Source: an optimization exercise on an open RTL-to-GDS flow (aim: small area). Production flows keep margins and buffers that such runs may drop. At most, simulation tests tie the RTL to the original design; equivalence was not proved. The series may have gaps, and a smaller design here may also do less where the tests do not look. No functional check of the RTL was part of run 3. No driver is modelled on the clock port, so clocking that relies on it looks cheaper here than on a real chip. No activity file was given, so power comes from the tool's default toggle rates.

**Run 1: signal wires by layer**

Drawn at 2 px/um.
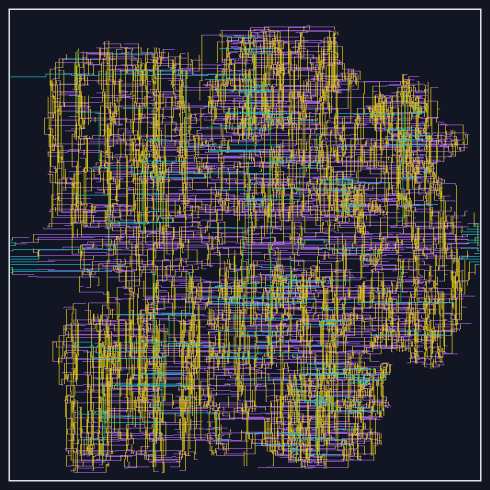
**Run 1: the metal 1 layer**

Drawn at 2 px/um. Supply wires on this layer in gray.
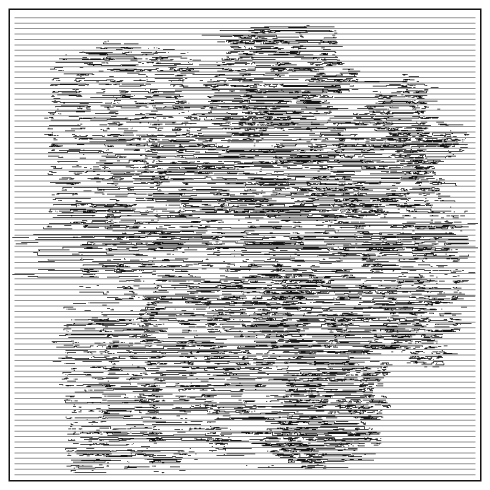
**Run 1: sequential cells colored by netlist name**

Drawn at 1.5 px/um. Other sequential cells in the stronger gray, the rest of the logic in the fainter gray.
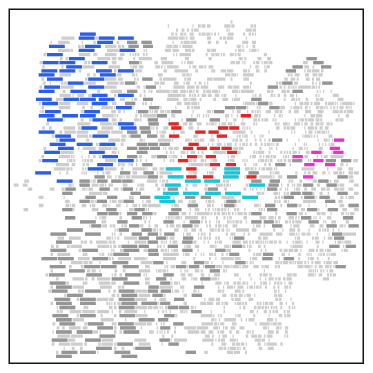
===== design/flow/run.sh =====
#!/bin/bash
# synth_recipe.tcl (not shown) runs the flow's synth.tcl, then flattens the netlist and writes it again
# the make line also repeats each setting of config.mk as NAME=value (left out here)
make -C /OpenROAD-flow-scripts/flow DESIGN_CONFIG=/design/flow/config.mk WORK_HOME=/design/flow/orfs CLKGATE_MAP_FILE= SYNTH_SCRIPT=/design/flow/synth_recipe.tcl finish

===== design/flow/config.mk =====
export PLATFORM = sky130hd
export DESIGN_NAME = top
export DESIGN_NICKNAME = top
export VERILOG_FILES = /design/flow/design.v
export SDC_FILE = /design/flow/constraint.sdc
export NUM_CORES = 4
export LEC_CHECK = 0
export CAP_MARGIN = 20
export CORE_MARGIN = 2
export CORE_UTILIZATION = 40
export SLEW_MARGIN = 20

===== design/flow/constraint.sdc =====
create_clock -name core_clock -period 5.0 [get_ports {clk}]
set_input_delay 1.0000 -clock core_clock [delete_from_list [all_inputs] [get_ports {clk}]]
set_output_delay 1.0000 -clock core_clock [all_outputs]
set_load 0.01 [all_outputs]

===== design/flow/design.v =====
module ALU( 
    input bit [7:0] reg_1, input bit [7:0] reg_2, 
    input bit [3:0]op, 
    output bit [7:0] out); 
    logic [15:0] selReg[1:0];
    logic [15:0] midReg[1:0];
    logic [7:0] res[15:0];
    assign selReg[0] = reg_1;
    assign selReg[1] = reg_2;
    assign res[0] = selReg[0]+selReg[1];
    assign res[1] = selReg[0]-selReg[1];
    assign res[2] = selReg[0]&selReg[1];
    assign res[3] = selReg[0]|selReg[1];
    assign res[4] = selReg[0]<selReg[1];
    assign res[5] = selReg[0]^selReg[1];
    assign res[6] = selReg[0]<<selReg[1][2:0];
    assign res[7] = selReg[0]>>selReg[1][2:0];
    assign res[8] = 0;
    assign res[9] = 0;
    assign res[10] = 0;
    assign res[11] = 0;
    assign res[12] = 0;
    assign res[13] = 0;
    assign res[14] = 0;
    assign res[15] = 0;
    assign out = res[op];
endmodule
module reg_file (
    input clk, input rw, input reset, 
    input [2:0] RS, RT, RD,
    input [7:0] RD_data, 
    output reg [7:0] RS_data, RT_data);
    reg [7:0] file [7:1];
    always @(posedge clk)begin
        if(reset) begin
            for( int i = 1; i < 8; i++ ) begin
                file[i] <= 0;
            end
        end else begin
            if( RD && rw )begin
                file[RD] <= RD_data;
            end else begin
            end
        end
    end
    always @ (*) begin
        if( RS )begin
            RS_data <= file[RS];
        end else begin
            RS_data <= 0;
        end
        if( RT )begin
            RT_data <= file[RT];
        end else begin
            RT_data <= 0;
        end
    end
endmodule
module core
    #(
        parameter pc_start = 0
    )
    (
    input bit clk, input bit reset,
    input bit grant_given, 
    output bit grant_request, output bit rw,
    input bit[7:0] data_in, output bit[7:0] data_out,
    output bit [8:0] address 
    );
    localparam o_ALU   =  0;
    localparam o_JMP   =  2;
    localparam o_JEQ   =  4;
    localparam o_ALUI  =  8;
    localparam o_LOAD  = 32;
    localparam o_STORE = 40;
    localparam f_ADD = 32;
    localparam f_SUB = 34;
    localparam f_AND = 36;
    localparam f_OR  = 37;
    localparam f_XOR = 38;
    localparam f_SLT = 42;
    localparam f_SHIFT_LEFT = 4;
    localparam f_SHIFT_RIGHT = 7;
    bit [3:0] state;
    bit [7:0] PC;
    bit [31:0] IR;
    bit [7:0] alu_data1,alu_data2,alu_result;
    bit [3:0] alu_op; 
    bit [7:0] data_rs,data_rt,data_rd;
    bit [2:0] rs,rt,rd;
    bit reg_rw;
    reg_file register_file(
        .clk(clk),
        .reset(reset),
        .rw(reg_rw),
        .RS(rs), .RT(rt), .RD(rd),
        .RS_data(data_rs),
        .RT_data(data_rt),
        .RD_data(data_rd)
    );
    ALU alu(
        .reg_1(alu_data1),
        .reg_2(alu_data2),
        .op(alu_op),
        .out(alu_result)
    );
    always @ (posedge clk) begin
        if( reset ) begin
            state <= 0;
            PC <= pc_start;
            IR <= 0;
            rw <= 0;
            grant_request <= 0;
            address <= 0;
            data_out <= 0;
            alu_data1 <= 0;
            alu_data2 <= 0;
            alu_op <= 0;
            data_rd <= 0;
            rs <= 0;
            rt <= 0;
            rd <= 0;
            reg_rw <= 0;
        end else begin
        case(state)
            0: begin 
                reg_rw <= 0; 
                rw <= 0;
                if( grant_given == 0 ) begin
                    address <= {1'b0,PC};
                    grant_request <= 1;
                end else begin
                    PC <= PC + 1;
                    grant_request <= 0;
                    IR[31:24] <= data_in;
                    state <= 1;
                end
            end
            1: begin 
                if( grant_given == 0 ) begin
                    address <= {1'b0,PC};
                    grant_request <= 1;
                end else begin
                    PC <= PC + 1;
                    grant_request <= 0;
                    IR[23:16] <= data_in;
                    state <= 2;
                end
            end
            2: begin 
                if( grant_given == 0 ) begin
                    address <= {1'b0,PC};
                    grant_request <= 1;
                end else begin
                    PC <= PC + 1;
                    grant_request <= 0;
                    IR[15:8] <= data_in;
                    state <= 3;
                end
            end
            3: begin 
                if( grant_given == 0 ) begin
                    address <= {1'b0,PC};
                    grant_request <= 1;
                end else begin
                    PC <= PC + 1;
                    grant_request <= 0;
                    IR[7:0] <= data_in;
                    state <= 4;
                end
            end
            4: begin 
                case(IR[31:26])
                    o_ALU: begin
                        rw <= 0;
                        rs <= IR[23:21];
                        rt <= IR[18:16];
                        rd <= IR[13:11];
                        case(IR[5:0]) 
                            f_ADD: begin
                                alu_op <= 0;
                            end
                            f_SUB: begin
                                alu_op <= 1;
                            end
                            f_AND: begin
                                alu_op <= 2;
                            end
                            f_OR: begin
                                alu_op <= 3;
                            end
                            f_SLT: begin
                                alu_op <= 4;
                            end
                            f_XOR: begin
                                alu_op <= 5;
                            end
                            f_SHIFT_LEFT: begin
                                alu_op <= 6;
                            end
                            f_SHIFT_RIGHT: begin
                                alu_op <= 7;
                            end
                        endcase
                        state <= 5;
                    end
                    o_JMP: begin
                        PC <= IR[7:0];
                        state <= 0;
                    end
                    o_JEQ: begin
                        rs <= IR[23:21];
                        rt <= IR[18:16];
                        rd <= 0;
                        alu_op <= 5; 
                        state <= 5;
                        alu_data1 <= data_rs;
                        alu_data2 <= data_rt;
                    end
                    o_ALUI: begin 
                        rs <= IR[23:21];
                        rt <= IR[18:16];
                        rd <= IR[13:11];
                        alu_data1 <= data_rs;
                        alu_data2 <= IR[7:0];
                        state <= 5;
                    end
                    o_LOAD: begin
                        data_rd <= data_rd;        
                        if( grant_given == 0 ) begin
                            address <= {1'b0,IR[8:0]};
                            grant_request <= 1;
                            rw <= 0;
                        end else begin
                            reg_rw <= 1;
                            grant_request <= 0;
                            data_rd <= data_in; 
                            rd <= IR[18:16];
                            state <= 0;
                        end
                    end
                    o_STORE: begin
                            address <= {1'b0,IR[8:0]};
                            state <= 5;
                            rt <= IR[18:16];
                    end
                endcase
            end
            5: begin 
                case(IR[31:26])
                    o_ALU:begin
                        alu_data1 <= data_rs;
                        alu_data2 <= data_rt;
                        state <= 6;
                    end
                    o_JEQ:begin
                        alu_data1 <= data_rs;
                        alu_data2 <= data_rt;
                        state <= 6;
                    end
                    o_ALUI: begin
                        alu_data1 <= data_rs;
                        alu_data2 <= IR[7:0];
                        state <= 6;
                    end
                    o_STORE: begin 
                        if( grant_given == 0 ) begin
                            grant_request <= 1;
                            rw <= 1;
                            data_out <= data_rt;
                        end else begin
                            grant_request <= 0;
                            state <= 0;
                        end
                    end
                endcase
            end
            6: begin 
                case(IR[31:26])
                    o_ALU: begin 
                        data_rd <= alu_result;
                        reg_rw <= 1;
                        state <= 0;
                    end
                    o_ALUI: begin
                        rd <= rt;
                        data_rd <= alu_result;
                        reg_rw <= 1;
                        state <= 0;
                    end
                    o_JEQ: begin
                        if( alu_result == 0 )
                            PC <= PC + (IR[7:0]) - 4;
                        state <= 0;
                    end
                endcase
            end
            default: begin
                state <= 0; 
                PC <= 0; 
            end
        endcase
        end
    end
endmodule
module bus(
    input bit clk,
    input bit reset,
    input bit core0_request,
    input bit core0_rw,
    output bit core0_grant,
    input bit [7:0] core0_data_in,
    output bit [7:0] core0_data_out,
    input bit [8:0] core0_address,
    input bit core1_request,
    input bit core1_rw,
    output bit core1_grant,
    input bit [7:0] core1_data_in,
    output bit [7:0] core1_data_out,
    input bit [8:0] core1_address,
    output bit [8:0] RAM_address,
    output bit [7:0] RAM_data_in,
    input bit  [7:0] RAM_data_out,
    output bit rw
);
    bit [1:0] in_progress;
    bit [1:0] grant_given;
    bit [1:0] grant_request;
    bit [1:0] grant_request_type;
    bit patron;
    bit [8:0] addr [1:0];
    bit [7:0] data_in [1:0];
    bit [7:0] data_out [1:0];
    parameter wait_state = 0;
    parameter write_state = 1;
    parameter read_request_state = 2;
    parameter read_deliver_state = 3;
    bit [2:0] state;
    always @ ( posedge clk ) begin
        if( reset ) begin
            grant_given[0] <= 0;
            grant_given[1] <= 0;
            rw <= 0;
            patron <= 0;
            state <= wait_state;
            RAM_address <= 0;
            RAM_data_in <= 0;
            data_out[0] <= 0;
            data_out[1] <= 0;
        end else begin
            case(state)
            wait_state: begin
                grant_given[patron] <= 0;
                if( grant_request[~patron] ) begin 
                    patron <= ~patron;
                    case(grant_request_type[~patron])
                        1: state <= write_state;
                        0: state <= read_request_state;
                    endcase
                end else if(grant_request[patron]) begin
                    case(grant_request_type[patron])
                        1: state <= write_state;
                        0: state <= read_request_state;
                    endcase
                end
            end
            write_state: begin
                RAM_data_in <= data_in[patron];
                RAM_address <= addr[patron];
                rw <= 1;
                state <= 7;
                grant_given[patron] <= 1;
            end
            read_request_state: begin
                RAM_address <= addr[patron];
                rw <= 0;
                state <= read_deliver_state;
            end
            read_deliver_state: begin
                data_out[patron] <= RAM_data_out;
                state <= 7;
                grant_given[patron] <= 1;
            end
            default:begin
                state <= wait_state;
                rw <= 0;
                grant_given[patron] <= 0;
            end
            endcase
        end
    end
    assign core0_data_out = data_out[0];
    assign core1_data_out = data_out[1];
    assign data_in[0] = core0_data_in;
    assign data_in[1] = core1_data_in;
    assign addr[0] = core0_address;
    assign addr[1] = core1_address;
    assign grant_request[0] = core0_request;
    assign grant_request[1] = core1_request;
    assign grant_request_type[0] = core0_rw;
    assign grant_request_type[1] = core1_rw;
    assign core0_grant = grant_given[0];
    assign core1_grant = grant_given[1];
endmodule
`timescale 1ns/1ps
module top(
    input clk,
    input rst,
    output [8:0] RAM_address,
    output [7:0] RAM_data_in,
    input  [7:0] RAM_data_out,
    output RAM_rw
);
wire grant_given_cpu0, grant_request_cpu0, rw_cpu0;
wire [7:0] data_in_cpu0, data_out_cpu0;
wire [8:0] address_cpu0;
wire grant_given_cpu1, grant_request_cpu1, rw_cpu1;
wire [7:0] data_in_cpu1, data_out_cpu1;
wire [8:0] address_cpu1;
core #(.pc_start(0)) core0 (
    .clk(clk),
    .reset(rst),
    .grant_given(grant_given_cpu0),
    .grant_request(grant_request_cpu0),
    .rw(rw_cpu0),
    .data_in(data_in_cpu0),
    .data_out(data_out_cpu0),
    .address(address_cpu0)
    );
core #(.pc_start(4)) core1 (
    .clk(clk),
    .reset(rst),
    .grant_given(grant_given_cpu1),
    .grant_request(grant_request_cpu1),
    .rw(rw_cpu1),
    .data_in(data_in_cpu1),
    .data_out(data_out_cpu1),
    .address(address_cpu1)
    );
bus system_bus(
    .clk(clk),
    .reset(rst),
    .core0_request(grant_request_cpu0),
    .core0_grant(grant_given_cpu0),
    .core0_data_in(data_out_cpu0),
    .core0_data_out(data_in_cpu0),
    .core0_address(address_cpu0),
    .core0_rw(rw_cpu0),
    .core1_request(grant_request_cpu1),
    .core1_grant(grant_given_cpu1),
    .core1_data_in(data_out_cpu1),
    .core1_data_out(data_in_cpu1),
    .core1_address(address_cpu1),
    .core1_rw(rw_cpu1),
    .RAM_address(RAM_address),
    .RAM_data_in(RAM_data_in),
    .RAM_data_out(RAM_data_out),
    .rw(RAM_rw)
);
endmodule

==> results.toml, run 1 <==
[power_and_ir_drop]
leakage_nw = 8.45
comb_power_share_pct = 5.7
powerComb_mw = 0.383
power.internal_mw = 5.19
peakVddDrop_v = 0.000222
net-switching-power_mw = 1.55
switching_share_pct = 23.0
power-top-group = "sequential cells"
clkPwrFrac_pct = 46.2
p_seq_share_pct = 48.1
p_per_area_nw_per_um2 = 285
finalPower_mw = 6.74
p_clk_mw = 3.11

[critical_path]
r2r-start = "core0.alu_data2[2]"
critical_path_depth = 10
ff2ff_setup_slack_ns = 1.05
crit_chain = "inv_1 -> ha_1 -> nor3_1 -> o311ai_0 -> nand3_1 -> a211oi_1 -> o32ai_1 -> nor4_4 -> a21oi_2 -> mux2_4"
cp.arrival_ns = 4.41
cp_max_fo = 9
cp-end-kind = "flop"
path_buf_inv = 1
start_kind = "flop"
slowest_delay_ns = 0.67
endpoint = "core0.PC[1]"
path_class = "flop to flop"
cp-startpoint = "core0.alu_data2[2]"
r2r-end = "core0.PC[1]"
required_ns = 5.46
crit_family = "compound AO/OA/AOI/OAI gates"
slowest_stage = "o311ai_0"
r2r_cells = 10

[timing]
finalCritPeriodShare_pct = 79.1
setup_violations = 0
tns_ns = 0
skew_ns = 0.0200
fmax_ghz = 0.253
grt_setup_unrepaired = "false"
slew_headroom_pct = 28.9
finalHoldViolCount = 0
finalWorstSetupSlack_ns = 1.05
drv_slew = 0
holdWs_ns = 0.465
worst_pin_slew_ns = 1.06
fin_crit_ns = 3.95

[yosys]
yosys.area_share.simple_pct = 18.3
yosysMostFrequentCell = "nor2_1"
ys_async_sr_fraction_pct = 0
synth-compound-area-share_pct = 13.0
synth_top_area_share_pct = 20.6
synth-edff-count = 144
synth_top_family_by_area = "simple AND/OR/NAND/NOR gates"
synth_mux_area_share_pct = 17.0
synthCells = 2196
yosysSeqAreaShare_pct = 40.9
synthTopCellsByArea = "dfxtp_1 (21%), edfxtp_1 (20%), mux4_2 (8.0%), mux2i_1 (7.8%), nor2_1 (5.5%)"
synth_top_area_cell = "dfxtp_1"
postSynthAreaPerCell_um2 = 9.72
synth_seq_cells = 364
synthXorXnorAreaFrac_pct = 1.19
netlist-cell-type-count = 88
mappedNetlistArea_um2 = 21400
yosys_warnings = 9
synth_fa_ha_area_share_pct = 5.27
synth_top_cells_by_count = "nor2_1 (313), dfxtp_1 (220), mux2i_1 (167)"
synthFlopType = "dfxtp_1"

[cts]
cts_htree_levels = 2
cts_made_buffers = 41
cts.sinks = 364
cts_tree = "yes"
clk_path_buf_depth = 3
cts-resized-gates = 0
post_cts_buffers = 0
root_buffer = "clkbuf_16"
cts_hold_buf = 0
insertion_delay_ns = 0.58
clk_pin_slew_ns = 0.07

[placed_design]
dpl_worst_slack_ns = 1.03
dp_hpwl_um = 43400
gp_congestion = 0.887
placedCellCount = 2824
port_buffers = 27
placed_cell_area_um2 = 22300

[global_routing]
overflow = 0
grt.met3_usage_pct = 3.01
busiest_layer = "met2"
first_global_vias = 16000
grt_pass1_wl_um = 93500
grt_max_degree = 141
grt.met2_usage_pct = 32.2
antenna_found_initial = 0

[cells_and_area]
clkCellAreaFrac_pct = 5.92
nonClkBufAreaFrac_pct = 2.09
syn_to_final_growth_pct = 10.8
n_antenna_cell = 1
layout-drive-gt1-share_pct = 9.83
fin_area_um2 = 23700
final_common_cell = "nor2_1"
biggestCellCategory = "multi-input combinational cells"
multi_input_area_share_pct = 49.7
final_cell_mix = "nor2_1 (311), dfxtp_1 (218), mux2i_1 (167)"
clkbuf_count = 62
nFillCells = 4954
nNetsFinal = 2273
buffers = 55
num-multi-input-gates = 1605
biggestRegsByFlops = "core0.register_file.file x64, core1.register_file.file x64"
seq_cell_count = 364
inverters_excl_clock = 112
stdcell_count = 2897
multi_input_area_um2 = 11800

[die]
std_cell_rows = 84
core_um2 = 52700
tapcell.inserted = 688
start_util_pct = 40.6
die_area_um2 = 55300
fp.dieW_um = 235
ios = 28
die_height_um = 235

[hold_path]
hold_end = "core1.address[8]"
min_path_type = "flop to flop"
worstHoldStart = "core1.address[8]"
whs_path_depth = 2

[route]
wl_met1_um = 29100
drc = 0
dr_wl_met2_um = 25900
wl_met3_um = 3320
top_layer_used = "met4"
drt_iter0_drc = 1590
viasPerCell = 5.75
postRouteAntennaNets = 0
drtPass1Iterations = 8

[status]
status = "finished clean"

[job]
maxCapViolCount = 0
Back to the opening pictures, 'signal wires by layer':
[met2] yellow | wire length: 25.9 mm
[met1] purple | wire length: 29.1 mm
[met3] cyan | wire length: 3320 um
[met4] green | wire length: 1020 um
Routed Wire Length: 59300 um
total number of vias: 16700
Total GRT Usage: 21.2%
routed len/inst: 20.5 um

Back to the opening pictures, 'the metal 1 layer':
share of all routed wire: 49%
nets with wire on the layer: 2157
main direction: horizontal
met1 Usage GRT: 31.8%

Back to the opening pictures, 'sequential cells colored by netlist name':
[core0.address] magenta | sequential cells: 9 | where: middle right
[core0.register_file.file] blue | sequential cells: 64
[system_bus.data_out] cyan | sequential cells: 16 | where: center
[core0.IR] red | sequential cells: 24 | where: center
sequential cell area: 8730 um^2
sequential power: 3.24 mW
final core occ: 44.9%
Seq/total area: 36.9%

**Run 1: full-chip view from the flow's report step**

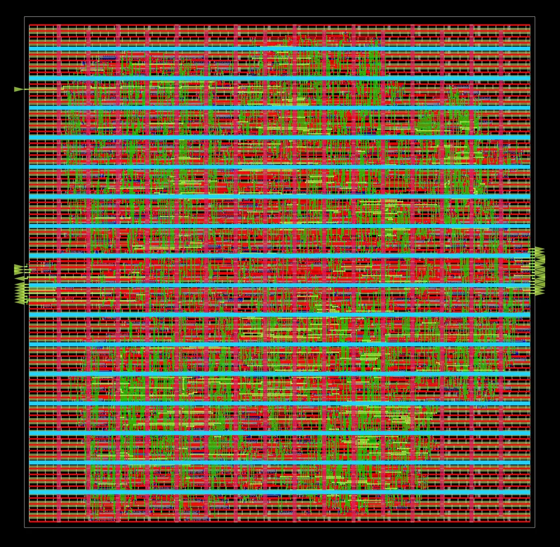

==> run 2: a larger rewrite; changed files in full <==
==> design/flow/design.v <==
`timescale 1ns/1ps
module top(
    input clk,
    input rst,
    output [8:0] RAM_address,
    output [7:0] RAM_data_in,
    input  [7:0] RAM_data_out,
    output RAM_rw
);
    localparam [2:0] CA = 3'd0;   
    localparam [2:0] CJ = 3'd1;   
    localparam [2:0] CE = 3'd2;   
    localparam [2:0] CI = 3'd3;   
    localparam [2:0] CL = 3'd4;   
    localparam [2:0] CS = 3'd5;   
    localparam [2:0] OADD = 3'd0, OSUB = 3'd1, OAND = 3'd2, OOR = 3'd3,
                     OSLT = 3'd4, OXOR = 3'd5, OSHL = 3'd6, OSHR = 3'd7;
    reg  [7:0] t;             
    wire [2:0] ph  = t[2:0];
    wire [4:0] stp = t[7:3];
    reg        clr;           
    reg        cur;           
    reg  [2:0] cls;           
    reg  [7:0] A;             
    reg        A8;            
    reg  [7:0] D;             
    reg        C, Z;
    reg  [2:0] S;             
    reg  [7:0] R0 [1:7];      
    reg  [7:0] R1 [1:7];      
    reg  [7:0] PC0, PC1;
    reg  [2:0] OP0, OP1;
    wire p0 = (ph == 3'd0);
    wire p7 = (ph == 3'd7);
    wire [7:0] dm = RAM_data_out;
    wire dp = dm[ph];                     
    wire Dout = D[0];
    wire pc_out = cur ? PC1[0] : PC0[0];
    wire [2:0] op = cur ? OP1 : OP0;
    reg       as;             
    reg [1:0] k;
    reg [1:0] fsel;           
    reg [2:0] dsrc;           
    reg       sload, we, pcw, zcmp, zld, ald, opx, opf, rw, last, region;
    always @* begin
        as = 0; k = 2'd0; fsel = 2'd0; dsrc = 3'd0;
        sload = 0; we = 0; pcw = 0; zcmp = 0; zld = 0; ald = 0;
        opx = 0; opf = 0; rw = 0; last = 0; region = 0;
        if (stp == 5'd0) begin
            as = 1; k = 2'd0;
        end else case (cls)
            CA: case (stp)
                5'd1:  begin as = 1; k = 2'd3; end
                5'd2:  begin as = 1; k = 2'd1; opf = 1; end
                5'd3:  begin dsrc = 3'd1; fsel = 2'd0; sload = 1; end
                5'd4:  begin dsrc = 3'd3; fsel = 2'd1; end
                5'd16: begin as = 1; k = 2'd2; end
                5'd17: begin we = 1; fsel = 2'd2; pcw = 1; last = 1; end
                default: region = stp[3];
            endcase
            CI: case (stp)
                5'd1:  begin as = 1; k = 2'd3; end
                5'd2:  begin dsrc = 3'd2; sload = 1; end
                5'd3:  begin as = 1; k = 2'd1; end
                5'd4:  begin dsrc = 3'd3; fsel = 2'd1; end
                5'd17: begin we = 1; fsel = 2'd0; pcw = 1; last = 1; end
                default: region = stp[3] & ~stp[4];
            endcase
            CE: case (stp)
                5'd1:  begin as = 1; k = 2'd1; end
                5'd2:  begin dsrc = 3'd1; fsel = 2'd1; end
                5'd3:  begin zcmp = 1; fsel = 2'd0; end
                5'd4:  begin as = 1; k = 2'd3; opx = 1; end
                5'd5:  begin pcw = 1; last = 1; end
                default: ;
            endcase
            CJ: case (stp)
                5'd1:  begin as = 1; k = 2'd3; end
                5'd2:  begin pcw = 1; last = 1; end
                default: ;
            endcase
            default: case (stp)   
                5'd1:  begin as = 1; k = 2'd1; end
                5'd2:  begin dsrc = 3'd2; sload = 1; end
                5'd3:  begin as = 1; k = 2'd2; end
                5'd4:  begin as = 1; k = 2'd3; zld = 1; end
                5'd5:  begin dsrc = 3'd2; end
                5'd6:  begin ald = 1; end
                5'd7:  begin dsrc = (cls == CL) ? 3'd2 : 3'd1; fsel = 2'd3; pcw = 1; end
                5'd8:  begin we = (cls == CL); fsel = 2'd3; rw = (cls == CS); last = 1; end
                default: ;
            endcase
        endcase
    end
    reg [2:0] f;
    always @* begin
        case (fsel)
            2'd0: f = dm[2:0];
            2'd1: f = dm[7:5];
            2'd2: f = dm[5:3];
            default: f = S;
        endcase
    end
    reg P;
    always @* begin
        P = 1'b0;
        if (f != 3'd0) P = cur ? R1[f][0] : R0[f][0];
    end
    wire subm = (op == OSUB) || (op == OSLT);
    wire bb   = Dout ^ subm;
    wire acin = p0 ? subm : C;
    wire asum = P ^ bb ^ acin;
    wire acout = (P & bb) | (acin & (P | bb));
    reg  ares;
    always @* begin
        case (op)
            OADD, OSUB: ares = asum;
            OAND: ares = P & Dout;
            OOR:  ares = P | Dout;
            OXOR: ares = P ^ Dout;
            OSLT: ares = 1'b0;
            default: ares = P;       
        endcase
    end
    wire kact = (stp[2:0] < S);
    wire shl  = region & (op == OSHL) & kact;
    wire shr  = region & (op == OSHR) & kact;
    wire sltf = region & (op == OSLT) & (stp[2:0] == 3'd0);
    wire kb   = (p0 & k[0]) | ((ph == 3'd1) & k[1]);
    wire pb   = as ? kb : ((cls == CE) & ~Z) ? dp : (ph == 3'd2);
    wire pcin = p0 ? 1'b0 : C;
    wire psum = pc_out ^ pb ^ pcin;
    wire pcout = (pc_out & pb) | (pcin & (pc_out | pb));
    wire pcnew = (cls == CJ) ? dp : psum;
    reg Din;
    always @* begin
        case (dsrc)
            3'd1: Din = P;
            3'd2: Din = dp;
            3'd3: Din = ares;
            default: begin
                if (shl) Din = p0 ? 1'b0 : C;
                else if (sltf) Din = p0 ? ~C : C;
                else if (shr) Din = p7 ? 1'b0 : D[1];
                else Din = Dout;
            end
        endcase
    end
    reg [2:0] fop;
    reg       fok;
    always @* begin
        fok = 1'b1;
        case (dm[5:0])
            6'd32: fop = OADD;
            6'd34: fop = OSUB;
            6'd36: fop = OAND;
            6'd37: fop = OOR;
            6'd38: fop = OXOR;
            6'd42: fop = OSLT;
            6'd4:  fop = OSHL;
            6'd7:  fop = OSHR;
            default: begin fop = OADD; fok = 1'b0; end
        endcase
    end
    reg [2:0] ncls;
    always @* begin
        if (dm[7]) ncls = dm[5] ? CS : CL;
        else if (dm[5]) ncls = CI;
        else if (dm[4]) ncls = CE;
        else if (dm[3]) ncls = CJ;
        else ncls = CA;
    end
    wire wbit = Dout & ~clr;
    wire opw  = opx | (opf & p0 & fok);
    wire [2:0] opn = opx ? OXOR : fop;
    integer i;
    always @(posedge clk) begin
        if (rst) begin
            t   <= 8'd0;
            clr <= 1'b1;
            cur <= 1'b0;
        end else if (clr) begin
            t   <= 8'd0;
            t[2:0] <= ph + 3'd1;
            if (p7) clr <= 1'b0;
        end else if (last & p7) begin
            t   <= 8'd0;
            cur <= ~cur;
        end else begin
            t <= t + 8'd1;
        end
        if (stp == 5'd1 && p0) cls <= ncls;
        if (as) begin
            A  <= {psum, A[7:1]};
            A8 <= 1'b0;
        end else if (ald) begin
            A  <= {Dout, A[7:1]};
            A8 <= Z;
        end
        D <= {Din, D[7:1]};
        if (sload && ph < 3'd3) S <= {Din, S[2:1]};
        if (as || pcw) C <= pcout;
        else if (dsrc == 3'd3) C <= acout;
        else if (shl || sltf) C <= Dout;
        if (zcmp) Z <= (p0 ? 1'b0 : Z) | (Dout ^ P);
        else if (zld && p0) Z <= dm[0];
        for (i = 1; i < 8; i = i + 1) begin
            R0[i] <= {(clr || (we && !cur && f == i)) ? wbit : R0[i][0], R0[i][7:1]};
            R1[i] <= {(clr || (we &&  cur && f == i)) ? wbit : R1[i][0], R1[i][7:1]};
        end
        PC0 <= {clr ? 1'b0 : (pcw && !cur) ? pcnew : PC0[0], PC0[7:1]};
        PC1 <= {clr ? (ph == 3'd2) : (pcw && cur) ? pcnew : PC1[0], PC1[7:1]};
        if (clr) begin
            OP0 <= OADD;
            OP1 <= OADD;
        end else if (opw) begin
            if (cur) OP1 <= opn; else OP0 <= opn;
        end
    end
    assign RAM_address = {A8, A};
    assign RAM_data_in = D;
    assign RAM_rw = rw & p0 & ~clr;
endmodule
**Run 2: full-chip view from the flow's report step**

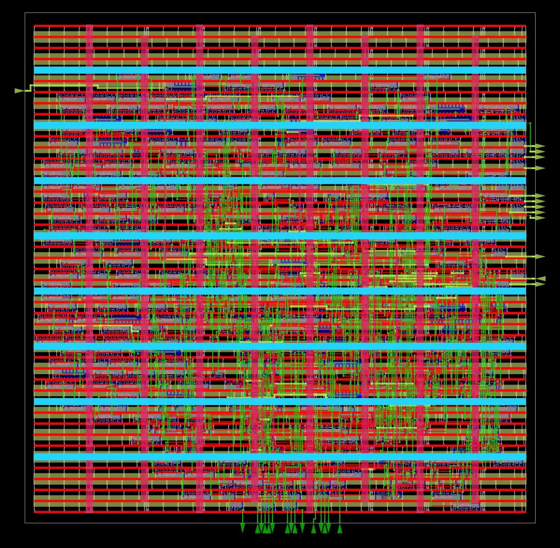
Chip Width: 126 um
final core occ: 47.9%
# rows: 44

**Run 2: the metal 1 layer**

Drawn at 4 px/um. Supply wires on this layer in gray.
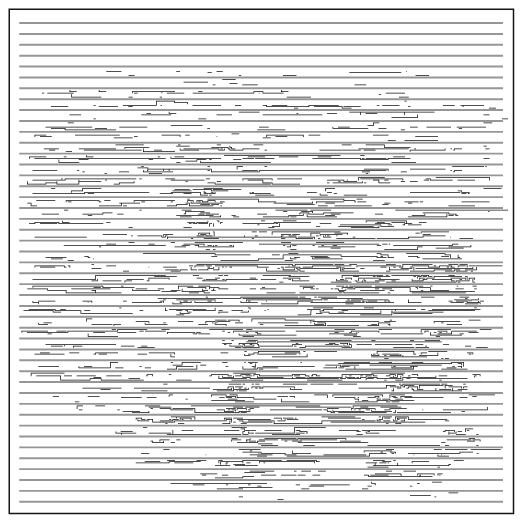
main direction: horizontal
nets with wire on the layer: 549
total number of vias: 3819
met1 Usage GRT: 21.2%

**Run 2: sequential cells colored by netlist name**

Drawn at 3 px/um. Other sequential cells in the stronger gray, the rest of the logic in the fainter gray.
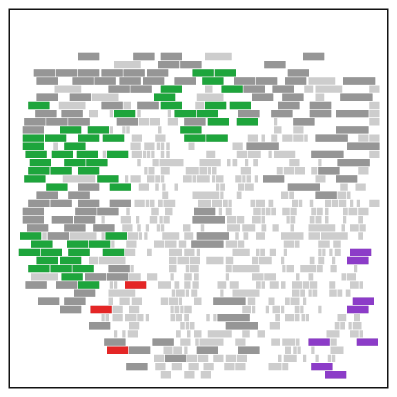
sequential cell area: 3540 um^2
sequential power: 1.38 mW

**Run 2: cell sizes after repair**

Drawn at 3 px/um.
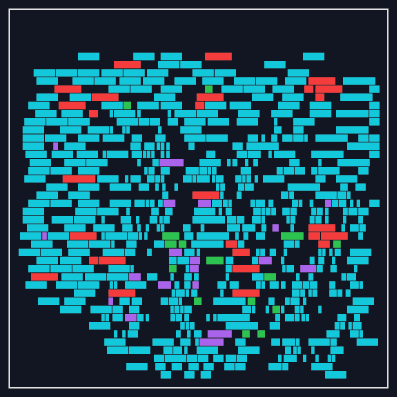
[drive 6 and up] red | cells: 27 | share: 4.7% | most used: clkbuf_16
[drive 1 or less] cyan | cells: 512 | share: 89% | most used: dfxtp_1
[drive 3 to 4] green | cells: 15 | share: 2.6% | most used: buf_4
[drive 2] purple | cells: 19 | share: 3.3%
Non-CTS buffers: 35
final worst slack: 0.721 ns
final instance area: 6930 um^2
area grow syn2layout: 17.0%

==> results.toml, run 2 <==
[critical_path]
cp_max_fo = 14
path_buf_inv = 0
r2r-end = "S[2]"
cp-startpoint = "t[3]"
endpoint = "S[2]"

[cells_and_area]
seq_cell_count = 169
clkCellAreaFrac_pct = 8.36
nNetsFinal = 582
clkbuf_count = 17
nFillCells = 1336
sh_seq_area_pct = 51.1
n_antenna_cell = 0
final_common_cell = "dfxtp_1"
biggestRegsByFlops = "R0 x56, R1 x56"
multi_input_area_share_pct = 31.3
final_cell_mix = "dfxtp_1 (153), nor2_1 (61), nand2_1 (42)"

[route]
wire_per_inst_um = 15.8
dr_wl_met2_um = 5370
drc = 0
wl_met1_um = 5780
wirelength_um = 11900
viasPerCell = 5.04
drtPass1Iterations = 4

[placed_design]
dpl_worst_slack_ns = 0.394
gp_congestion = 0.893
placedCellCount = 725

[yosys]
netlist-cell-type-count = 73
yosysSeqAreaShare_pct = 59.8
yosysMostFrequentCell = "dfxtp_1"
yosys_warnings = 19
synthXorXnorAreaFrac_pct = 1.78
ys_async_sr_fraction_pct = 0
postSynthAreaPerCell_um2 = 11.1
synth_top_area_cell = "dfxtp_1"
synthFlopType = "dfxtp_1"
synth_seq_cells = 169
yosys.area_share.simple_pct = 14.2

[global_routing]
grt_pass1_wl_um = 19900
busiest_layer = "met2"
grt_max_degree = 27
first_global_vias = 3830
antenna_found_initial = 0
overflow = 0

[power_and_ir_drop]
finalPower_mw = 2.71
switching_share_pct = 22.4
p_clk_mw = 1.27
clkPwrFrac_pct = 46.9
power.internal_mw = 2.10
p_seq_share_pct = 50.9
leakage_nw = 2.66
powerComb_mw = 0.0611

[status]
status = "finished clean"

[cts]
post_cts_buffers = 0
clk_path_buf_depth = 2

[job]
maxCapViolCount = 0

[hold_path]
hold_end = "R1[7][0]"

[timing]
grt_setup_unrepaired = "false"
holdWs_ns = 0.321
fin_crit_ns = 4.28
finalHoldViolCount = 0

[die]
core_um2 = 14500
tapcell.inserted = 184
**Run 2: signal wires by layer**

Drawn at 4 px/um.
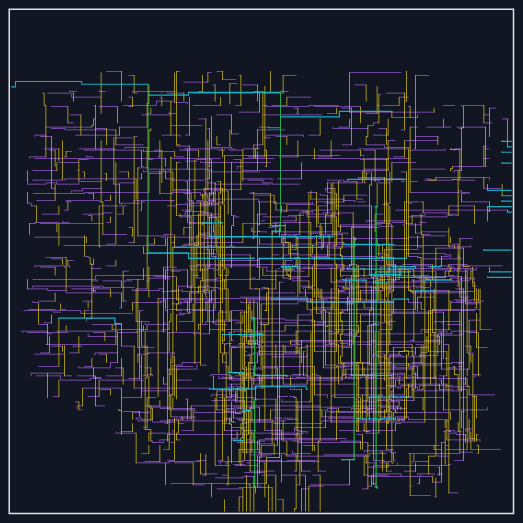

--- run 3 (changed files replaced; the others as in run 2) ---
removed: design/flow/run.sh
==> design/flow/design.v <==
`timescale 1ns/1ps
module top(
    input clk,
    input rst,
    output [8:0] RAM_address,
    output [7:0] RAM_data_in,
    input  [7:0] RAM_data_out,
    output RAM_rw
);
    localparam [2:0] CA = 3'd0;   
    localparam [2:0] CJ = 3'd1;   
    localparam [2:0] CE = 3'd3;   
    localparam [2:0] CI = 3'd2;   
    localparam [2:0] CL = 3'd4;   
    localparam [2:0] CS = 3'd6;   
    localparam [2:0] OADD = 3'd0, OSUB = 3'd1, OAND = 3'd2, OOR = 3'd3,
                     OSLT = 3'd4, OXOR = 3'd5, OSHL = 3'd6, OSHR = 3'd7;
    wire [2:0] ph;
    wire [3:0] stp;
    wire clr, cur;
    wire [2:0] cls;
    wire as, sload, we, pcw, zcmp, zld, ald, opx, opf, rw, last, region;
    wire [1:0] k, fsel;
    wire [2:0] dsrc;
    ctl u_ctl(.clk(clk), .rst(rst), .dm(RAM_data_out), .ph(ph), .stp(stp), .clr(clr), .cur(cur),
              .cls(cls), .as(as), .k(k), .fsel(fsel), .dsrc(dsrc), .sload(sload), .we(we), .pcw(pcw),
              .zcmp(zcmp), .zld(zld), .ald(ald), .opx(opx), .opf(opf), .rw(rw), .region(region));
    wire [2:0] S;
    reg  [2:0] f;
    always @* begin
        case (fsel)
            2'd0: f = RAM_data_out[2:0];
            2'd1: f = RAM_data_out[7:5];
            2'd2: f = RAM_data_out[5:3];
            default: f = S;
        endcase
    end
    wire P, wbit;
    rf u_rf(.clk(clk), .cur(cur), .f(f), .we(we), .clr(clr), .wbit(wbit), .P(P));
    wire pc_out, pcnew;
    wire [2:0] op;
    pcop u_pcop(.clk(clk), .cur(cur), .clr(clr), .ph(ph), .pcw(pcw), .pcnew(pcnew), .pc_out(pc_out),
                .dm(RAM_data_out), .opx(opx), .opf(opf), .op(op));
    dp u_dp(.clk(clk), .ph(ph), .stp(stp), .cls(cls), .clr(clr), .dm(RAM_data_out), .P(P), .pc_out(pc_out),
            .op(op), .as(as), .k(k), .dsrc(dsrc), .sload(sload), .pcw(pcw), .zcmp(zcmp), .zld(zld),
            .ald(ald), .region(region), .S(S), .wbit(wbit), .pcnew(pcnew),
            .RAM_address(RAM_address), .RAM_data_in(RAM_data_in));
    assign RAM_rw = rw & (ph == 3'd0) & ~clr;
endmodule
module ctl(
    input clk, input rst, input [7:0] dm,
    output [2:0] ph, output [3:0] stp, output reg clr, output reg cur, output reg [2:0] cls,
    output reg as, output reg [1:0] k, output reg [1:0] fsel, output reg [2:0] dsrc,
    output reg sload, output reg we, output reg pcw, output reg zcmp, output reg zld,
    output reg ald, output reg opx, output reg opf, output reg rw, output reg region
);
    localparam [2:0] CA = 3'd0, CJ = 3'd1, CE = 3'd3, CI = 3'd2, CL = 3'd4, CS = 3'd6;
    reg [6:0] t;
    assign ph = t[2:0];
    assign stp = t[6:3];
    reg last;
    wire iA = (cls == CA), iI = (cls == CI), iE = (cls == CE), iJ = (cls == CJ);
    wire iM = cls[2];                        
    wire iL = iM & ~cls[1];
    wire s0 = (stp == 4'd0), s1 = (stp == 4'd1), s2 = (stp == 4'd2), s3 = (stp == 4'd3);
    wire s4 = (stp == 4'd4), s5 = (stp == 4'd5), s6 = (stp == 4'd6), s7 = (stp == 4'd7);
    wire s8 = (stp == 4'd8), s12 = (stp == 4'd12), s13 = (stp == 4'd13);
    wire ai = iA | iI;
    always @* begin
        as    = s0 | s1 | (iA & (s2 | s12)) | (iI & s3) | ((iE | iM) & s4) | (iM & s3);
        k[0]  = ~s0 & ~(iA & s12) & ~(iM & s3);
        k[1]  = (s1 & ~(iE | iM)) | (iA & s12) | s4 | (iM & s3);
        fsel[0] = (ai & s4) | (iE & s2) | (iM & (s7 | s8));
        fsel[1] = (iA & s13) | (iM & (s7 | s8));
        dsrc[2] = 1'b0;
        dsrc[0] = (iA & s3) | (ai & s4) | (iE & s2) | (iM & s7 & ~iL);
        dsrc[1] = (iI & s2) | (ai & s4) | (iM & (s2 | s5 | (s7 & iL)));
        sload = ((iI | iM) & s2) | (iA & s3);
        we    = (iA & s13) | (iI & s12) | (iL & s8);
        pcw   = (iA & s13) | (iI & s12) | (iE & s5) | (iJ & s2) | (iM & s7);
        last  = (iA & s13) | (iI & s12) | (iE & s5) | (iJ & s2) | (iM & s8);
        zcmp  = iE & s3;
        zld   = iM & s4;
        ald   = iM & s6;
        opx   = iE & s4;
        opf   = iA & s2;
        rw    = iM & cls[1] & s8;
        region = ai & ~s0 & ~s1 & ~s2 & ~s3 & ~s4 & ~s12 & ~s13 & ~stp[3] | ai & stp[3] & ~stp[2];
    end
    always @(posedge clk) begin
        if (rst) begin
            t   <= 7'd0;
            clr <= 1'b1;
            cur <= 1'b0;
        end else if (clr) begin
            t   <= 7'd0;
            t[2:0] <= ph + 3'd1;
            if (ph == 3'd7) clr <= 1'b0;
        end else if (last & (ph == 3'd7)) begin
            t   <= 7'd0;
            cur <= ~cur;
        end else begin
            t <= t + 7'd1;
        end
        if (stp == 4'd1 && ph == 3'd0) cls <= {dm[7], dm[5] | dm[4], dm[4] | dm[3]};
    end
endmodule
module rf(input clk, input cur, input [2:0] f, input we, input clr, input wbit, output reg P);
    reg [7:0] R0 [1:7];
    reg [7:0] R1 [1:7];
    always @* begin
        P = 1'b0;
        if (f != 3'd0) P = cur ? R1[f][0] : R0[f][0];
    end
    wire [1:0] wc = {clr | (we & cur), clr | (we & ~cur)};
    wire [3:0] lo = {clr | (f[1:0] == 2'd3), clr | (f[1:0] == 2'd2), clr | (f[1:0] == 2'd1), clr | (f[1:0] == 2'd0)};
    wire [1:0] hi = {clr | f[2], clr | ~f[2]};
    integer i;
    always @(posedge clk) begin
        for (i = 1; i < 8; i = i + 1) begin
            R0[i] <= {(wc[0] & lo[i % 4] & hi[i / 4]) ? wbit : R0[i][0], R0[i][7:1]};
            R1[i] <= {(wc[1] & lo[i % 4] & hi[i / 4]) ? wbit : R1[i][0], R1[i][7:1]};
        end
    end
endmodule
module pcop(input clk, input cur, input clr, input [2:0] ph, input pcw, input pcnew, output pc_out,
            input [7:0] dm, input opx, input opf, output [2:0] op);
    localparam [2:0] OADD = 3'd0, OSUB = 3'd1, OAND = 3'd2, OOR = 3'd3,
                     OSLT = 3'd4, OXOR = 3'd5, OSHL = 3'd6, OSHR = 3'd7;
    reg [7:0] PC0, PC1;
    reg [2:0] OP0, OP1;
    assign pc_out = cur ? PC1[0] : PC0[0];
    assign op = cur ? OP1 : OP0;
    reg [2:0] fop;
    reg       fok;
    always @* begin
        fok = 1'b1;
        case (dm[5:0])
            6'd32: fop = OADD;
            6'd34: fop = OSUB;
            6'd36: fop = OAND;
            6'd37: fop = OOR;
            6'd38: fop = OXOR;
            6'd42: fop = OSLT;
            6'd4:  fop = OSHL;
            6'd7:  fop = OSHR;
            default: begin fop = OADD; fok = 1'b0; end
        endcase
    end
    wire opw  = opx | (opf & (ph == 3'd0) & fok);
    wire [2:0] opn = opx ? OXOR : fop;
    always @(posedge clk) begin
        PC0 <= {clr ? 1'b0 : (pcw && !cur) ? pcnew : PC0[0], PC0[7:1]};
        PC1 <= {clr ? (ph == 3'd2) : (pcw && cur) ? pcnew : PC1[0], PC1[7:1]};
        if (clr) begin
            OP0 <= OADD;
            OP1 <= OADD;
        end else if (opw) begin
            if (cur) OP1 <= opn; else OP0 <= opn;
        end
    end
endmodule
module dp(
    input clk, input [2:0] ph, input [3:0] stp, input [2:0] cls, input clr, input [7:0] dm,
    input P, input pc_out, input [2:0] op,
    input as, input [1:0] k, input [2:0] dsrc, input sload, input pcw, input zcmp, input zld,
    input ald, input region,
    output reg [2:0] S, output wbit, output pcnew,
    output [8:0] RAM_address, output [7:0] RAM_data_in
);
    localparam [2:0] CE = 3'd3, CJ = 3'd1;
    localparam [2:0] OADD = 3'd0, OSUB = 3'd1, OAND = 3'd2, OOR = 3'd3,
                     OSLT = 3'd4, OXOR = 3'd5, OSHL = 3'd6, OSHR = 3'd7;
    reg [7:0] A;
    reg       A8;
    reg [7:0] D;
    reg       C, Z;
    wire p0 = (ph == 3'd0);
    wire p7 = (ph == 3'd7);
    wire dp = dm[ph];
    wire Dout = D[0];
    wire subm = (op == OSUB) || (op == OSLT);
    wire bb   = Dout ^ subm;
    wire acin = p0 ? subm : C;
    wire asum = P ^ bb ^ acin;
    wire acout = (P & bb) | (acin & (P | bb));
    reg  ares;
    always @* begin
        case (op)
            OADD, OSUB: ares = asum;
            OAND: ares = P & Dout;
            OOR:  ares = P | Dout;
            OXOR: ares = P ^ Dout;
            OSLT: ares = 1'b0;
            default: ares = P;
        endcase
    end
    wire [2:0] kk = {stp[3], stp[1:0]};
    wire kact = (kk <= S);
    wire shl  = region & (op == OSHL) & kact;
    wire shr  = region & (op == OSHR) & kact;
    wire sltf = region & (op == OSLT) & (kk == 3'd1);
    wire kb   = (p0 & k[0]) | ((ph == 3'd1) & k[1]);
    wire pb   = as ? kb : ((cls == CE) & ~Z) ? dp : (ph == 3'd2);
    wire pcin = p0 ? 1'b0 : C;
    wire psum = pc_out ^ pb ^ pcin;
    wire pcout = (pc_out & pb) | (pcin & (pc_out | pb));
    assign pcnew = (cls == CJ) ? dp : psum;
    reg Din;
    always @* begin
        case (dsrc)
            3'd1: Din = P;
            3'd2: Din = dp;
            3'd3: Din = ares;
            default: begin
                if (shl) Din = p0 ? 1'b0 : C;
                else if (sltf) Din = p0 ? ~C : C;
                else if (shr) Din = p7 ? 1'b0 : D[1];
                else Din = Dout;
            end
        endcase
    end
    assign wbit = Dout & ~clr;
    always @(posedge clk) begin
        if (as) begin
            A  <= {psum, A[7:1]};
            A8 <= 1'b0;
        end else if (ald) begin
            A  <= {Dout, A[7:1]};
            A8 <= Z;
        end
        D <= {Din, D[7:1]};
        if (sload && ph < 3'd3) S <= {Din, S[2:1]};
        if (as || pcw) C <= pcout;
        else if (dsrc == 3'd3) C <= acout;
        else if (shl || sltf) C <= Dout;
        if (zcmp) Z <= (p0 ? 1'b0 : Z) | (Dout ^ P);
        else if (zld && p0) Z <= dm[0];
    end
    assign RAM_address = {A8, A};
    assign RAM_data_in = D;
endmodule
==> design/flow/flow/run.sh <==
#!/bin/bash
# The standard layout (standard.sh, unchanged synthesis), but with the
# smallest buffer on each port and a clock tree of small clock buffers
# without dummy loads. Each tool's output goes to the ORFS logs; the make
# output goes to standard.log here.
set -e
export BUFFER_PORTS_ARGS="-buffer_cell sky130_fd_sc_hd__buf_1"
export CTS_ARGS="-sink_clustering_enable -repair_clock_nets -dont_use_dummy_load -buf_list {sky130_fd_sc_hd__clkbuf_8} -sink_clustering_size 24 -sink_clustering_max_diameter 60"
bash standard.sh > standard.log 2>&1
==> design/flow/standard.sh <==
#!/bin/bash
# synth_recipe.tcl (not shown) runs the flow's synth.tcl, then flattens the netlist and writes it again
# the make line also repeats each setting of config.mk as NAME=value (left out here)
make -C /OpenROAD-flow-scripts/flow DESIGN_CONFIG=/design/flow/config.mk WORK_HOME=/design/flow/orfs CLKGATE_MAP_FILE= SYNTH_SCRIPT=/design/flow/synth_recipe.tcl "${@:-finish}"
==> design/flow/config.mk <==
export PLATFORM = sky130hd
export DESIGN_NAME = top
export DESIGN_NICKNAME = top
export VERILOG_FILES = /design/flow/design.v
export SDC_FILE = /design/flow/constraint.sdc
export NUM_CORES = 4
export LEC_CHECK = 0
export ABC_AREA = 1
export CAP_MARGIN = 20
export CORE_MARGIN = 2
export CORE_UTILIZATION = 70
export SLEW_MARGIN = 20
**Run 3: signal wires by layer**

Drawn at 4 px/um.
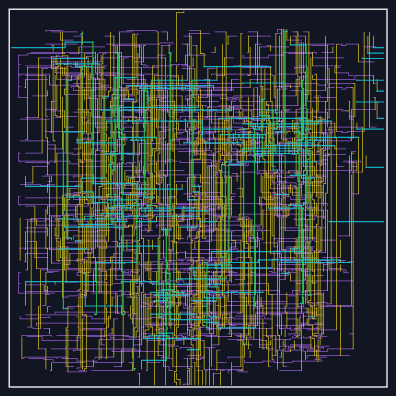
[met4] green | wire length: 1030 um
[met3] cyan | wire length: 1090 um
[met2] yellow | wire length: 6730 um
[met1] purple | wire length: 4860 um
Total GRT Usage: 33.9%
total number of vias: 4235

**Run 3: sequential cells colored by netlist name**

Drawn at 4 px/um. Other sequential cells in the stronger gray, the rest of the logic in the fainter gray.
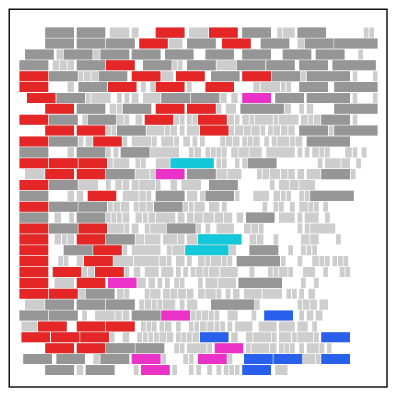
[u_rf.R1] red | sequential cells: 56
[u_dp.D] magenta | sequential cells: 8
[u_dp.S] cyan | sequential cells: 3
[u_ctl.t] blue | sequential cells: 7
not colored: 94
Seq/total area: 57.9%
sequential power: 1.37 mW
sequential cell area: 3520 um^2
final core occ: 77.9%

**Run 3: full-chip view from the flow's report step**

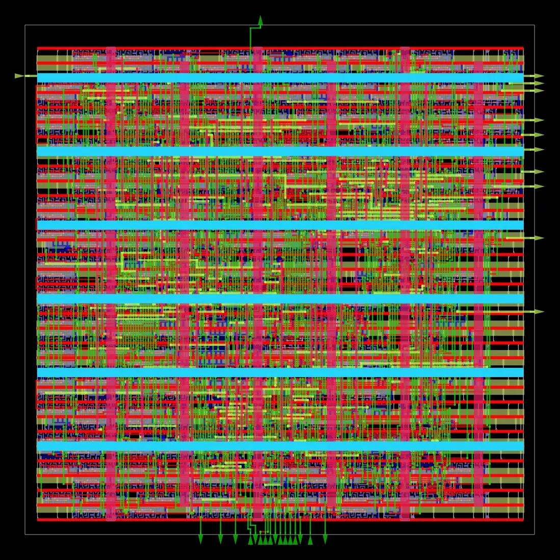
# rows: 32
Routed Wire Length: 13700 um
die span in y: 94.1 um

**Run 3: cell sizes after repair**

Drawn at 4 px/um.
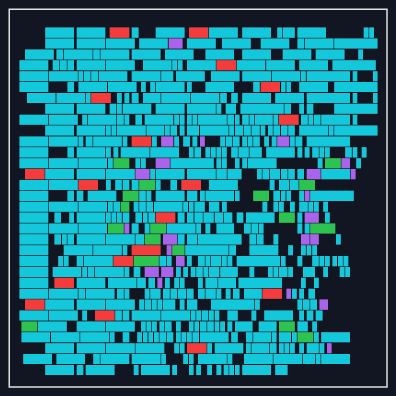
[drive 2] purple | cells: 23 | share: 3.8% | most used: inv_2
[drive 3 to 4] green | cells: 17 | share: 2.8% | most used: nand2_4
[drive 6 and up] red | cells: 18 | share: 3.0% | most used: clkbuf_8
[drive 1 or less] cyan | cells: 543 | share: 90% | most used: dfxtp_1
area grow syn2layout: 7.10%
final instance area: 6080 um^2

==> results.toml, run 3 <==
[cells_and_area]
clkbuf_count = 17
biggestRegsByFlops = "u_rf.R0 x56, u_rf.R1 x56"
n_antenna_cell = 0
multi_input_area_um2 = 1870
biggestCellCategory = "flip-flops and latches"
clkCellAreaFrac_pct = 3.85
seq_cell_count = 168
buffers = 27
num-multi-input-gates = 331
inverters_excl_clock = 58
stdcell_count = 703
nonClkBufAreaFrac_pct = 1.67
nFillCells = 461
multi_input_area_share_pct = 30.8
final_common_cell = "dfxtp_1"

[power_and_ir_drop]
p_seq_share_pct = 64.0
power-top-group = "sequential cells"
powerComb_mw = 0.0652
p_clk_mw = 0.706
net-switching-power_mw = 0.460
power.internal_mw = 1.68
comb_power_share_pct = 3.0
finalPower_mw = 2.14
leakage_nw = 2.53

[yosys]
synth_mux_area_share_pct = 0.176
synth-compound-area-share_pct = 9.14
yosys_warnings = 23
synthTopCellsByArea = "dfxtp_1 (54%), edfxtp_1 (8.5%), nand2_1 (6.2%), o21ai_0 (3.4%), nand3_1 (3.3%)"
synthFlopType = "dfxtp_1"
synth_top_area_cell = "dfxtp_1"
synth_fa_ha_area_share_pct = 3.13
postSynthAreaPerCell_um2 = 10.0
synthCells = 567
synth_top_area_share_pct = 53.6
synth_top_cells_by_count = "dfxtp_1 (152), nand2_1 (94), inv_1 (49)"
yosysMostFrequentCell = "dfxtp_1"
ys_async_sr_fraction_pct = 0
synthXorXnorAreaFrac_pct = 0.617

[timing]
worst_pin_slew_ns = 0.680
grt_setup_unrepaired = "false"
tns_ns = 0
fin_crit_ns = 3.93
finalCritPeriodShare_pct = 78.6
finalHoldViolCount = 0
fmax_ghz = 0.254
slew_headroom_pct = 54.4

[die]
core_um2 = 7810
tapcell.inserted = 102
die_area_um2 = 8850

[global_routing]
grt_use_met1_pct = 36.6
grt.met3_usage_pct = 9.79
antenna_found_initial = 0
first_global_vias = 4213
busiest_layer = "met2"
overflow = 0
grt_max_degree = 17

[cts]
cts.sinks = 168
insertion_delay_ns = 0.46
post_cts_buffers = 0
cts_tree = "yes"
cts-resized-gates = 0
cts_made_buffers = 17
cts_hold_buf = 0
clk_pin_slew_ns = 0.09
root_buffer = "clkbuf_8"
clk_path_buf_depth = 2

[status]
status = "finished clean"

[critical_path]
cp.arrival_ns = 4.22
r2r-end = "u_dp.S[2]"
critical_path_depth = 18
endpoint = "u_dp.S[2]"
r2r-start = "u_ctl.t[6]"
required_ns = 5.29
slowest_delay_ns = 0.65
cp-end-kind = "flop"
r2r_cells = 18
path_buf_inv = 3

[route]
wl_met3_um = 1090
wire_per_inst_um = 19.5
dr_wl_met2_um = 6730
top_layer_used = "met4"
drtPass1Iterations = 6
wl_met1_um = 4860
postRouteAntennaNets = 0
viasPerCell = 6.02

[hold_path]
hold_end = "u_rf.R1[1][3]"
min_path_type = "flop to flop"
worstHoldStart = "u_rf.R1[1][4]"
whs_path_depth = 0

[placed_design]
dp_hpwl_um = 9430
port_buffers = 27

[job]
maxCapViolCount = 0
**Run 3: the metal 1 layer**

Drawn at 6 px/um. Supply wires on this layer in gray.
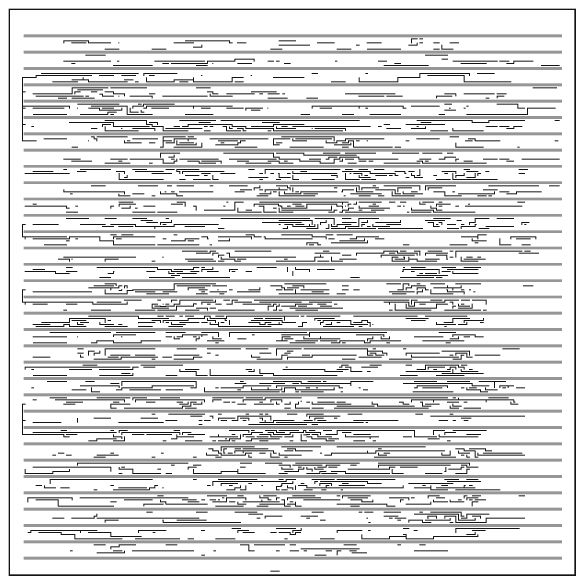

==> inputs of run 4 (changes only) <==
--- a/design/flow/design.v
+++ b/design/flow/design.v
@@ -49,7 +49,7 @@
 endmodule
 module ctl(
     input clk, input rst, input [7:0] dm,
-    output [2:0] ph, output [3:0] stp, output reg clr, output reg cur, output reg [2:0] cls,
+    output [2:0] ph, output [3:0] stp, output clr, output reg cur, output reg [2:0] cls,
     output reg as, output reg [1:0] k, output reg [1:0] fsel, output reg [2:0] dsrc,
     output reg sload, output reg we, output reg pcw, output reg zcmp, output reg zld,
     output reg ald, output reg opx, output reg opf, output reg rw, output reg region
@@ -59,6 +59,7 @@
     assign ph = t[2:0];
     assign stp = t[6:3];
     reg last;
+    assign clr = &stp;
     wire iA = (cls == CA), iI = (cls == CI), iE = (cls == CE), iJ = (cls == CJ);
     wire iM = cls[2];                        
     wire iL = iM & ~cls[1];
@@ -89,13 +90,8 @@
     end
     always @(posedge clk) begin
         if (rst) begin
-            t   <= 7'd0;
-            clr <= 1'b1;
+            t   <= 7'b1111_000;
             cur <= 1'b0;
-        end else if (clr) begin
-            t   <= 7'd0;
-            t[2:0] <= ph + 3'd1;
-            if (ph == 3'd7) clr <= 1'b0;
         end else if (last & (ph == 3'd7)) begin
             t   <= 7'd0;
             cur <= ~cur;
@@ -233,7 +229,7 @@
         if (sload && ph < 3'd3) S <= {Din, S[2:1]};
         if (as || pcw) C <= pcout;
         else if (dsrc == 3'd3) C <= acout;
-        else if (shl || sltf) C <= Dout;
+        else C <= Dout;
         if (zcmp) Z <= (p0 ? 1'b0 : Z) | (Dout ^ P);
         else if (zld && p0) Z <= dm[0];
     end
==> design/flow/flow/run.sh (replaced) <==
#!/bin/bash
# The standard layout (standard.sh) with three changes:
#  - synthesis maps the logic with the area-oriented ABC script in
#    flow/abc_area.script and without the full-adder extraction (same
#    Yosys passes otherwise, same registers and names);
#  - each port gets the smallest buffer (buf_1);
#  - the clock tree is built from small clock buffers, without dummy loads.
# The ORFS logs of every step stay under orfs/logs; make's output goes to
# standard.log here.
set -e
rm -rf scripts_area
cp -r "$FLOW_HOME/scripts" scripts_area
cp flow/abc_area.script scripts_area/abc_area.script
export SCRIPTS_DIR="$PWD/scripts_area"
export ADDER_MAP_FILE=
export BUFFER_PORTS_ARGS="-buffer_cell sky130_fd_sc_hd__buf_1"
export CTS_ARGS="-sink_clustering_enable -repair_clock_nets -dont_use_dummy_load -buf_list {sky130_fd_sc_hd__clkbuf_8}"
bash standard.sh > standard.log 2>&1
==> design/flow/flow/abc_area.script (new file) <==
strash
ifraig
scorr
dc2
strash
dch -f
amap
**Run 4: the metal 1 layer**

Drawn at 6 px/um. Supply wires on this layer in gray.
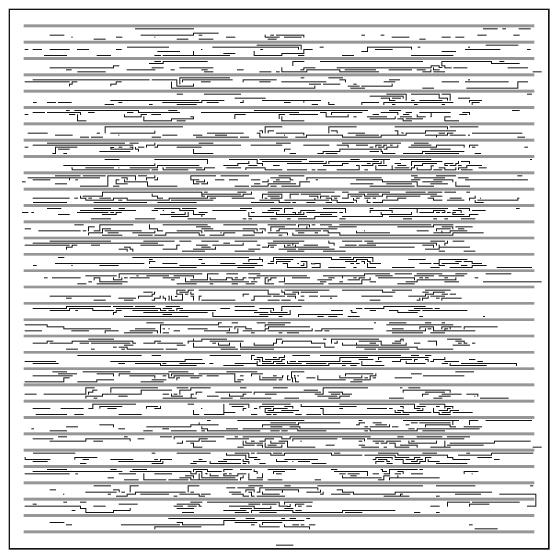
share of all routed wire: 34%
wire length on this layer: 4900 um
met1 Usage GRT: 41.8%
total number of vias: 4279

**Run 4: cell sizes after repair**

Drawn at 4 px/um.
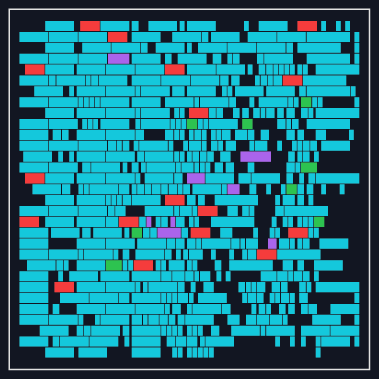
[drive 1 or less] cyan | cells: 514 | share: 94% | most used: dfxtp_1
[drive 6 and up] red | cells: 17 | share: 3.1% | most used: clkbuf_8
[drive 2] purple | cells: 8 | share: 1.5% | most used: inv_2
[drive 3 to 4] green | cells: 8 | share: 1.5% | most used: buf_4
final instance area: 5670 um^2
area grow syn2layout: 10.3%

**Run 4: full-chip view from the flow's report step**

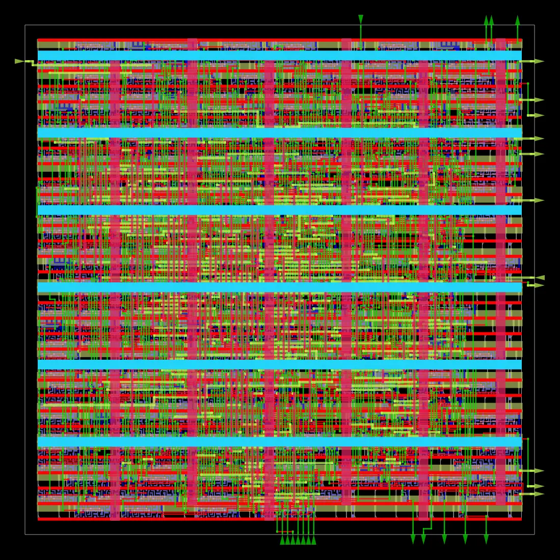
I/O pin cnt: 28
die span in y: 89.7 um

**Run 4: signal wires by layer**

Drawn at 6 px/um.
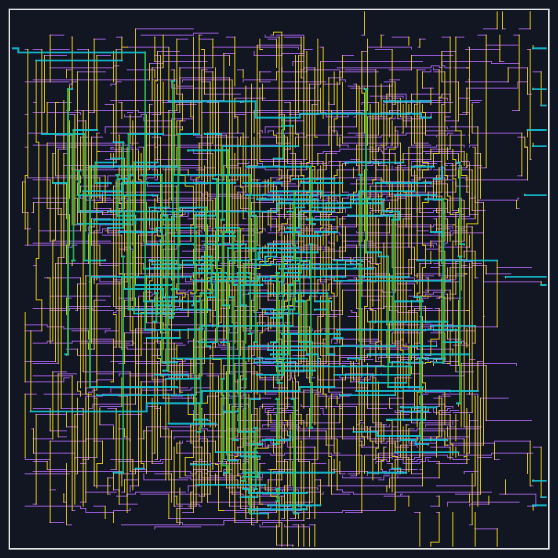
[met1] purple | wire length: 4900 um
[met3] cyan | wire length: 1450 um
[met4] green | wire length: 1170 um
[met2] yellow | wire length: 6790 um
Total GRT Usage: 37.9%
routed len/inst: 22.2 um
Routed Wire Length: 14300 um

==> results.toml, run 4 <==
[route]
top_layer_used = "met4"
postRouteAntennaNets = 0
viasPerCell = 6.62

[cts]
cts_hold_buf = 0
cts_htree_levels = 4
cts-resized-gates = 1
clk_pin_slew_ns = 0.08
root_buffer = "clkbuf_8"
post_cts_buffers = 0
cts_made_buffers = 17
cts.sinks = 167

[die]
std_cell_rows = 31
tapcell.inserted = 99
core_um2 = 7180
start_util_pct = 71.6

[yosys]
synth-edff-count = 15
netlist-cell-type-count = 36
yosysMostFrequentCell = "dfxtp_1"
synthTopCellsByArea = "dfxtp_1 (59%), edfxtp_1 (8.8%), nor2_1 (6.4%), clkinv_1 (3.9%), o22ai_1 (2.8%)"
synth_top_cells_by_count = "dfxtp_1 (152), nor2_1 (87), clkinv_1 (53)"
postSynthAreaPerCell_um2 = 10.3
yosys.area_share.simple_pct = 13.9
synthXorXnorAreaFrac_pct = 0
synthFlopType = "dfxtp_1"
synth_top_area_share_pct = 59.2
synth_fa_ha_area_share_pct = 0
synth_mux_area_share_pct = 0
mappedNetlistArea_um2 = 5140
synth_top_family_by_area = "compound AO/OA/AOI/OAI gates"

[global_routing]
grt.met2_usage_pct = 59.8
antenna_found_initial = 0
overflow = 0
grt_pass1_wl_um = 21400

[cells_and_area]
nNetsFinal = 559
clkbuf_count = 17
layout-drive-gt1-share_pct = 6.03
buffers = 33
final_common_cell = "dfxtp_1"
final_cell_mix = "dfxtp_1 (151), nor2_1 (84), clkinv_1 (51)"
biggestRegsByFlops = "u_rf.R0 x56, u_rf.R1 x56"

[timing]
worst_pin_slew_ns = 0.848
holdWs_ns = 0.328
finalHoldViolCount = 0
finalCritPeriodShare_pct = 97.1
fin_crit_ns = 4.85

[critical_path]
ff2ff_setup_slack_ns = 0.15
cp.arrival_ns = 5.03
cp-end-kind = "flop"
cp_max_fo = 7
slowest_stage = "a2111oi_2"
endpoint = "u_dp.S[2]"

[power_and_ir_drop]
finalPower_mw = 2.31
net-switching-power_mw = 0.539
power-top-group = "sequential cells"
comb_power_share_pct = 4.6
p_seq_share_pct = 64.1

[placed_design]
placedCellCount = 629
port_buffers = 27
gp_congestion = 1.01
dp_hpwl_um = 9490

[hold_path]
whs_path_depth = 0
worstHoldStart = "u_rf.R0[7][2]"
hold_end = "u_rf.R0[7][1]"

[status]
status = "finished clean"
**Run 4: sequential cells colored by netlist name**

Drawn at 4 px/um. Other sequential cells in the stronger gray, the rest of the logic in the fainter gray.
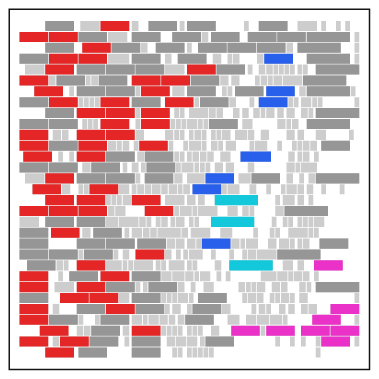

==> run 5: a larger rewrite; changed files in full <==
==> design/flow/design.v <==
`timescale 1ns/1ps
module top(
    input clk,
    input rst,
    output [8:0] RAM_address,
    output [7:0] RAM_data_in,
    input  [7:0] RAM_data_out,
    output RAM_rw
);
    localparam [2:0] CA = 3'd0;   
    localparam [2:0] CJ = 3'd1;   
    localparam [2:0] CE = 3'd3;   
    localparam [2:0] CI = 3'd2;   
    localparam [2:0] CL = 3'd4;   
    localparam [2:0] CS = 3'd6;   
    localparam [2:0] OADD = 3'd0, OSUB = 3'd1, OAND = 3'd2, OOR = 3'd3,
                     OSLT = 3'd4, OXOR = 3'd5, OSHL = 3'd6, OSHR = 3'd7;
    wire [2:0] ph;
    wire [3:0] stp;
    wire clr, cur;
    wire [2:0] cls;
    wire as, sload, we, pcw, zcmp, zld, ald, opx, opf, rw, last, region;
    wire [1:0] k, fsel;
    wire [2:0] dsrc;
    wire g;
    ctl u_ctl(.clk(clk), .rst(rst), .dm(RAM_data_out), .ph(ph), .stp(stp), .clr(clr), .cur(cur),
              .cls(cls), .as(as), .k(k), .fsel(fsel), .dsrc(dsrc), .sload(sload), .we(we), .pcw(pcw),
              .zcmp(zcmp), .zld(zld), .ald(ald), .opx(opx), .opf(opf), .rw(rw), .region(region), .g(g));
    wire [2:0] S;
    reg  [2:0] f;
    always @* begin
        case (fsel)
            2'd0: f = RAM_data_out[2:0];
            2'd1: f = RAM_data_out[7:5];
            2'd2: f = RAM_data_out[5:3];
            default: f = S;
        endcase
    end
    wire P, wbit;
    rf u_rf(.clk(clk), .f(f), .we(we), .clr(clr), .wbit(wbit), .P(P));
    wire pc_out, pcnew;
    wire [2:0] op;
    pcop u_pcop(.clk(clk), .cur(cur), .clr(clr), .ph(ph), .pcw(pcw), .pcnew(pcnew), .pc_out(pc_out),
                .dm(RAM_data_out), .opx(opx), .opf(opf), .op(op));
    dp u_dp(.clk(clk), .ph(ph), .stp(stp), .cls(cls), .clr(clr), .dm(RAM_data_out), .P(P), .pc_out(pc_out),
            .op(op), .as(as), .k(k), .dsrc(dsrc), .sload(sload), .pcw(pcw), .zcmp(zcmp), .zld(zld),
            .ald(ald), .region(region), .S(S), .wbit(wbit), .pcnew(pcnew),
            .RAM_address(RAM_address), .RAM_data_in(RAM_data_in));
    assign RAM_rw = rw & (ph == 3'd0) & ~clr;
endmodule
module ctl(
    input clk, input rst, input [7:0] dm,
    output [2:0] ph, output [3:0] stp, output clr, output reg cur, output reg [2:0] cls,
    output reg as, output reg [1:0] k, output reg [1:0] fsel, output reg [2:0] dsrc,
    output reg sload, output reg we, output reg pcw, output reg zcmp, output reg zld,
    output reg ald, output reg opx, output reg opf, output reg rw, output reg region,
    output reg g
);
    localparam [2:0] CA = 3'd0, CJ = 3'd1, CE = 3'd3, CI = 3'd2, CL = 3'd4, CS = 3'd6;
    reg [6:0] t;
    assign ph = t[2:0];
    assign stp = t[6:3];
    reg last;
    assign clr = &stp[3:1];
    wire iA = (cls == CA), iI = (cls == CI), iE = (cls == CE), iJ = (cls == CJ);
    wire iM = cls[2];                        
    wire iL = iM & ~cls[1];
    wire s0 = (stp == 4'd0), s1 = (stp == 4'd1), s2 = (stp == 4'd2), s3 = (stp == 4'd3);
    wire s4 = (stp == 4'd4), s5 = (stp == 4'd5), s6 = (stp == 4'd6), s7 = (stp == 4'd7);
    wire s8 = (stp == 4'd8), s12 = (stp == 4'd12), s13 = (stp == 4'd13);
    wire ai = iA | iI;
    wire rstep = (iA & (s3 | s4 | s13)) | (iI & (s4 | s12)) | (iE & (s2 | s3)) | (iM & (iL ? s8 : s7));
    wire stall = rstep & (g ^ cur);
    always @* begin
        as    = s0 | s1 | (iA & (s2 | s12)) | (iI & s3) | (iE & s4) | (iM & (s3 | s5));
        k[0]  = ~s0 & ~(iA & s12) & ~(iM & s5);
        k[1]  = (s1 & ~(iE | iM)) | (iA & s12) | s4 | (iM & (s3 | s5));
        fsel[0] = (ai & s4) | (iE & s2) | (iM & (s7 | s8));
        fsel[1] = (iA & s13) | (iM & (s7 | s8));
        dsrc[2] = 1'b0;
        dsrc[0] = (iA & s3) | (ai & s4) | (iE & s2) | (iM & s7 & ~iL);
        dsrc[1] = (iI & s2) | (ai & s4) | (iM & (s2 | s4 | (s7 & iL)));
        sload = ((iI | iM) & s2) | (iA & s3);
        we    = (iA & s13) | (iI & s12) | (iL & s8);
        pcw   = (iA & s13) | (iI & s12) | (iE & s5) | (iJ & s2) | (iM & s7);
        last  = (iA & s13) | (iI & s12) | (iE & s5) | (iJ & s2) | (iM & s8);
        zcmp  = iE & s3;
        zld   = 1'b0;
        ald   = iM & s6;
        opx   = iE & s4;
        opf   = iA & s2;
        rw    = iM & cls[1] & s8;
        region = ai & ~s0 & ~s1 & ~s2 & ~s3 & ~s4 & ~s12 & ~s13 & ~stp[3] | ai & stp[3] & ~stp[2];
        if (stall) begin
            dsrc = 3'd0; sload = 0; we = 0; pcw = 0; last = 0; zcmp = 0;
        end
    end
    always @(posedge clk) begin
        if (rst) begin
            t   <= 7'b1110_000;
            cur <= 1'b0;
            g   <= 1'b0;
        end else begin
            g <= g ^ (ph == 3'd7);
            if (last & (ph == 3'd7)) begin
                t   <= 7'd0;
                cur <= ~cur;
            end else begin
                t[2:0] <= ph + 3'd1;
                if ((ph == 3'd7) & ~stall) t[6:3] <= stp + 4'd1;
            end
        end
        if (stp == 4'd1 && ph == 3'd0) cls <= {dm[7], dm[5] | dm[4], dm[4] | dm[3]};
    end
endmodule
module rf(input clk, input [2:0] f, input we, input clr, input wbit, output reg P);
    reg [15:0] R [1:7];
    always @* begin
        P = 1'b0;
        if (f != 3'd0) P = R[f][0];
    end
    wire [3:0] lo = {clr | (f[1:0] == 2'd3), clr | (f[1:0] == 2'd2), clr | (f[1:0] == 2'd1), clr | (f[1:0] == 2'd0)};
    wire [1:0] hi = {clr | f[2], clr | ~f[2]};
    wire w = clr | we;
    integer i;
    always @(posedge clk) begin
        for (i = 1; i < 8; i = i + 1)
            R[i] <= {(w & lo[i % 4] & hi[i / 4]) ? wbit : R[i][0], R[i][15:1]};
    end
endmodule
module pcop(input clk, input cur, input clr, input [2:0] ph, input pcw, input pcnew, output pc_out,
            input [7:0] dm, input opx, input opf, output [2:0] op);
    localparam [2:0] OADD = 3'd0, OSUB = 3'd1, OAND = 3'd2, OOR = 3'd3,
                     OSLT = 3'd4, OXOR = 3'd5, OSHL = 3'd6, OSHR = 3'd7;
    reg [7:0] PC0, PC1;
    reg [2:0] OP0, OP1;
    assign pc_out = cur ? PC1[0] : PC0[0];
    assign op = cur ? OP1 : OP0;
    reg [2:0] fop;
    reg       fok;
    always @* begin
        fok = 1'b1;
        case (dm[5:0])
            6'd32: fop = OADD;
            6'd34: fop = OSUB;
            6'd36: fop = OAND;
            6'd37: fop = OOR;
            6'd38: fop = OXOR;
            6'd42: fop = OSLT;
            6'd4:  fop = OSHL;
            6'd7:  fop = OSHR;
            default: begin fop = OADD; fok = 1'b0; end
        endcase
    end
    wire opw  = opx | (opf & (ph == 3'd0) & fok);
    wire [2:0] opn = opx ? OXOR : fop;
    always @(posedge clk) begin
        PC0 <= {clr ? 1'b0 : (pcw && !cur) ? pcnew : PC0[0], PC0[7:1]};
        PC1 <= {clr ? (ph == 3'd2) : (pcw && cur) ? pcnew : PC1[0], PC1[7:1]};
        if (clr) begin
            OP0 <= OADD;
            OP1 <= OADD;
        end else if (opw) begin
            if (cur) OP1 <= opn; else OP0 <= opn;
        end
    end
endmodule
module dp(
    input clk, input [2:0] ph, input [3:0] stp, input [2:0] cls, input clr, input [7:0] dm,
    input P, input pc_out, input [2:0] op,
    input as, input [1:0] k, input [2:0] dsrc, input sload, input pcw, input zcmp, input zld,
    input ald, input region,
    output reg [2:0] S, output wbit, output pcnew,
    output [8:0] RAM_address, output [7:0] RAM_data_in
);
    localparam [2:0] CE = 3'd3, CJ = 3'd1;
    localparam [2:0] OADD = 3'd0, OSUB = 3'd1, OAND = 3'd2, OOR = 3'd3,
                     OSLT = 3'd4, OXOR = 3'd5, OSHL = 3'd6, OSHR = 3'd7;
    reg [7:0] A;
    reg       A8;
    reg [7:0] D;
    reg       C, Z;
    wire p0 = (ph == 3'd0);
    wire p7 = (ph == 3'd7);
    wire dp = dm[ph];
    wire Dout = D[0];
    wire subm = (op == OSUB) || (op == OSLT);
    wire bb   = Dout ^ subm;
    wire acin = p0 ? subm : C;
    wire asum = P ^ bb ^ acin;
    wire acout = (P & bb) | (acin & (P | bb));
    reg  ares;
    always @* begin
        case (op)
            OADD, OSUB: ares = asum;
            OAND: ares = P & Dout;
            OOR:  ares = P | Dout;
            OXOR: ares = P ^ Dout;
            OSLT: ares = 1'b0;
            default: ares = P;
        endcase
    end
    wire [2:0] kk = {stp[3], stp[1:0]};
    wire kact = (kk <= S);
    wire shl  = region & (op == OSHL) & kact;
    wire shr  = region & (op == OSHR) & kact;
    wire sltf = region & (op == OSLT) & (kk == 3'd1);
    wire kb   = (p0 & k[0]) | ((ph == 3'd1) & k[1]);
    wire pb   = as ? kb : ((cls == CE) & ~Z) ? dp : (ph == 3'd2);
    wire pcin = p0 ? 1'b0 : C;
    wire psum = pc_out ^ pb ^ pcin;
    wire pcout = (pc_out & pb) | (pcin & (pc_out | pb));
    assign pcnew = (cls == CJ) ? dp : psum;
    reg Din;
    always @* begin
        case (dsrc)
            3'd1: Din = P;
            3'd2: Din = dp;
            3'd3: Din = ares;
            default: begin
                if (shl) Din = p0 ? 1'b0 : C;
                else if (sltf) Din = p0 ? ~C : C;
                else if (shr) Din = p7 ? 1'b0 : D[1];
                else Din = Dout;
            end
        endcase
    end
    assign wbit = Dout & ~clr;
    always @(posedge clk) begin
        if (as) begin
            A  <= {psum, A[7:1]};
            A8 <= 1'b0;
        end else if (ald) begin
            A  <= {Dout, A[7:1]};
            if (p0) A8 <= dm[0];
        end
        D <= {Din, D[7:1]};
        if (sload && ph < 3'd3) S <= {Din, S[2:1]};
        if (as || pcw) C <= pcout;
        else if (dsrc == 3'd3) C <= acout;
        else C <= Dout;
        if (zcmp) Z <= (p0 ? 1'b0 : Z) | (Dout ^ P);
        else if (zld && p0) Z <= dm[0];
    end
    assign RAM_address = {A8, A};
    assign RAM_data_in = D;
endmodule
==> design/flow/flow/run.sh <==
#!/bin/bash
# The standard layout (standard.sh) with these changes:
#  - synthesis maps the logic with the area-oriented ABC script in
#    flow/abc_area.script and without the full-adder extraction (same
#    Yosys passes otherwise, same registers and names);
#  - each port gets the smallest buffer (buf_1);
#  - the clock tree is built from clkbuf_8 without dummy loads, and right
#    after it is built each clock buffer is swapped for the smallest clock
#    buffer that keeps every flip-flop clock pin's slew under a margin
#    (flow/clkbuf_downsize.tcl).
# The ORFS logs of every step stay under orfs/logs; make's output goes to
# standard.log here.
set -e
rm -rf scripts_area
cp -r "$FLOW_HOME/scripts" scripts_area
cp flow/abc_area.script scripts_area/abc_area.script
cp flow/clkbuf_downsize.tcl scripts_area/clkbuf_downsize.tcl
sed -i 's|^log_cmd clock_tree_synthesis {\*}\$cts_args$|&\nsource $::env(SCRIPTS_DIR)/clkbuf_downsize.tcl|' scripts_area/cts.tcl
grep -q clkbuf_downsize scripts_area/cts.tcl
export SCRIPTS_DIR="$PWD/scripts_area"
export ADDER_MAP_FILE=
export BUFFER_PORTS_ARGS="-buffer_cell sky130_fd_sc_hd__buf_1"
export CTS_ARGS="-sink_clustering_enable -repair_clock_nets -dont_use_dummy_load -buf_list sky130_fd_sc_hd__clkbuf_8"
bash standard.sh > standard.log 2>&1
==> design/flow/flow/clkbuf_downsize.tcl <==
proc clkds_worst_slew {} {
  set worst 0
  foreach pin [get_pins -hierarchical */CLK] {
    set s [get_property $pin slew_max]
    if { $s > $worst } { set worst $s }
  }
  return $worst
}
set clkds_lim 0.105
estimate_parasitics -placement
puts "clkbuf_downsize: worst flip-flop clock slew before: [clkds_worst_slew]"
foreach clkds_inst [[ord::get_db_block] getInsts] {
  set clkds_master [[$clkds_inst getMaster] getName]
  if { ![string match sky130_fd_sc_hd__clkbuf_* $clkds_master] } { continue }
  set clkds_name [$clkds_inst getName]
  set clkds_leaf 0
  foreach clkds_it [[[$clkds_inst findITerm X] getNet] getITerms] {
    if { [[$clkds_it getMTerm] getName] == "CLK" } { set clkds_leaf 1 }
  }
  if { $clkds_leaf } {
    set clkds_cands {sky130_fd_sc_hd__clkbuf_4}
  } else {
    set clkds_cands {sky130_fd_sc_hd__clkbuf_2 sky130_fd_sc_hd__clkbuf_4}
  }
  foreach clkds_cand $clkds_cands {
    if { $clkds_cand == $clkds_master } { break }
    replace_cell [get_cells $clkds_name] $clkds_cand
    estimate_parasitics -placement
    if { [clkds_worst_slew] <= $clkds_lim } {
      puts "clkbuf_downsize: $clkds_name $clkds_master -> $clkds_cand"
      break
    }
    replace_cell [get_cells $clkds_name] $clkds_master
    estimate_parasitics -placement
  }
}
puts "clkbuf_downsize: worst flip-flop clock slew after: [clkds_worst_slew]"
==> design/flow/config.mk <==
export PLATFORM = sky130hd
export DESIGN_NAME = top
export DESIGN_NICKNAME = top
export VERILOG_FILES = /design/flow/design.v
export SDC_FILE = /design/flow/constraint.sdc
export NUM_CORES = 4
export LEC_CHECK = 0
export ABC_AREA = 1
export CAP_MARGIN = 20
export CORE_MARGIN = 2
export CORE_UTILIZATION = 55
export SLEW_MARGIN = 20
**Run 5: sequential cells colored by netlist name**

Drawn at 4 px/um. Other sequential cells in the stronger gray, the rest of the logic in the fainter gray.
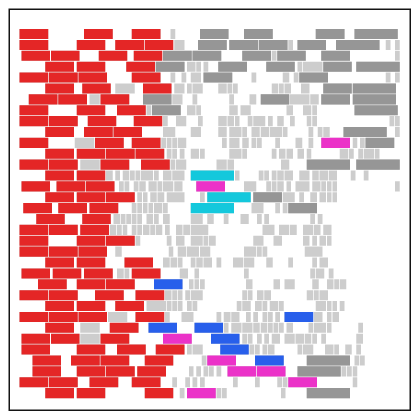
[u_rf.R] red | sequential cells: 112
[u_dp.S] cyan | sequential cells: 3
[u_ctl.t] blue | sequential cells: 7 | where: bottom center
[u_dp.D] magenta | sequential cells: 8
final core occ: 62.5%
Seq/total area: 63.8%
sequential power: 1.40 mW

**Run 5: signal wires by layer**

Drawn at 4 px/um.
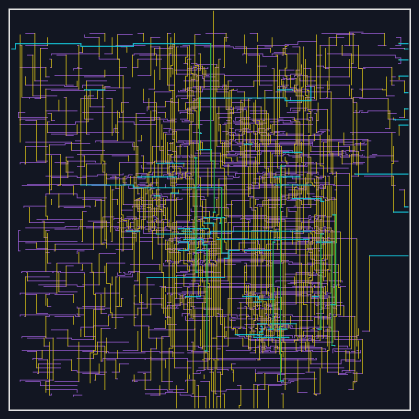
[met2] yellow | wire length: 5160 um
[met3] cyan | wire length: 414 um
[met4] green | wire length: 275 um
[met1] purple | wire length: 4690 um
Total GRT Usage: 22.9%
Routed Wire Length: 10500 um
total number of vias: 3559
routed len/inst: 16.5 um

**Run 5: the metal 1 layer**

Drawn at 6 px/um. Supply wires on this layer in gray.
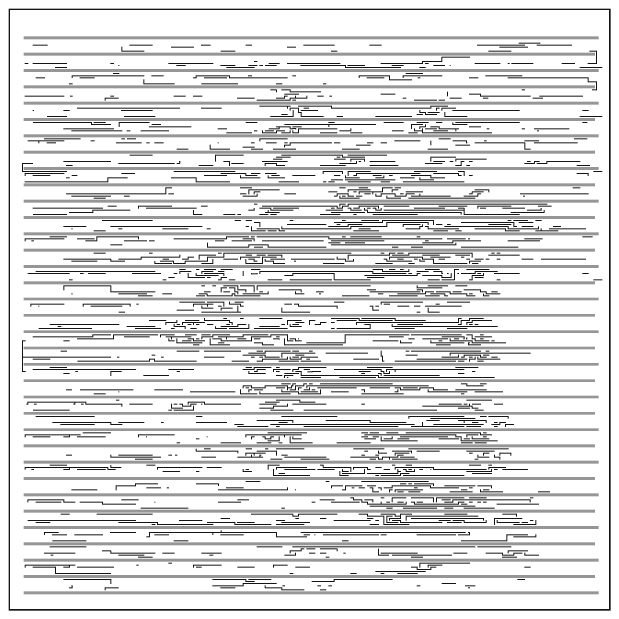
wire length on this layer: 4690 um
nets with wire on the layer: 520
longest straight run: 33.1 um
met1 Usage GRT: 28.1%

**Run 5: full-chip view from the flow's report step**

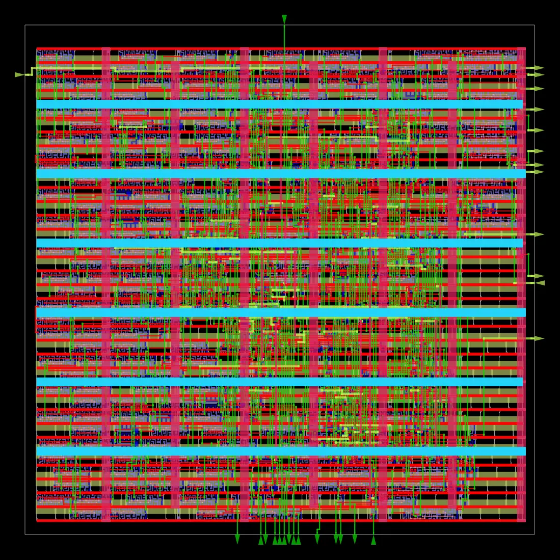
Chip Width: 99.9 um
filler-free cell count of the finished design: 639

==> results.toml, run 5 <==
[yosys]
synth-compound-area-share_pct = 11.7
yosysSeqAreaShare_pct = 69.5
mappedNetlistArea_um2 = 5050
yosys_warnings = 22
synthFlopType = "dfxtp_1"
synth_mux_area_share_pct = 0
synth_fa_ha_area_share_pct = 0
synth-edff-count = 15
synth_top_family_by_area = "simple AND/OR/NAND/NOR gates"
synthCells = 485
synthTopCellsByArea = "dfxtp_1 (61%), edfxtp_1 (8.9%), nor2_1 (6.5%), clkinv_1 (4.5%), o22ai_1 (2.4%)"
synth_seq_cells = 168
postSynthAreaPerCell_um2 = 10.4
ys_async_sr_fraction_pct = 0
yosysMostFrequentCell = "dfxtp_1"
synth_top_area_cell = "dfxtp_1"
synth_top_area_share_pct = 60.6
synthXorXnorAreaFrac_pct = 0
synth_top_cells_by_count = "dfxtp_1 (153), nor2_1 (87), clkinv_1 (60)"
netlist-cell-type-count = 36
yosys.area_share.simple_pct = 14.0

[critical_path]
r2r-end = "u_dp.S[2]"
path_buf_inv = 4
r2r-start = "u_ctl.t[6]"
slowest_delay_ns = 0.53
r2r_cells = 20
ff2ff_setup_slack_ns = 0.48
path_class = "flop to flop"
endpoint = "u_dp.S[2]"
cp-end-kind = "flop"
crit_chain = "clkinv_1 -> nand2_1 -> nor2_1 -> clkinv_1 -> nor2_1 -> nor2_1 -> nand3_1 -> o21ai_0 -> clkinv_1 -> nand2_1 -> a31oi_1 -> o22ai_2 -> clkinv_1 -> nor2b_1 -> nor2_1 -> nor2_1 -> a2111oi_0 -> or4_1 -> o311ai_0 -> o311ai_0"
cp_max_fo = 7
cp.arrival_ns = 4.89
critical_path_depth = 20
crit_family = "simple AND/OR/NAND/NOR gates"
required_ns = 5.37
slowest_stage = "o21ai_0"
start_kind = "flop"
cp-startpoint = "u_ctl.t[6]"
cp_common_cell = "nor2_1"

[placed_design]
port_buffers = 27
placedCellCount = 622
gp_congestion = 0.970
dp_hpwl_um = 7580
dpl_worst_slack_ns = 0.269
placed_cell_area_um2 = 5310

[cts]
cts_tree = "yes"
cts_hold_buf = 0
cts.sinks = 168
clk_pin_slew_ns = 0.10
cts-resized-gates = 0
cts_made_buffers = 17
insertion_delay_ns = 0.68
post_cts_buffers = 0

[timing]
worst_pin_slew_ns = 0.795
finalWorstSetupSlack_ns = 0.476
holdWs_ns = 0.299
fmax_ghz = 0.221
setup_violations = 0
drv_slew = 0
slew_headroom_pct = 46.3
tns_ns = 0
finalCritPeriodShare_pct = 90.5
finalHoldViolCount = 0
fin_crit_ns = 4.52
skew_ns = 0.0357

[route]
postRouteAntennaNets = 0
dr_wl_met2_um = 5160
wl_met3_um = 413
top_layer_used = "met4"
drc = 0
drt_iter0_drc = 256
viasPerCell = 5.57
drtPass1Iterations = 5
wl_met1_um = 4690

[power_and_ir_drop]
p_seq_share_pct = 67.6
finalPower_mw = 2.08
net-switching-power_mw = 0.442
powerComb_mw = 0.0598
power-top-group = "sequential cells"
power.internal_mw = 1.64
peakVddDrop_v = 0.000309
comb_power_share_pct = 2.9
p_per_area_nw_per_um2 = 377
clkPwrFrac_pct = 29.5
leakage_nw = 2.00
p_clk_mw = 0.614
switching_share_pct = 21.3

[cells_and_area]
clkbuf_count = 17
inverters_excl_clock = 60
nNetsFinal = 543
multi_input_area_um2 = 1320
layout-drive-gt1-share_pct = 4.71
final_cell_mix = "dfxtp_1 (153), nor2_1 (86), clkinv_1 (60)"
multi_input_area_share_pct = 24.0
n_antenna_cell = 0
nFillCells = 722
top_register = "u_rf.R"
seq_cell_count = 168
biggestCellCategory = "flip-flops and latches"
fin_area_um2 = 5510
nonClkBufAreaFrac_pct = 2.39
largest_reg_flops = 112
final_common_cell = "dfxtp_1"
syn_to_final_growth_pct = 8.99
buffers = 31
num-multi-input-gates = 255
clkCellAreaFrac_pct = 3.29
seq_area_um2 = 3510

[status]
status = "finished clean"

[job]
maxCapViolCount = 0

[global_routing]
grt.met2_usage_pct = 38.8
overflow = 0
busiest_layer = "met2"
antenna_found_initial = 0
first_global_vias = 3553
grt.met3_usage_pct = 4.32
grt_pass1_wl_um = 17500
grt_max_degree = 18

[hold_path]
min_path_type = "flop to flop"
worstHoldStart = "u_rf.R[4][2]"
whs_path_depth = 0
hold_end = "u_rf.R[4][1]"

[die]
core_um2 = 8810
tapcell.inserted = 108
ios = 28
die_area_um2 = 9970
start_util_pct = 57.4
std_cell_rows = 34
**Run 5: cell sizes after repair**

Drawn at 4 px/um.
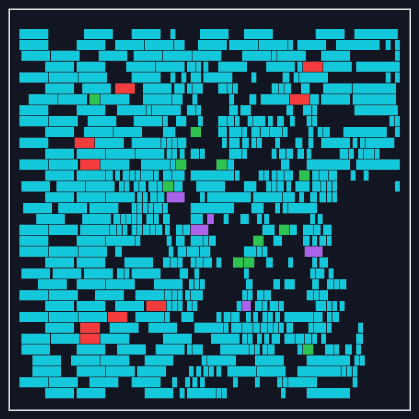

==> inputs of run 6 (changes only) <==
--- a/design/flow/config.mk
+++ b/design/flow/config.mk
@@ -8,5 +8,5 @@
 export ABC_AREA = 1
 export CAP_MARGIN = 20
 export CORE_MARGIN = 2
-export CORE_UTILIZATION = 55
+export CORE_UTILIZATION = 65
 export SLEW_MARGIN = 20
**Run 6: cell sizes after repair**

Drawn at 4 px/um.
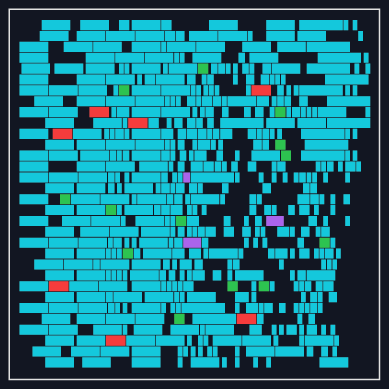
final worst slack: 0.297 ns
final instance area: 5480 um^2

**Run 6: signal wires by layer**

Drawn at 4 px/um.
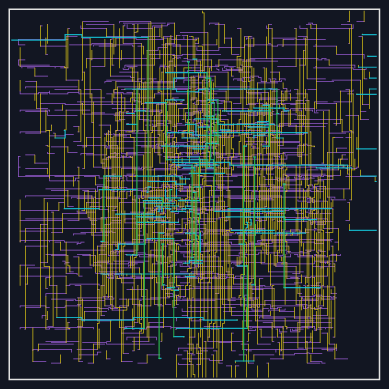
Total GRT Usage: 29.3%
routed len/inst: 18.5 um
Routed Wire Length: 11700 um
total number of vias: 3725

==> results.toml, run 6 <==
[status]
status = "finished clean"

[yosys]
synthFlopType = "dfxtp_1"
netlist-cell-type-count = 36
synth_top_family_by_area = "simple AND/OR/NAND/NOR gates"
synth_top_area_cell = "dfxtp_1"
synthTopCellsByArea = "dfxtp_1 (61%), edfxtp_1 (8.9%), nor2_1 (6.5%), clkinv_1 (4.5%), o22ai_1 (2.4%)"
yosysSeqAreaShare_pct = 69.5
postSynthAreaPerCell_um2 = 10.4
ys_async_sr_fraction_pct = 0
mappedNetlistArea_um2 = 5050
yosysMostFrequentCell = "dfxtp_1"
synth_fa_ha_area_share_pct = 0
synthCells = 485
synth-compound-area-share_pct = 11.7
synth_top_cells_by_count = "dfxtp_1 (153), nor2_1 (87), clkinv_1 (60)"
yosys_warnings = 22
yosys.area_share.simple_pct = 14.0
synth_mux_area_share_pct = 0
synthXorXnorAreaFrac_pct = 0
synth_top_area_share_pct = 60.6
synth-edff-count = 15
synth_seq_cells = 168

[timing]
fin_crit_ns = 4.70
worst_pin_slew_ns = 0.888
finalHoldViolCount = 0
setup_violations = 0
holdWs_ns = 0.304
skew_ns = 0.0408
tns_ns = 0
grt_setup_unrepaired = "false"
drv_slew = 0
finalCritPeriodShare_pct = 94.1
slew_headroom_pct = 40.0
fmax_ghz = 0.213

[cells_and_area]
biggestCellCategory = "flip-flops and latches"
multi_input_area_share_pct = 24.0
largest_reg_flops = 112
syn_to_final_growth_pct = 8.42
stdcell_count = 633
clkbuf_count = 17
final_cell_mix = "dfxtp_1 (153), nor2_1 (87), clkinv_1 (60)"
sh_seq_area_pct = 64.1
nonClkBufAreaFrac_pct = 2.40
n_antenna_cell = 0
final_common_cell = "dfxtp_1"
seq_area_um2 = 3510
top_register = "u_rf.R"
inverters_excl_clock = 60
num-multi-input-gates = 255
nNetsFinal = 543
buffers = 31
layout-drive-gt1-share_pct = 4.33
finish.utilization_pct = 71.6
multi_input_area_um2 = 1310
clkCellAreaFrac_pct = 3.08
seq_cell_count = 168
nFillCells = 523

[critical_path]
cp-end-kind = "flop"
crit_family = "compound AO/OA/AOI/OAI gates"
critical_path_depth = 18
required_ns = 5.45
ff2ff_setup_slack_ns = 0.30
slowest_delay_ns = 0.64
crit_chain = "clkinv_1 -> nand2_1 -> nor2_1 -> clkinv_1 -> nor2_1 -> nor2_1 -> nand3_1 -> o21ai_0 -> clkinv_1 -> nand3_1 -> nand3_1 -> o22ai_1 -> clkinv_1 -> o21ai_0 -> nor4_1 -> or4_1 -> o311ai_0 -> o311ai_0"
r2r-end = "u_dp.S[2]"
cp_max_fo = 7
start_kind = "flop"
slowest_stage = "o21ai_0"
r2r-start = "u_ctl.t[6]"
path_class = "flop to flop"
cp.arrival_ns = 5.15
cp-startpoint = "u_ctl.t[6]"
r2r_cells = 18
cp_common_cell = "clkinv_1"
path_buf_inv = 4
endpoint = "u_dp.S[2]"

[power_and_ir_drop]
clkPwrFrac_pct = 28.6
p_per_area_nw_per_um2 = 375
net-switching-power_mw = 0.437
switching_share_pct = 21.2
leakage_nw = 1.99
finalPower_mw = 2.06
powerComb_mw = 0.0614
peakVddDrop_v = 0.000311
seq_power_mw = 1.41
p_seq_share_pct = 68.4
power.internal_mw = 1.62
power-top-group = "sequential cells"
comb_power_share_pct = 3.0
p_clk_mw = 0.588

[route]
dr_wl_met2_um = 5760
viasPerCell = 5.88
wl_met1_um = 4660
top_layer_used = "met4"
wl_met3_um = 746
drtPass1Iterations = 6
postRouteAntennaNets = 0
drt_iter0_drc = 455
drc = 0

[placed_design]
gp_congestion = 1.02
dp_hpwl_um = 8510
port_buffers = 27
placedCellCount = 616
placed_cell_area_um2 = 5300
dpl_worst_slack_ns = 0.207

[hold_path]
min_path_type = "flop to flop"
whs_path_depth = 0
worstHoldStart = "u_rf.R[1][7]"
hold_end = "u_rf.R[1][6]"

[die]
start_util_pct = 66.1
std_cell_rows = 32
core_um2 = 7650
tapcell.inserted = 102
ios = 28

[cts]
clk_pin_slew_ns = 0.11
cts_made_buffers = 17
insertion_delay_ns = 0.73
cts-resized-gates = 0
cts_tree = "yes"
cts_hold_buf = 0
cts.sinks = 168
post_cts_buffers = 0

[global_routing]
antenna_found_initial = 0
grt_pass1_wl_um = 18400
overflow = 0
busiest_layer = "met2"
grt_max_degree = 18
first_global_vias = 3621
grt.met2_usage_pct = 49.9
grt.met3_usage_pct = 7.72

[job]
maxCapViolCount = 0
**Run 6: full-chip view from the flow's report step**

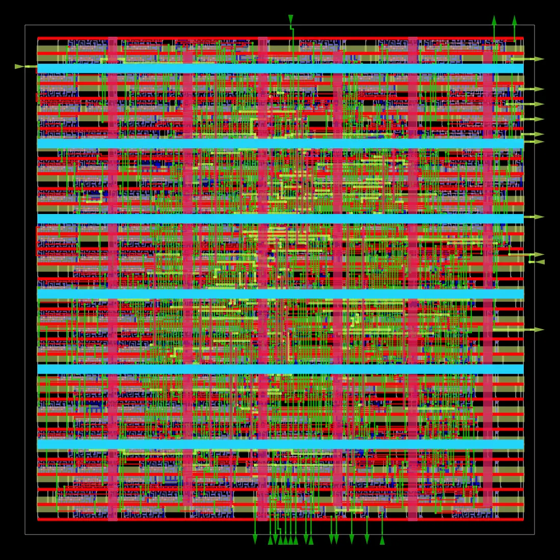
Die ar.: 8500 um^2
Chip Width: 92.2 um

**Run 6: the metal 1 layer**

Drawn at 6 px/um. Supply wires on this layer in gray.
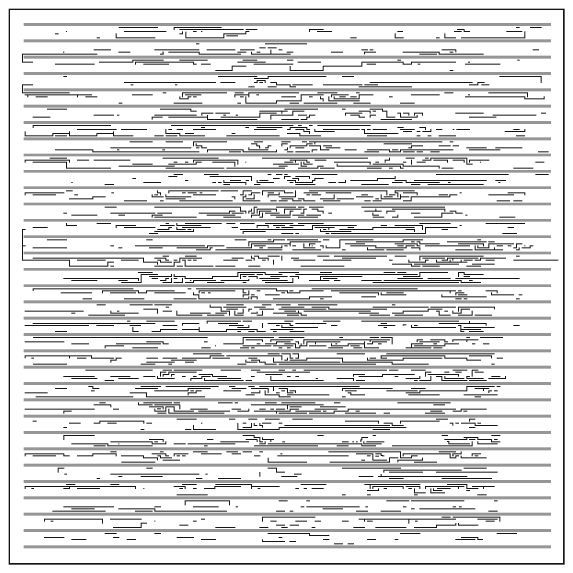
main direction: horizontal
longest straight run: 29.0 um
share of all routed wire: 40%
nets with wire on the layer: 522
wire length on this layer: 4660 um
met1 Usage GRT: 33.8%

**Run 6: sequential cells colored by netlist name**

Drawn at 4 px/um. Other sequential cells in the stronger gray, the rest of the logic in the fainter gray.
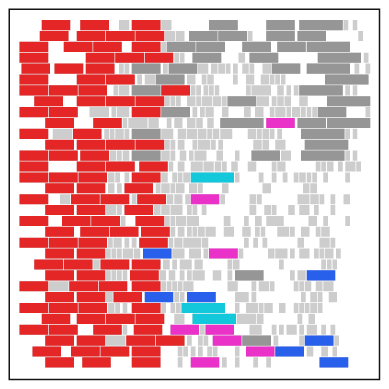

==> inputs of run 7 (changes only) <==
--- a/design/flow/design.v
+++ b/design/flow/design.v
@@ -87,7 +87,7 @@
         zcmp  = iE & s3;
         zld   = 1'b0;
         ald   = iM & s6;
-        opx   = iE & s4;
+        opx   = iE & s2;                     
         opf   = iA & s2;
         rw    = iM & cls[1] & s8;
         region = ai & ~s0 & ~s1 & ~s2 & ~s3 & ~s4 & ~s12 & ~s13 & ~stp[3] | ai & stp[3] & ~stp[2];
@@ -176,16 +176,14 @@
     localparam [2:0] CE = 3'd3, CJ = 3'd1;
     localparam [2:0] OADD = 3'd0, OSUB = 3'd1, OAND = 3'd2, OOR = 3'd3,
                      OSLT = 3'd4, OXOR = 3'd5, OSHL = 3'd6, OSHR = 3'd7;
-    reg [7:0] A;
-    reg       A8;
+    reg [8:0] A;              
     reg [7:0] D;
     reg       C, Z;
     wire p0 = (ph == 3'd0);
     wire p7 = (ph == 3'd7);
     wire dp = dm[ph];
-    wire Dout = D[0];
     wire subm = (op == OSUB) || (op == OSLT);
-    wire bb   = Dout ^ subm;
+    wire bb   = D[0] ^ subm;
     wire acin = p0 ? subm : C;
     wire asum = P ^ bb ^ acin;
     wire acout = (P & bb) | (acin & (P | bb));
@@ -193,9 +191,9 @@
     always @* begin
         case (op)
             OADD, OSUB: ares = asum;
-            OAND: ares = P & Dout;
-            OOR:  ares = P | Dout;
-            OXOR: ares = P ^ Dout;
+            OAND: ares = P & D[0];
+            OOR:  ares = P | D[0];
+            OXOR: ares = P ^ D[0];
             OSLT: ares = 1'b0;
             default: ares = P;
         endcase
@@ -221,27 +219,26 @@
                 if (shl) Din = p0 ? 1'b0 : C;
                 else if (sltf) Din = p0 ? ~C : C;
                 else if (shr) Din = p7 ? 1'b0 : D[1];
-                else Din = Dout;
+                else Din = D[0];
             end
         endcase
     end
-    assign wbit = Dout & ~clr;
+    assign wbit = D[0] & ~clr;
     always @(posedge clk) begin
         if (as) begin
-            A  <= {psum, A[7:1]};
-            A8 <= 1'b0;
+            A  <= {1'b0, psum, A[7:1]};
         end else if (ald) begin
-            A  <= {Dout, A[7:1]};
-            if (p0) A8 <= dm[0];
+            A[7:0] <= {D[0], A[7:1]};
+            if (p0) A[8] <= dm[0];
         end
         D <= {Din, D[7:1]};
         if (sload && ph < 3'd3) S <= {Din, S[2:1]};
         if (as || pcw) C <= pcout;
         else if (dsrc == 3'd3) C <= acout;
-        else C <= Dout;
-        if (zcmp) Z <= (p0 ? 1'b0 : Z) | (Dout ^ P);
+        else C <= D[0];
+        if (zcmp) Z <= (p0 ? 1'b0 : Z) | ares;
         else if (zld && p0) Z <= dm[0];
     end
-    assign RAM_address = {A8, A};
+    assign RAM_address = A;
     assign RAM_data_in = D;
 endmodule
--- a/design/flow/flow/clkbuf_downsize.tcl
+++ b/design/flow/flow/clkbuf_downsize.tcl
@@ -6,15 +6,27 @@
   }
   return $worst
 }
+proc clkds_net_slew { net } {
+  set worst 0
+  foreach it [$net getITerms] {
+    if { [[$it getMTerm] getName] == "CLK" } {
+      set s [get_property [get_pins [$it getName]] slew_max]
+      if { $s > $worst } { set worst $s }
+    }
+  }
+  return $worst
+}
 set clkds_lim 0.105
 estimate_parasitics -placement
-puts "clkbuf_downsize: worst flip-flop clock slew before: [clkds_worst_slew]"
+set clkds_start [clkds_worst_slew]
+puts "clkbuf_downsize: worst flip-flop clock slew before: $clkds_start"
 foreach clkds_inst [[ord::get_db_block] getInsts] {
   set clkds_master [[$clkds_inst getMaster] getName]
   if { ![string match sky130_fd_sc_hd__clkbuf_* $clkds_master] } { continue }
   set clkds_name [$clkds_inst getName]
+  set clkds_net [[$clkds_inst findITerm X] getNet]
   set clkds_leaf 0
-  foreach clkds_it [[[$clkds_inst findITerm X] getNet] getITerms] {
+  foreach clkds_it [$clkds_net getITerms] {
     if { [[$clkds_it getMTerm] getName] == "CLK" } { set clkds_leaf 1 }
   }
   if { $clkds_leaf } {
@@ -26,7 +38,10 @@
     if { $clkds_cand == $clkds_master } { break }
     replace_cell [get_cells $clkds_name] $clkds_cand
     estimate_parasitics -placement
-    if { [clkds_worst_slew] <= $clkds_lim } {
+    set clkds_ok 1
+    if { $clkds_leaf && [clkds_net_slew $clkds_net] > $clkds_lim } { set clkds_ok 0 }
+    if { [clkds_worst_slew] > [expr { max($clkds_lim, $clkds_start) }] } { set clkds_ok 0 }
+    if { $clkds_ok } {
       puts "clkbuf_downsize: $clkds_name $clkds_master -> $clkds_cand"
       break
     }
--- a/design/flow/config.mk
+++ b/design/flow/config.mk
@@ -8,5 +8,5 @@
 export ABC_AREA = 1
 export CAP_MARGIN = 20
 export CORE_MARGIN = 2
-export CORE_UTILIZATION = 65
+export CORE_UTILIZATION = 60
 export SLEW_MARGIN = 20
**Run 7: sequential cells colored by netlist name**

Drawn at 4 px/um. Other sequential cells in the stronger gray, the rest of the logic in the fainter gray.
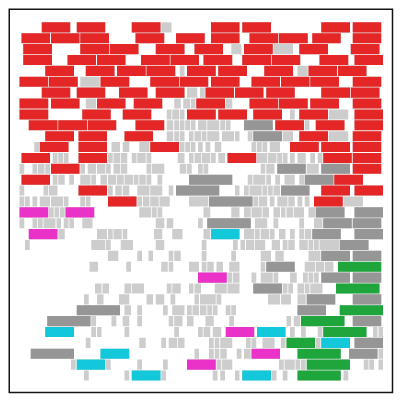
[u_rf.R] red | sequential cells: 112
[u_ctl.t] magenta | sequential cells: 7
[u_dp.D] cyan | sequential cells: 8
[u_dp.A] green | sequential cells: 9 | where: lower right
not colored: 32
Seq/total area: 64.6%
sequential power: 1.38 mW
final core occ: 66.6%
sequential cell area: 3510 um^2

**Run 7: cell sizes after repair**

Drawn at 4 px/um.
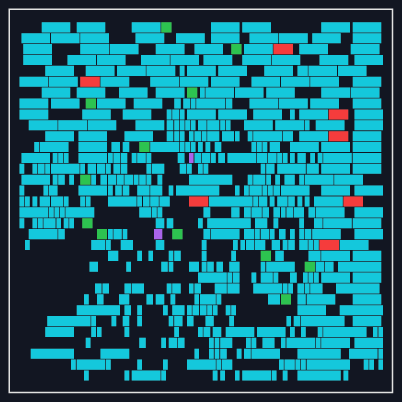
[drive 1 or less] cyan | cells: 497 | share: 96% | most used: dfxtp_1
[drive 6 and up] red | cells: 7 | share: 1.4% | most used: clkbuf_8
[drive 3 to 4] green | cells: 12 | share: 2.3% | most used: clkbuf_4
[drive 2] purple | cells: 2 | share: 0.39%
area grow syn2layout: 8.40%
final instance area: 5440 um^2
Non-CTS buffers: 29
final worst slack: 0.392 ns

**Run 7: the metal 1 layer**

Drawn at 6 px/um. Supply wires on this layer in gray.
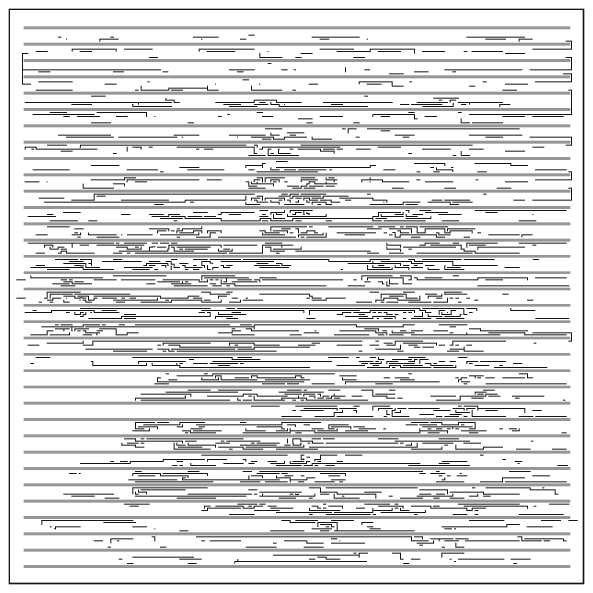
longest straight run: 44.8 um
share of all routed wire: 44%
total number of vias: 3605
Routed Wire Length: 10800 um
met1 Usage GRT: 33.7%

**Run 7: full-chip view from the flow's report step**

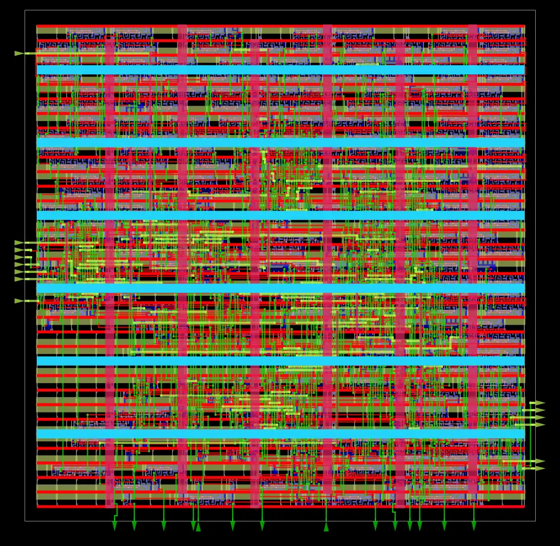
Chip Width: 95.5 um
filler-free cell count of the finished design: 623
# rows: 33
Die ar.: 9110 um^2
die span in y: 95.5 um

==> results.toml, run 7 <==
[cts]
clk_pin_slew_ns = 0.09
insertion_delay_ns = 0.42
cts_tree = "yes"
cts_hold_buf = 0
cts.sinks = 168
post_cts_buffers = 0

[yosys]
synth-edff-count = 15
synth_seq_cells = 168
netlist-cell-type-count = 31
mappedNetlistArea_um2 = 5020
synthXorXnorAreaFrac_pct = 0
ys_async_sr_fraction_pct = 0
synth_mux_area_share_pct = 0
synth_top_area_share_pct = 61.0
yosys_warnings = 22
synthTopCellsByArea = "dfxtp_1 (61%), edfxtp_1 (9.0%), nor2_1 (6.5%), clkinv_1 (3.7%), nand2_1 (1.9%)"
synth_top_family_by_area = "simple AND/OR/NAND/NOR gates"
postSynthAreaPerCell_um2 = 10.6
synthCells = 472
synthFlopType = "dfxtp_1"
yosys.area_share.simple_pct = 14.5
synth_top_area_cell = "dfxtp_1"
synth_fa_ha_area_share_pct = 0
yosysMostFrequentCell = "dfxtp_1"
synth_top_cells_by_count = "dfxtp_1 (153), nor2_1 (87), clkinv_1 (50)"

[critical_path]
crit_family = "compound AO/OA/AOI/OAI gates"
r2r-start = "u_ctl.cls[2]"
slowest_delay_ns = 0.47
cp-startpoint = "u_ctl.cls[2]"
crit_chain = "clkinv_1 -> nand3_1 -> or3_1 -> nor2_1 -> clkinv_1 -> nand3_1 -> nor2_1 -> o32ai_1 -> inv_2 -> a32oi_1 -> nand3_1 -> o21ai_1 -> clkinv_1 -> nor2b_1 -> nor2_1 -> a2111oi_0 -> or4_1 -> o21ai_0 -> o21ai_0"
cp-end-kind = "flop"
r2r-end = "u_dp.S[2]"
cp.arrival_ns = 4.82
cp_max_fo = 10
endpoint = "u_dp.S[2]"
path_buf_inv = 4
critical_path_depth = 19
r2r_cells = 19
start_kind = "flop"
required_ns = 5.21

[placed_design]
placedCellCount = 606
port_buffers = 27
dp_hpwl_um = 8020
gp_congestion = 0.945

[cells_and_area]
seq_cell_count = 168
n_antenna_cell = 0
top_register = "u_rf.R"
clkbuf_count = 17
largest_reg_flops = 112
num-multi-input-gates = 254
nNetsFinal = 530
multi_input_area_share_pct = 24.3
layout-drive-gt1-share_pct = 4.05
biggestRegsByFlops = "u_rf.R x112, u_dp.A x9"
final_cell_mix = "dfxtp_1 (153), nor2_1 (86), clkinv_1 (49)"
clkCellAreaFrac_pct = 3.15
biggestCellCategory = "flip-flops and latches"
final_common_cell = "dfxtp_1"
nFillCells = 614
inverters_excl_clock = 50

[job]
maxCapViolCount = 0

[power_and_ir_drop]
power.internal_mw = 1.61
p_seq_share_pct = 68.1
p_per_area_nw_per_um2 = 373
switching_share_pct = 20.7
clkPwrFrac_pct = 29.0
finalPower_mw = 2.03
peakVddDrop_v = 0.000270
powerComb_mw = 0.0595
power-top-group = "sequential cells"
leakage_nw = 1.98
comb_power_share_pct = 2.9
net-switching-power_mw = 0.421
p_clk_mw = 0.588

[route]
drc = 0
viasPerCell = 5.79
wire_per_inst_um = 17.3
drtPass1Iterations = 5
wl_met1_um = 4800
wl_met3_um = 864
postRouteAntennaNets = 0
dr_wl_met2_um = 4910

[global_routing]
first_global_vias = 3395
grt.met3_usage_pct = 7.67
grt_util_all_layers_pct = 25.4
grt_pass1_wl_um = 16900
antenna_found_initial = 0
grt.met2_usage_pct = 39.2
busiest_layer = "met2"

[timing]
drv_slew = 0
skew_ns = 0.0357
grt_setup_unrepaired = "false"
fmax_ghz = 0.217
worst_pin_slew_ns = 0.755
finalCritPeriodShare_pct = 92.2
slew_headroom_pct = 49.0
finalHoldViolCount = 0
holdWs_ns = 0.311

[die]
tapcell.inserted = 105
core_um2 = 8180
ios = 28

[hold_path]
min_path_type = "flop to flop"
hold_end = "u_rf.R[7][12]"
worstHoldStart = "u_rf.R[7][13]"

[status]
status = "finished clean"
**Run 7: signal wires by layer**

Drawn at 4 px/um.
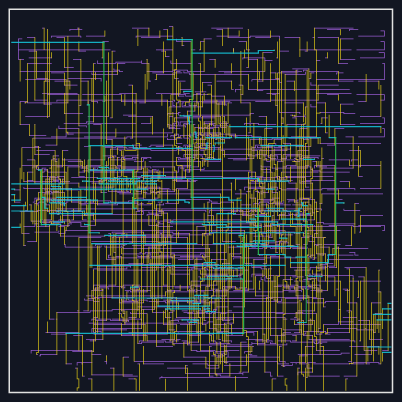

==> inputs of run 8 (changes only) <==
--- a/design/flow/design.v
+++ b/design/flow/design.v
@@ -13,8 +13,8 @@
     localparam [2:0] CI = 3'd2;   
     localparam [2:0] CL = 3'd4;   
     localparam [2:0] CS = 3'd6;   
-    localparam [2:0] OADD = 3'd0, OSUB = 3'd1, OAND = 3'd2, OOR = 3'd3,
-                     OSLT = 3'd4, OXOR = 3'd5, OSHL = 3'd6, OSHR = 3'd7;
+    localparam [2:0] OADD = 3'd0, OSUB = 3'd2, OAND = 3'd4, OOR = 3'd5,
+                     OSLT = 3'd3, OXOR = 3'd6, OSHL = 3'd1, OSHR = 3'd7;
     wire [2:0] ph;
     wire [3:0] stp;
     wire clr, cur;
@@ -130,28 +130,17 @@
 endmodule
 module pcop(input clk, input cur, input clr, input [2:0] ph, input pcw, input pcnew, output pc_out,
             input [7:0] dm, input opx, input opf, output [2:0] op);
-    localparam [2:0] OADD = 3'd0, OSUB = 3'd1, OAND = 3'd2, OOR = 3'd3,
-                     OSLT = 3'd4, OXOR = 3'd5, OSHL = 3'd6, OSHR = 3'd7;
+    localparam [2:0] OADD = 3'd0, OSUB = 3'd2, OAND = 3'd4, OOR = 3'd5,
+                     OSLT = 3'd3, OXOR = 3'd6, OSHL = 3'd1, OSHR = 3'd7;
     reg [7:0] PC0, PC1;
     reg [2:0] OP0, OP1;
     assign pc_out = cur ? PC1[0] : PC0[0];
     assign op = cur ? OP1 : OP0;
-    reg [2:0] fop;
-    reg       fok;
-    always @* begin
-        fok = 1'b1;
-        case (dm[5:0])
-            6'd32: fop = OADD;
-            6'd34: fop = OSUB;
-            6'd36: fop = OAND;
-            6'd37: fop = OOR;
-            6'd38: fop = OXOR;
-            6'd42: fop = OSLT;
-            6'd4:  fop = OSHL;
-            6'd7:  fop = OSHR;
-            default: begin fop = OADD; fok = 1'b0; end
-        endcase
-    end
+    wire [5:0] fn = dm[5:0];
+    wire [2:0] fop = fn[5] ? {fn[2], fn[1], fn[0] | fn[3]} : {fn[1], fn[1], 1'b1};
+    wire fok = ~fn[4] & (fn[5] ? ((~fn[3] & ~fn[2] & ~fn[0]) | (~fn[3] & fn[2] & ~(fn[1] & fn[0])) |
+                                  (fn[3] & ~fn[2] & fn[1] & ~fn[0]))
+                               : (~fn[3] & fn[2] & ~(fn[1] ^ fn[0])));
     wire opw  = opx | (opf & (ph == 3'd0) & fok);
     wire [2:0] opn = opx ? OXOR : fop;
     always @(posedge clk) begin
@@ -174,8 +163,8 @@
     output [8:0] RAM_address, output [7:0] RAM_data_in
 );
     localparam [2:0] CE = 3'd3, CJ = 3'd1;
-    localparam [2:0] OADD = 3'd0, OSUB = 3'd1, OAND = 3'd2, OOR = 3'd3,
-                     OSLT = 3'd4, OXOR = 3'd5, OSHL = 3'd6, OSHR = 3'd7;
+    localparam [2:0] OADD = 3'd0, OSUB = 3'd2, OAND = 3'd4, OOR = 3'd5,
+                     OSLT = 3'd3, OXOR = 3'd6, OSHL = 3'd1, OSHR = 3'd7;
     reg [8:0] A;              
     reg [7:0] D;
     reg       C, Z;
--- a/design/flow/config.mk
+++ b/design/flow/config.mk
@@ -8,5 +8,6 @@
 export ABC_AREA = 1
 export CAP_MARGIN = 20
 export CORE_MARGIN = 2
-export CORE_UTILIZATION = 60
+export CORE_UTILIZATION = 55
+export PLACE_DENSITY = 0.85
 export SLEW_MARGIN = 20
**Run 8: signal wires by layer**

Drawn at 4 px/um.
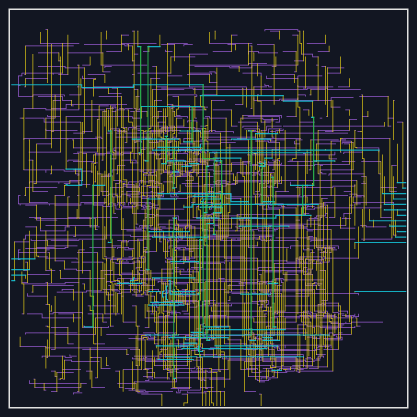
Routed Wire Length: 11100 um
Total GRT Usage: 24.4%
total number of vias: 3577

**Run 8: cell sizes after repair**

Drawn at 4 px/um.
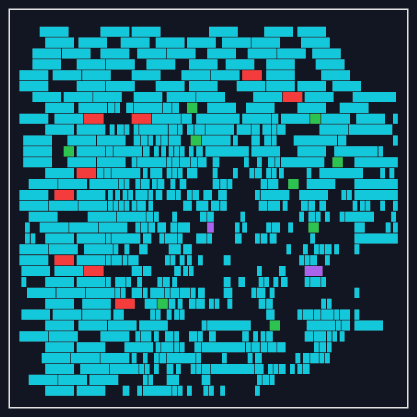
[drive 6 and up] red | cells: 9 | share: 1.7% | most used: clkbuf_8
[drive 3 to 4] green | cells: 9 | share: 1.7% | most used: clkbuf_4
[drive 1 or less] cyan | cells: 500 | share: 96% | most used: dfxtp_1
[drive 2] purple | cells: 2 | share: 0.38%
final worst slack: 0.629 ns
final instance area: 5430 um^2
area grow syn2layout: 8.80%

==> results.toml, run 8 <==
[power_and_ir_drop]
seq_power_mw = 1.38
comb_power_share_pct = 2.7
power-top-group = "sequential cells"
net-switching-power_mw = 0.429
clkPwrFrac_pct = 29.7
leakage_nw = 1.99
switching_share_pct = 21.0

[cts]
clk_pin_slew_ns = 0.10
post_cts_buffers = 0
insertion_delay_ns = 0.69
cts_made_buffers = 17
cts.sinks = 168
cts_hold_buf = 0

[hold_path]
hold_end = "u_rf.R[6][7]"
worstHoldStart = "u_rf.R[6][8]"
whs_path_depth = 0
min_path_type = "flop to flop"

[yosys]
synth_top_family_by_area = "simple AND/OR/NAND/NOR gates"
postSynthAreaPerCell_um2 = 10.5
synth_top_area_cell = "dfxtp_1"
synthXorXnorAreaFrac_pct = 0
mappedNetlistArea_um2 = 4990
synth_fa_ha_area_share_pct = 0
synthFlopType = "dfxtp_1"
synth_top_area_share_pct = 61.4
synth_mux_area_share_pct = 0
yosys_warnings = 22
synth-edff-count = 15
synth_top_cells_by_count = "dfxtp_1 (153), nor2_1 (87), clkinv_1 (50)"
yosysSeqAreaShare_pct = 70.4
synthTopCellsByArea = "dfxtp_1 (61%), edfxtp_1 (9.0%), nor2_1 (6.5%), clkinv_1 (3.8%), o21ai_0 (2.2%)"
synth_seq_cells = 168

[cells_and_area]
multi_input_area_share_pct = 23.9
seq_area_um2 = 3510
buffers = 29
clkCellAreaFrac_pct = 3.34
clkbuf_count = 17
top_register = "u_rf.R"
stdcell_count = 628
multi_input_area_um2 = 1300
nonClkBufAreaFrac_pct = 2.14
nFillCells = 711
inverters_excl_clock = 50

[timing]
drv_slew = 0
grt_setup_unrepaired = "false"
worst_pin_slew_ns = 1.03
finalHoldViolCount = 0
fmax_ghz = 0.229
finalCritPeriodShare_pct = 87.4
tns_ns = 0
skew_ns = 0.0399
setup_violations = 0
fin_crit_ns = 4.37
slew_headroom_pct = 30.5

[critical_path]
slowest_stage = "dfxtp_1"
r2r-end = "u_dp.Z"
r2r-start = "u_ctl.t[6]"
crit_chain = "clkinv_1 -> nor2_1 -> clkinv_1 -> nor3_1 -> clkinv_1 -> nand3_1 -> nor2_1 -> o22ai_1 -> clkinv_1 -> a32oi_1 -> nand3_1 -> o21ai_1 -> clkinv_1 -> nor2_1 -> o31ai_1 -> or4_1 -> o21ai_0 -> o21ai_0"
r2r_cells = 18
path_buf_inv = 5
cp_common_cell = "clkinv_1"
start_kind = "flop"
required_ns = 5.44
cp-startpoint = "u_ctl.t[6]"
path_class = "flop to flop"
critical_path_depth = 18

[placed_design]
placedCellCount = 611
dp_hpwl_um = 8240
dpl_worst_slack_ns = 0.665
port_buffers = 27

[die]
std_cell_rows = 34
tapcell.inserted = 108
ios = 28

[route]
drt_iter0_drc = 327
viasPerCell = 5.70
wire_per_inst_um = 17.7
top_layer_used = "met4"
wl_met1_um = 4630
dr_wl_met2_um = 5220

[global_routing]
grt.met3_usage_pct = 5.55
antenna_found_initial = 0
overflow = 0
grt_pass1_wl_um = 18000
grt.met2_usage_pct = 39.1
grt_max_degree = 18
busiest_layer = "met2"

[job]
maxCapViolCount = 0

[status]
status = "finished clean"
**Run 8: full-chip view from the flow's report step**

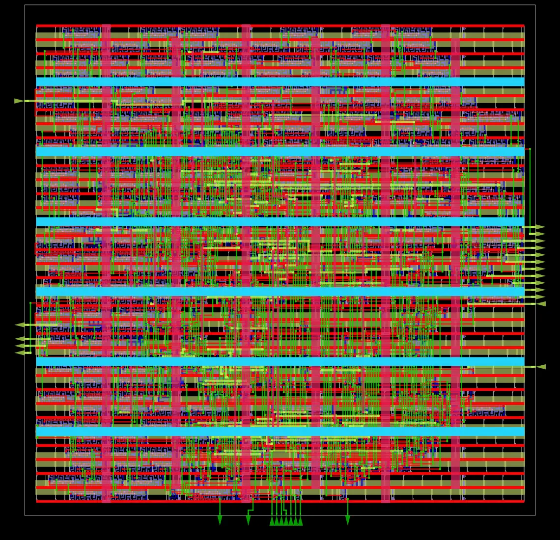
Die ar.: 9850 um^2
final core occ: 62.0%
Chip Width: 99.3 um
die span in y: 99.3 um

**Run 8: the metal 1 layer**

Drawn at 6 px/um. Supply wires on this layer in gray.
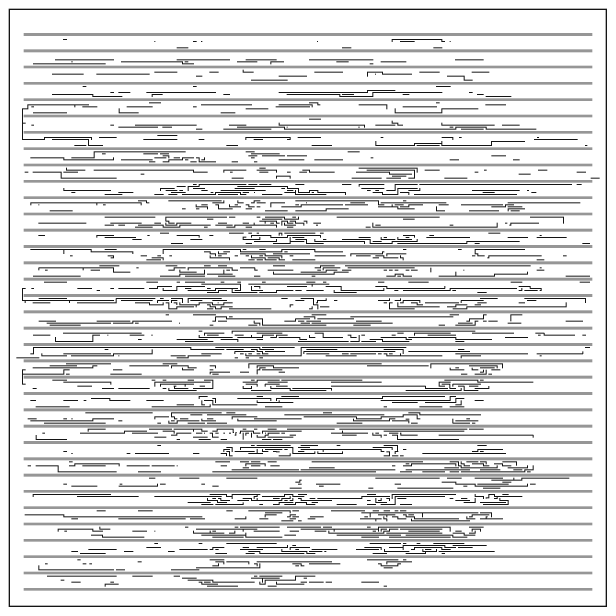
met1 Usage GRT: 30.8%

-- port drivers added, routing unchanged --
No port has a modelled driver above. Below, the same layouts with a new extraction and two added sets of constraints.
Step 1, drivers: a clkbuf_16 drives clk and a buf_2 each remaining input, both assumed.
Step 2 adds t to the input delays and takes it off the output delays; t is the mean of the earliest and latest rising clock arrival at the registers after step 1. Input paths then give back, and output paths get back, about the clock's delay inside the block.
Three values: no drivers, after step 1, after step 2; two values: the first two.
| run | shift t [ns] | setup slack, ns | worst hold slack (ns) | worst setup path at the end |
|---|---|---|---|---|
| run 1 | 0.630 | 1.047 / 1.047 / 1.047 | 0.465 / 0.465 / 0.465 | register to register |
| run 2 | 0.457 | 0.721 / 0.721 / 0.351 | 0.321 / 0.321 / 0.321 | input to register |
| run 3 | 0.477 | 1.069 / 1.069 / 0.956 | 0.309 / 0.309 / 0.309 | input to register |
| run 4 | 0.474 | 0.147 / 0.147 / 0.147 | 0.328 / 0.328 / 0.328 | register to register |
| run 5 | 0.692 | 0.476 / 0.476 / 0.476 | 0.299 / 0.299 / 0.299 | register to register |
| run 6 | 0.737 | 0.297 / 0.297 / 0.297 | 0.304 / 0.304 / 0.304 | register to register |
| run 7 | 0.436 | 0.392 / 0.392 / 0.392 | 0.311 / 0.311 / 0.311 | register to register |
| run 8 | 0.696 | 0.629 / 0.629 / 0.629 | 0.299 / 0.299 / 0.299 | register to register |
After both steps every run listed still meets setup and hold. The setup slack of run 2, which loses most, moves by 0.000 ns with the drivers and by -0.370 ns with both steps.
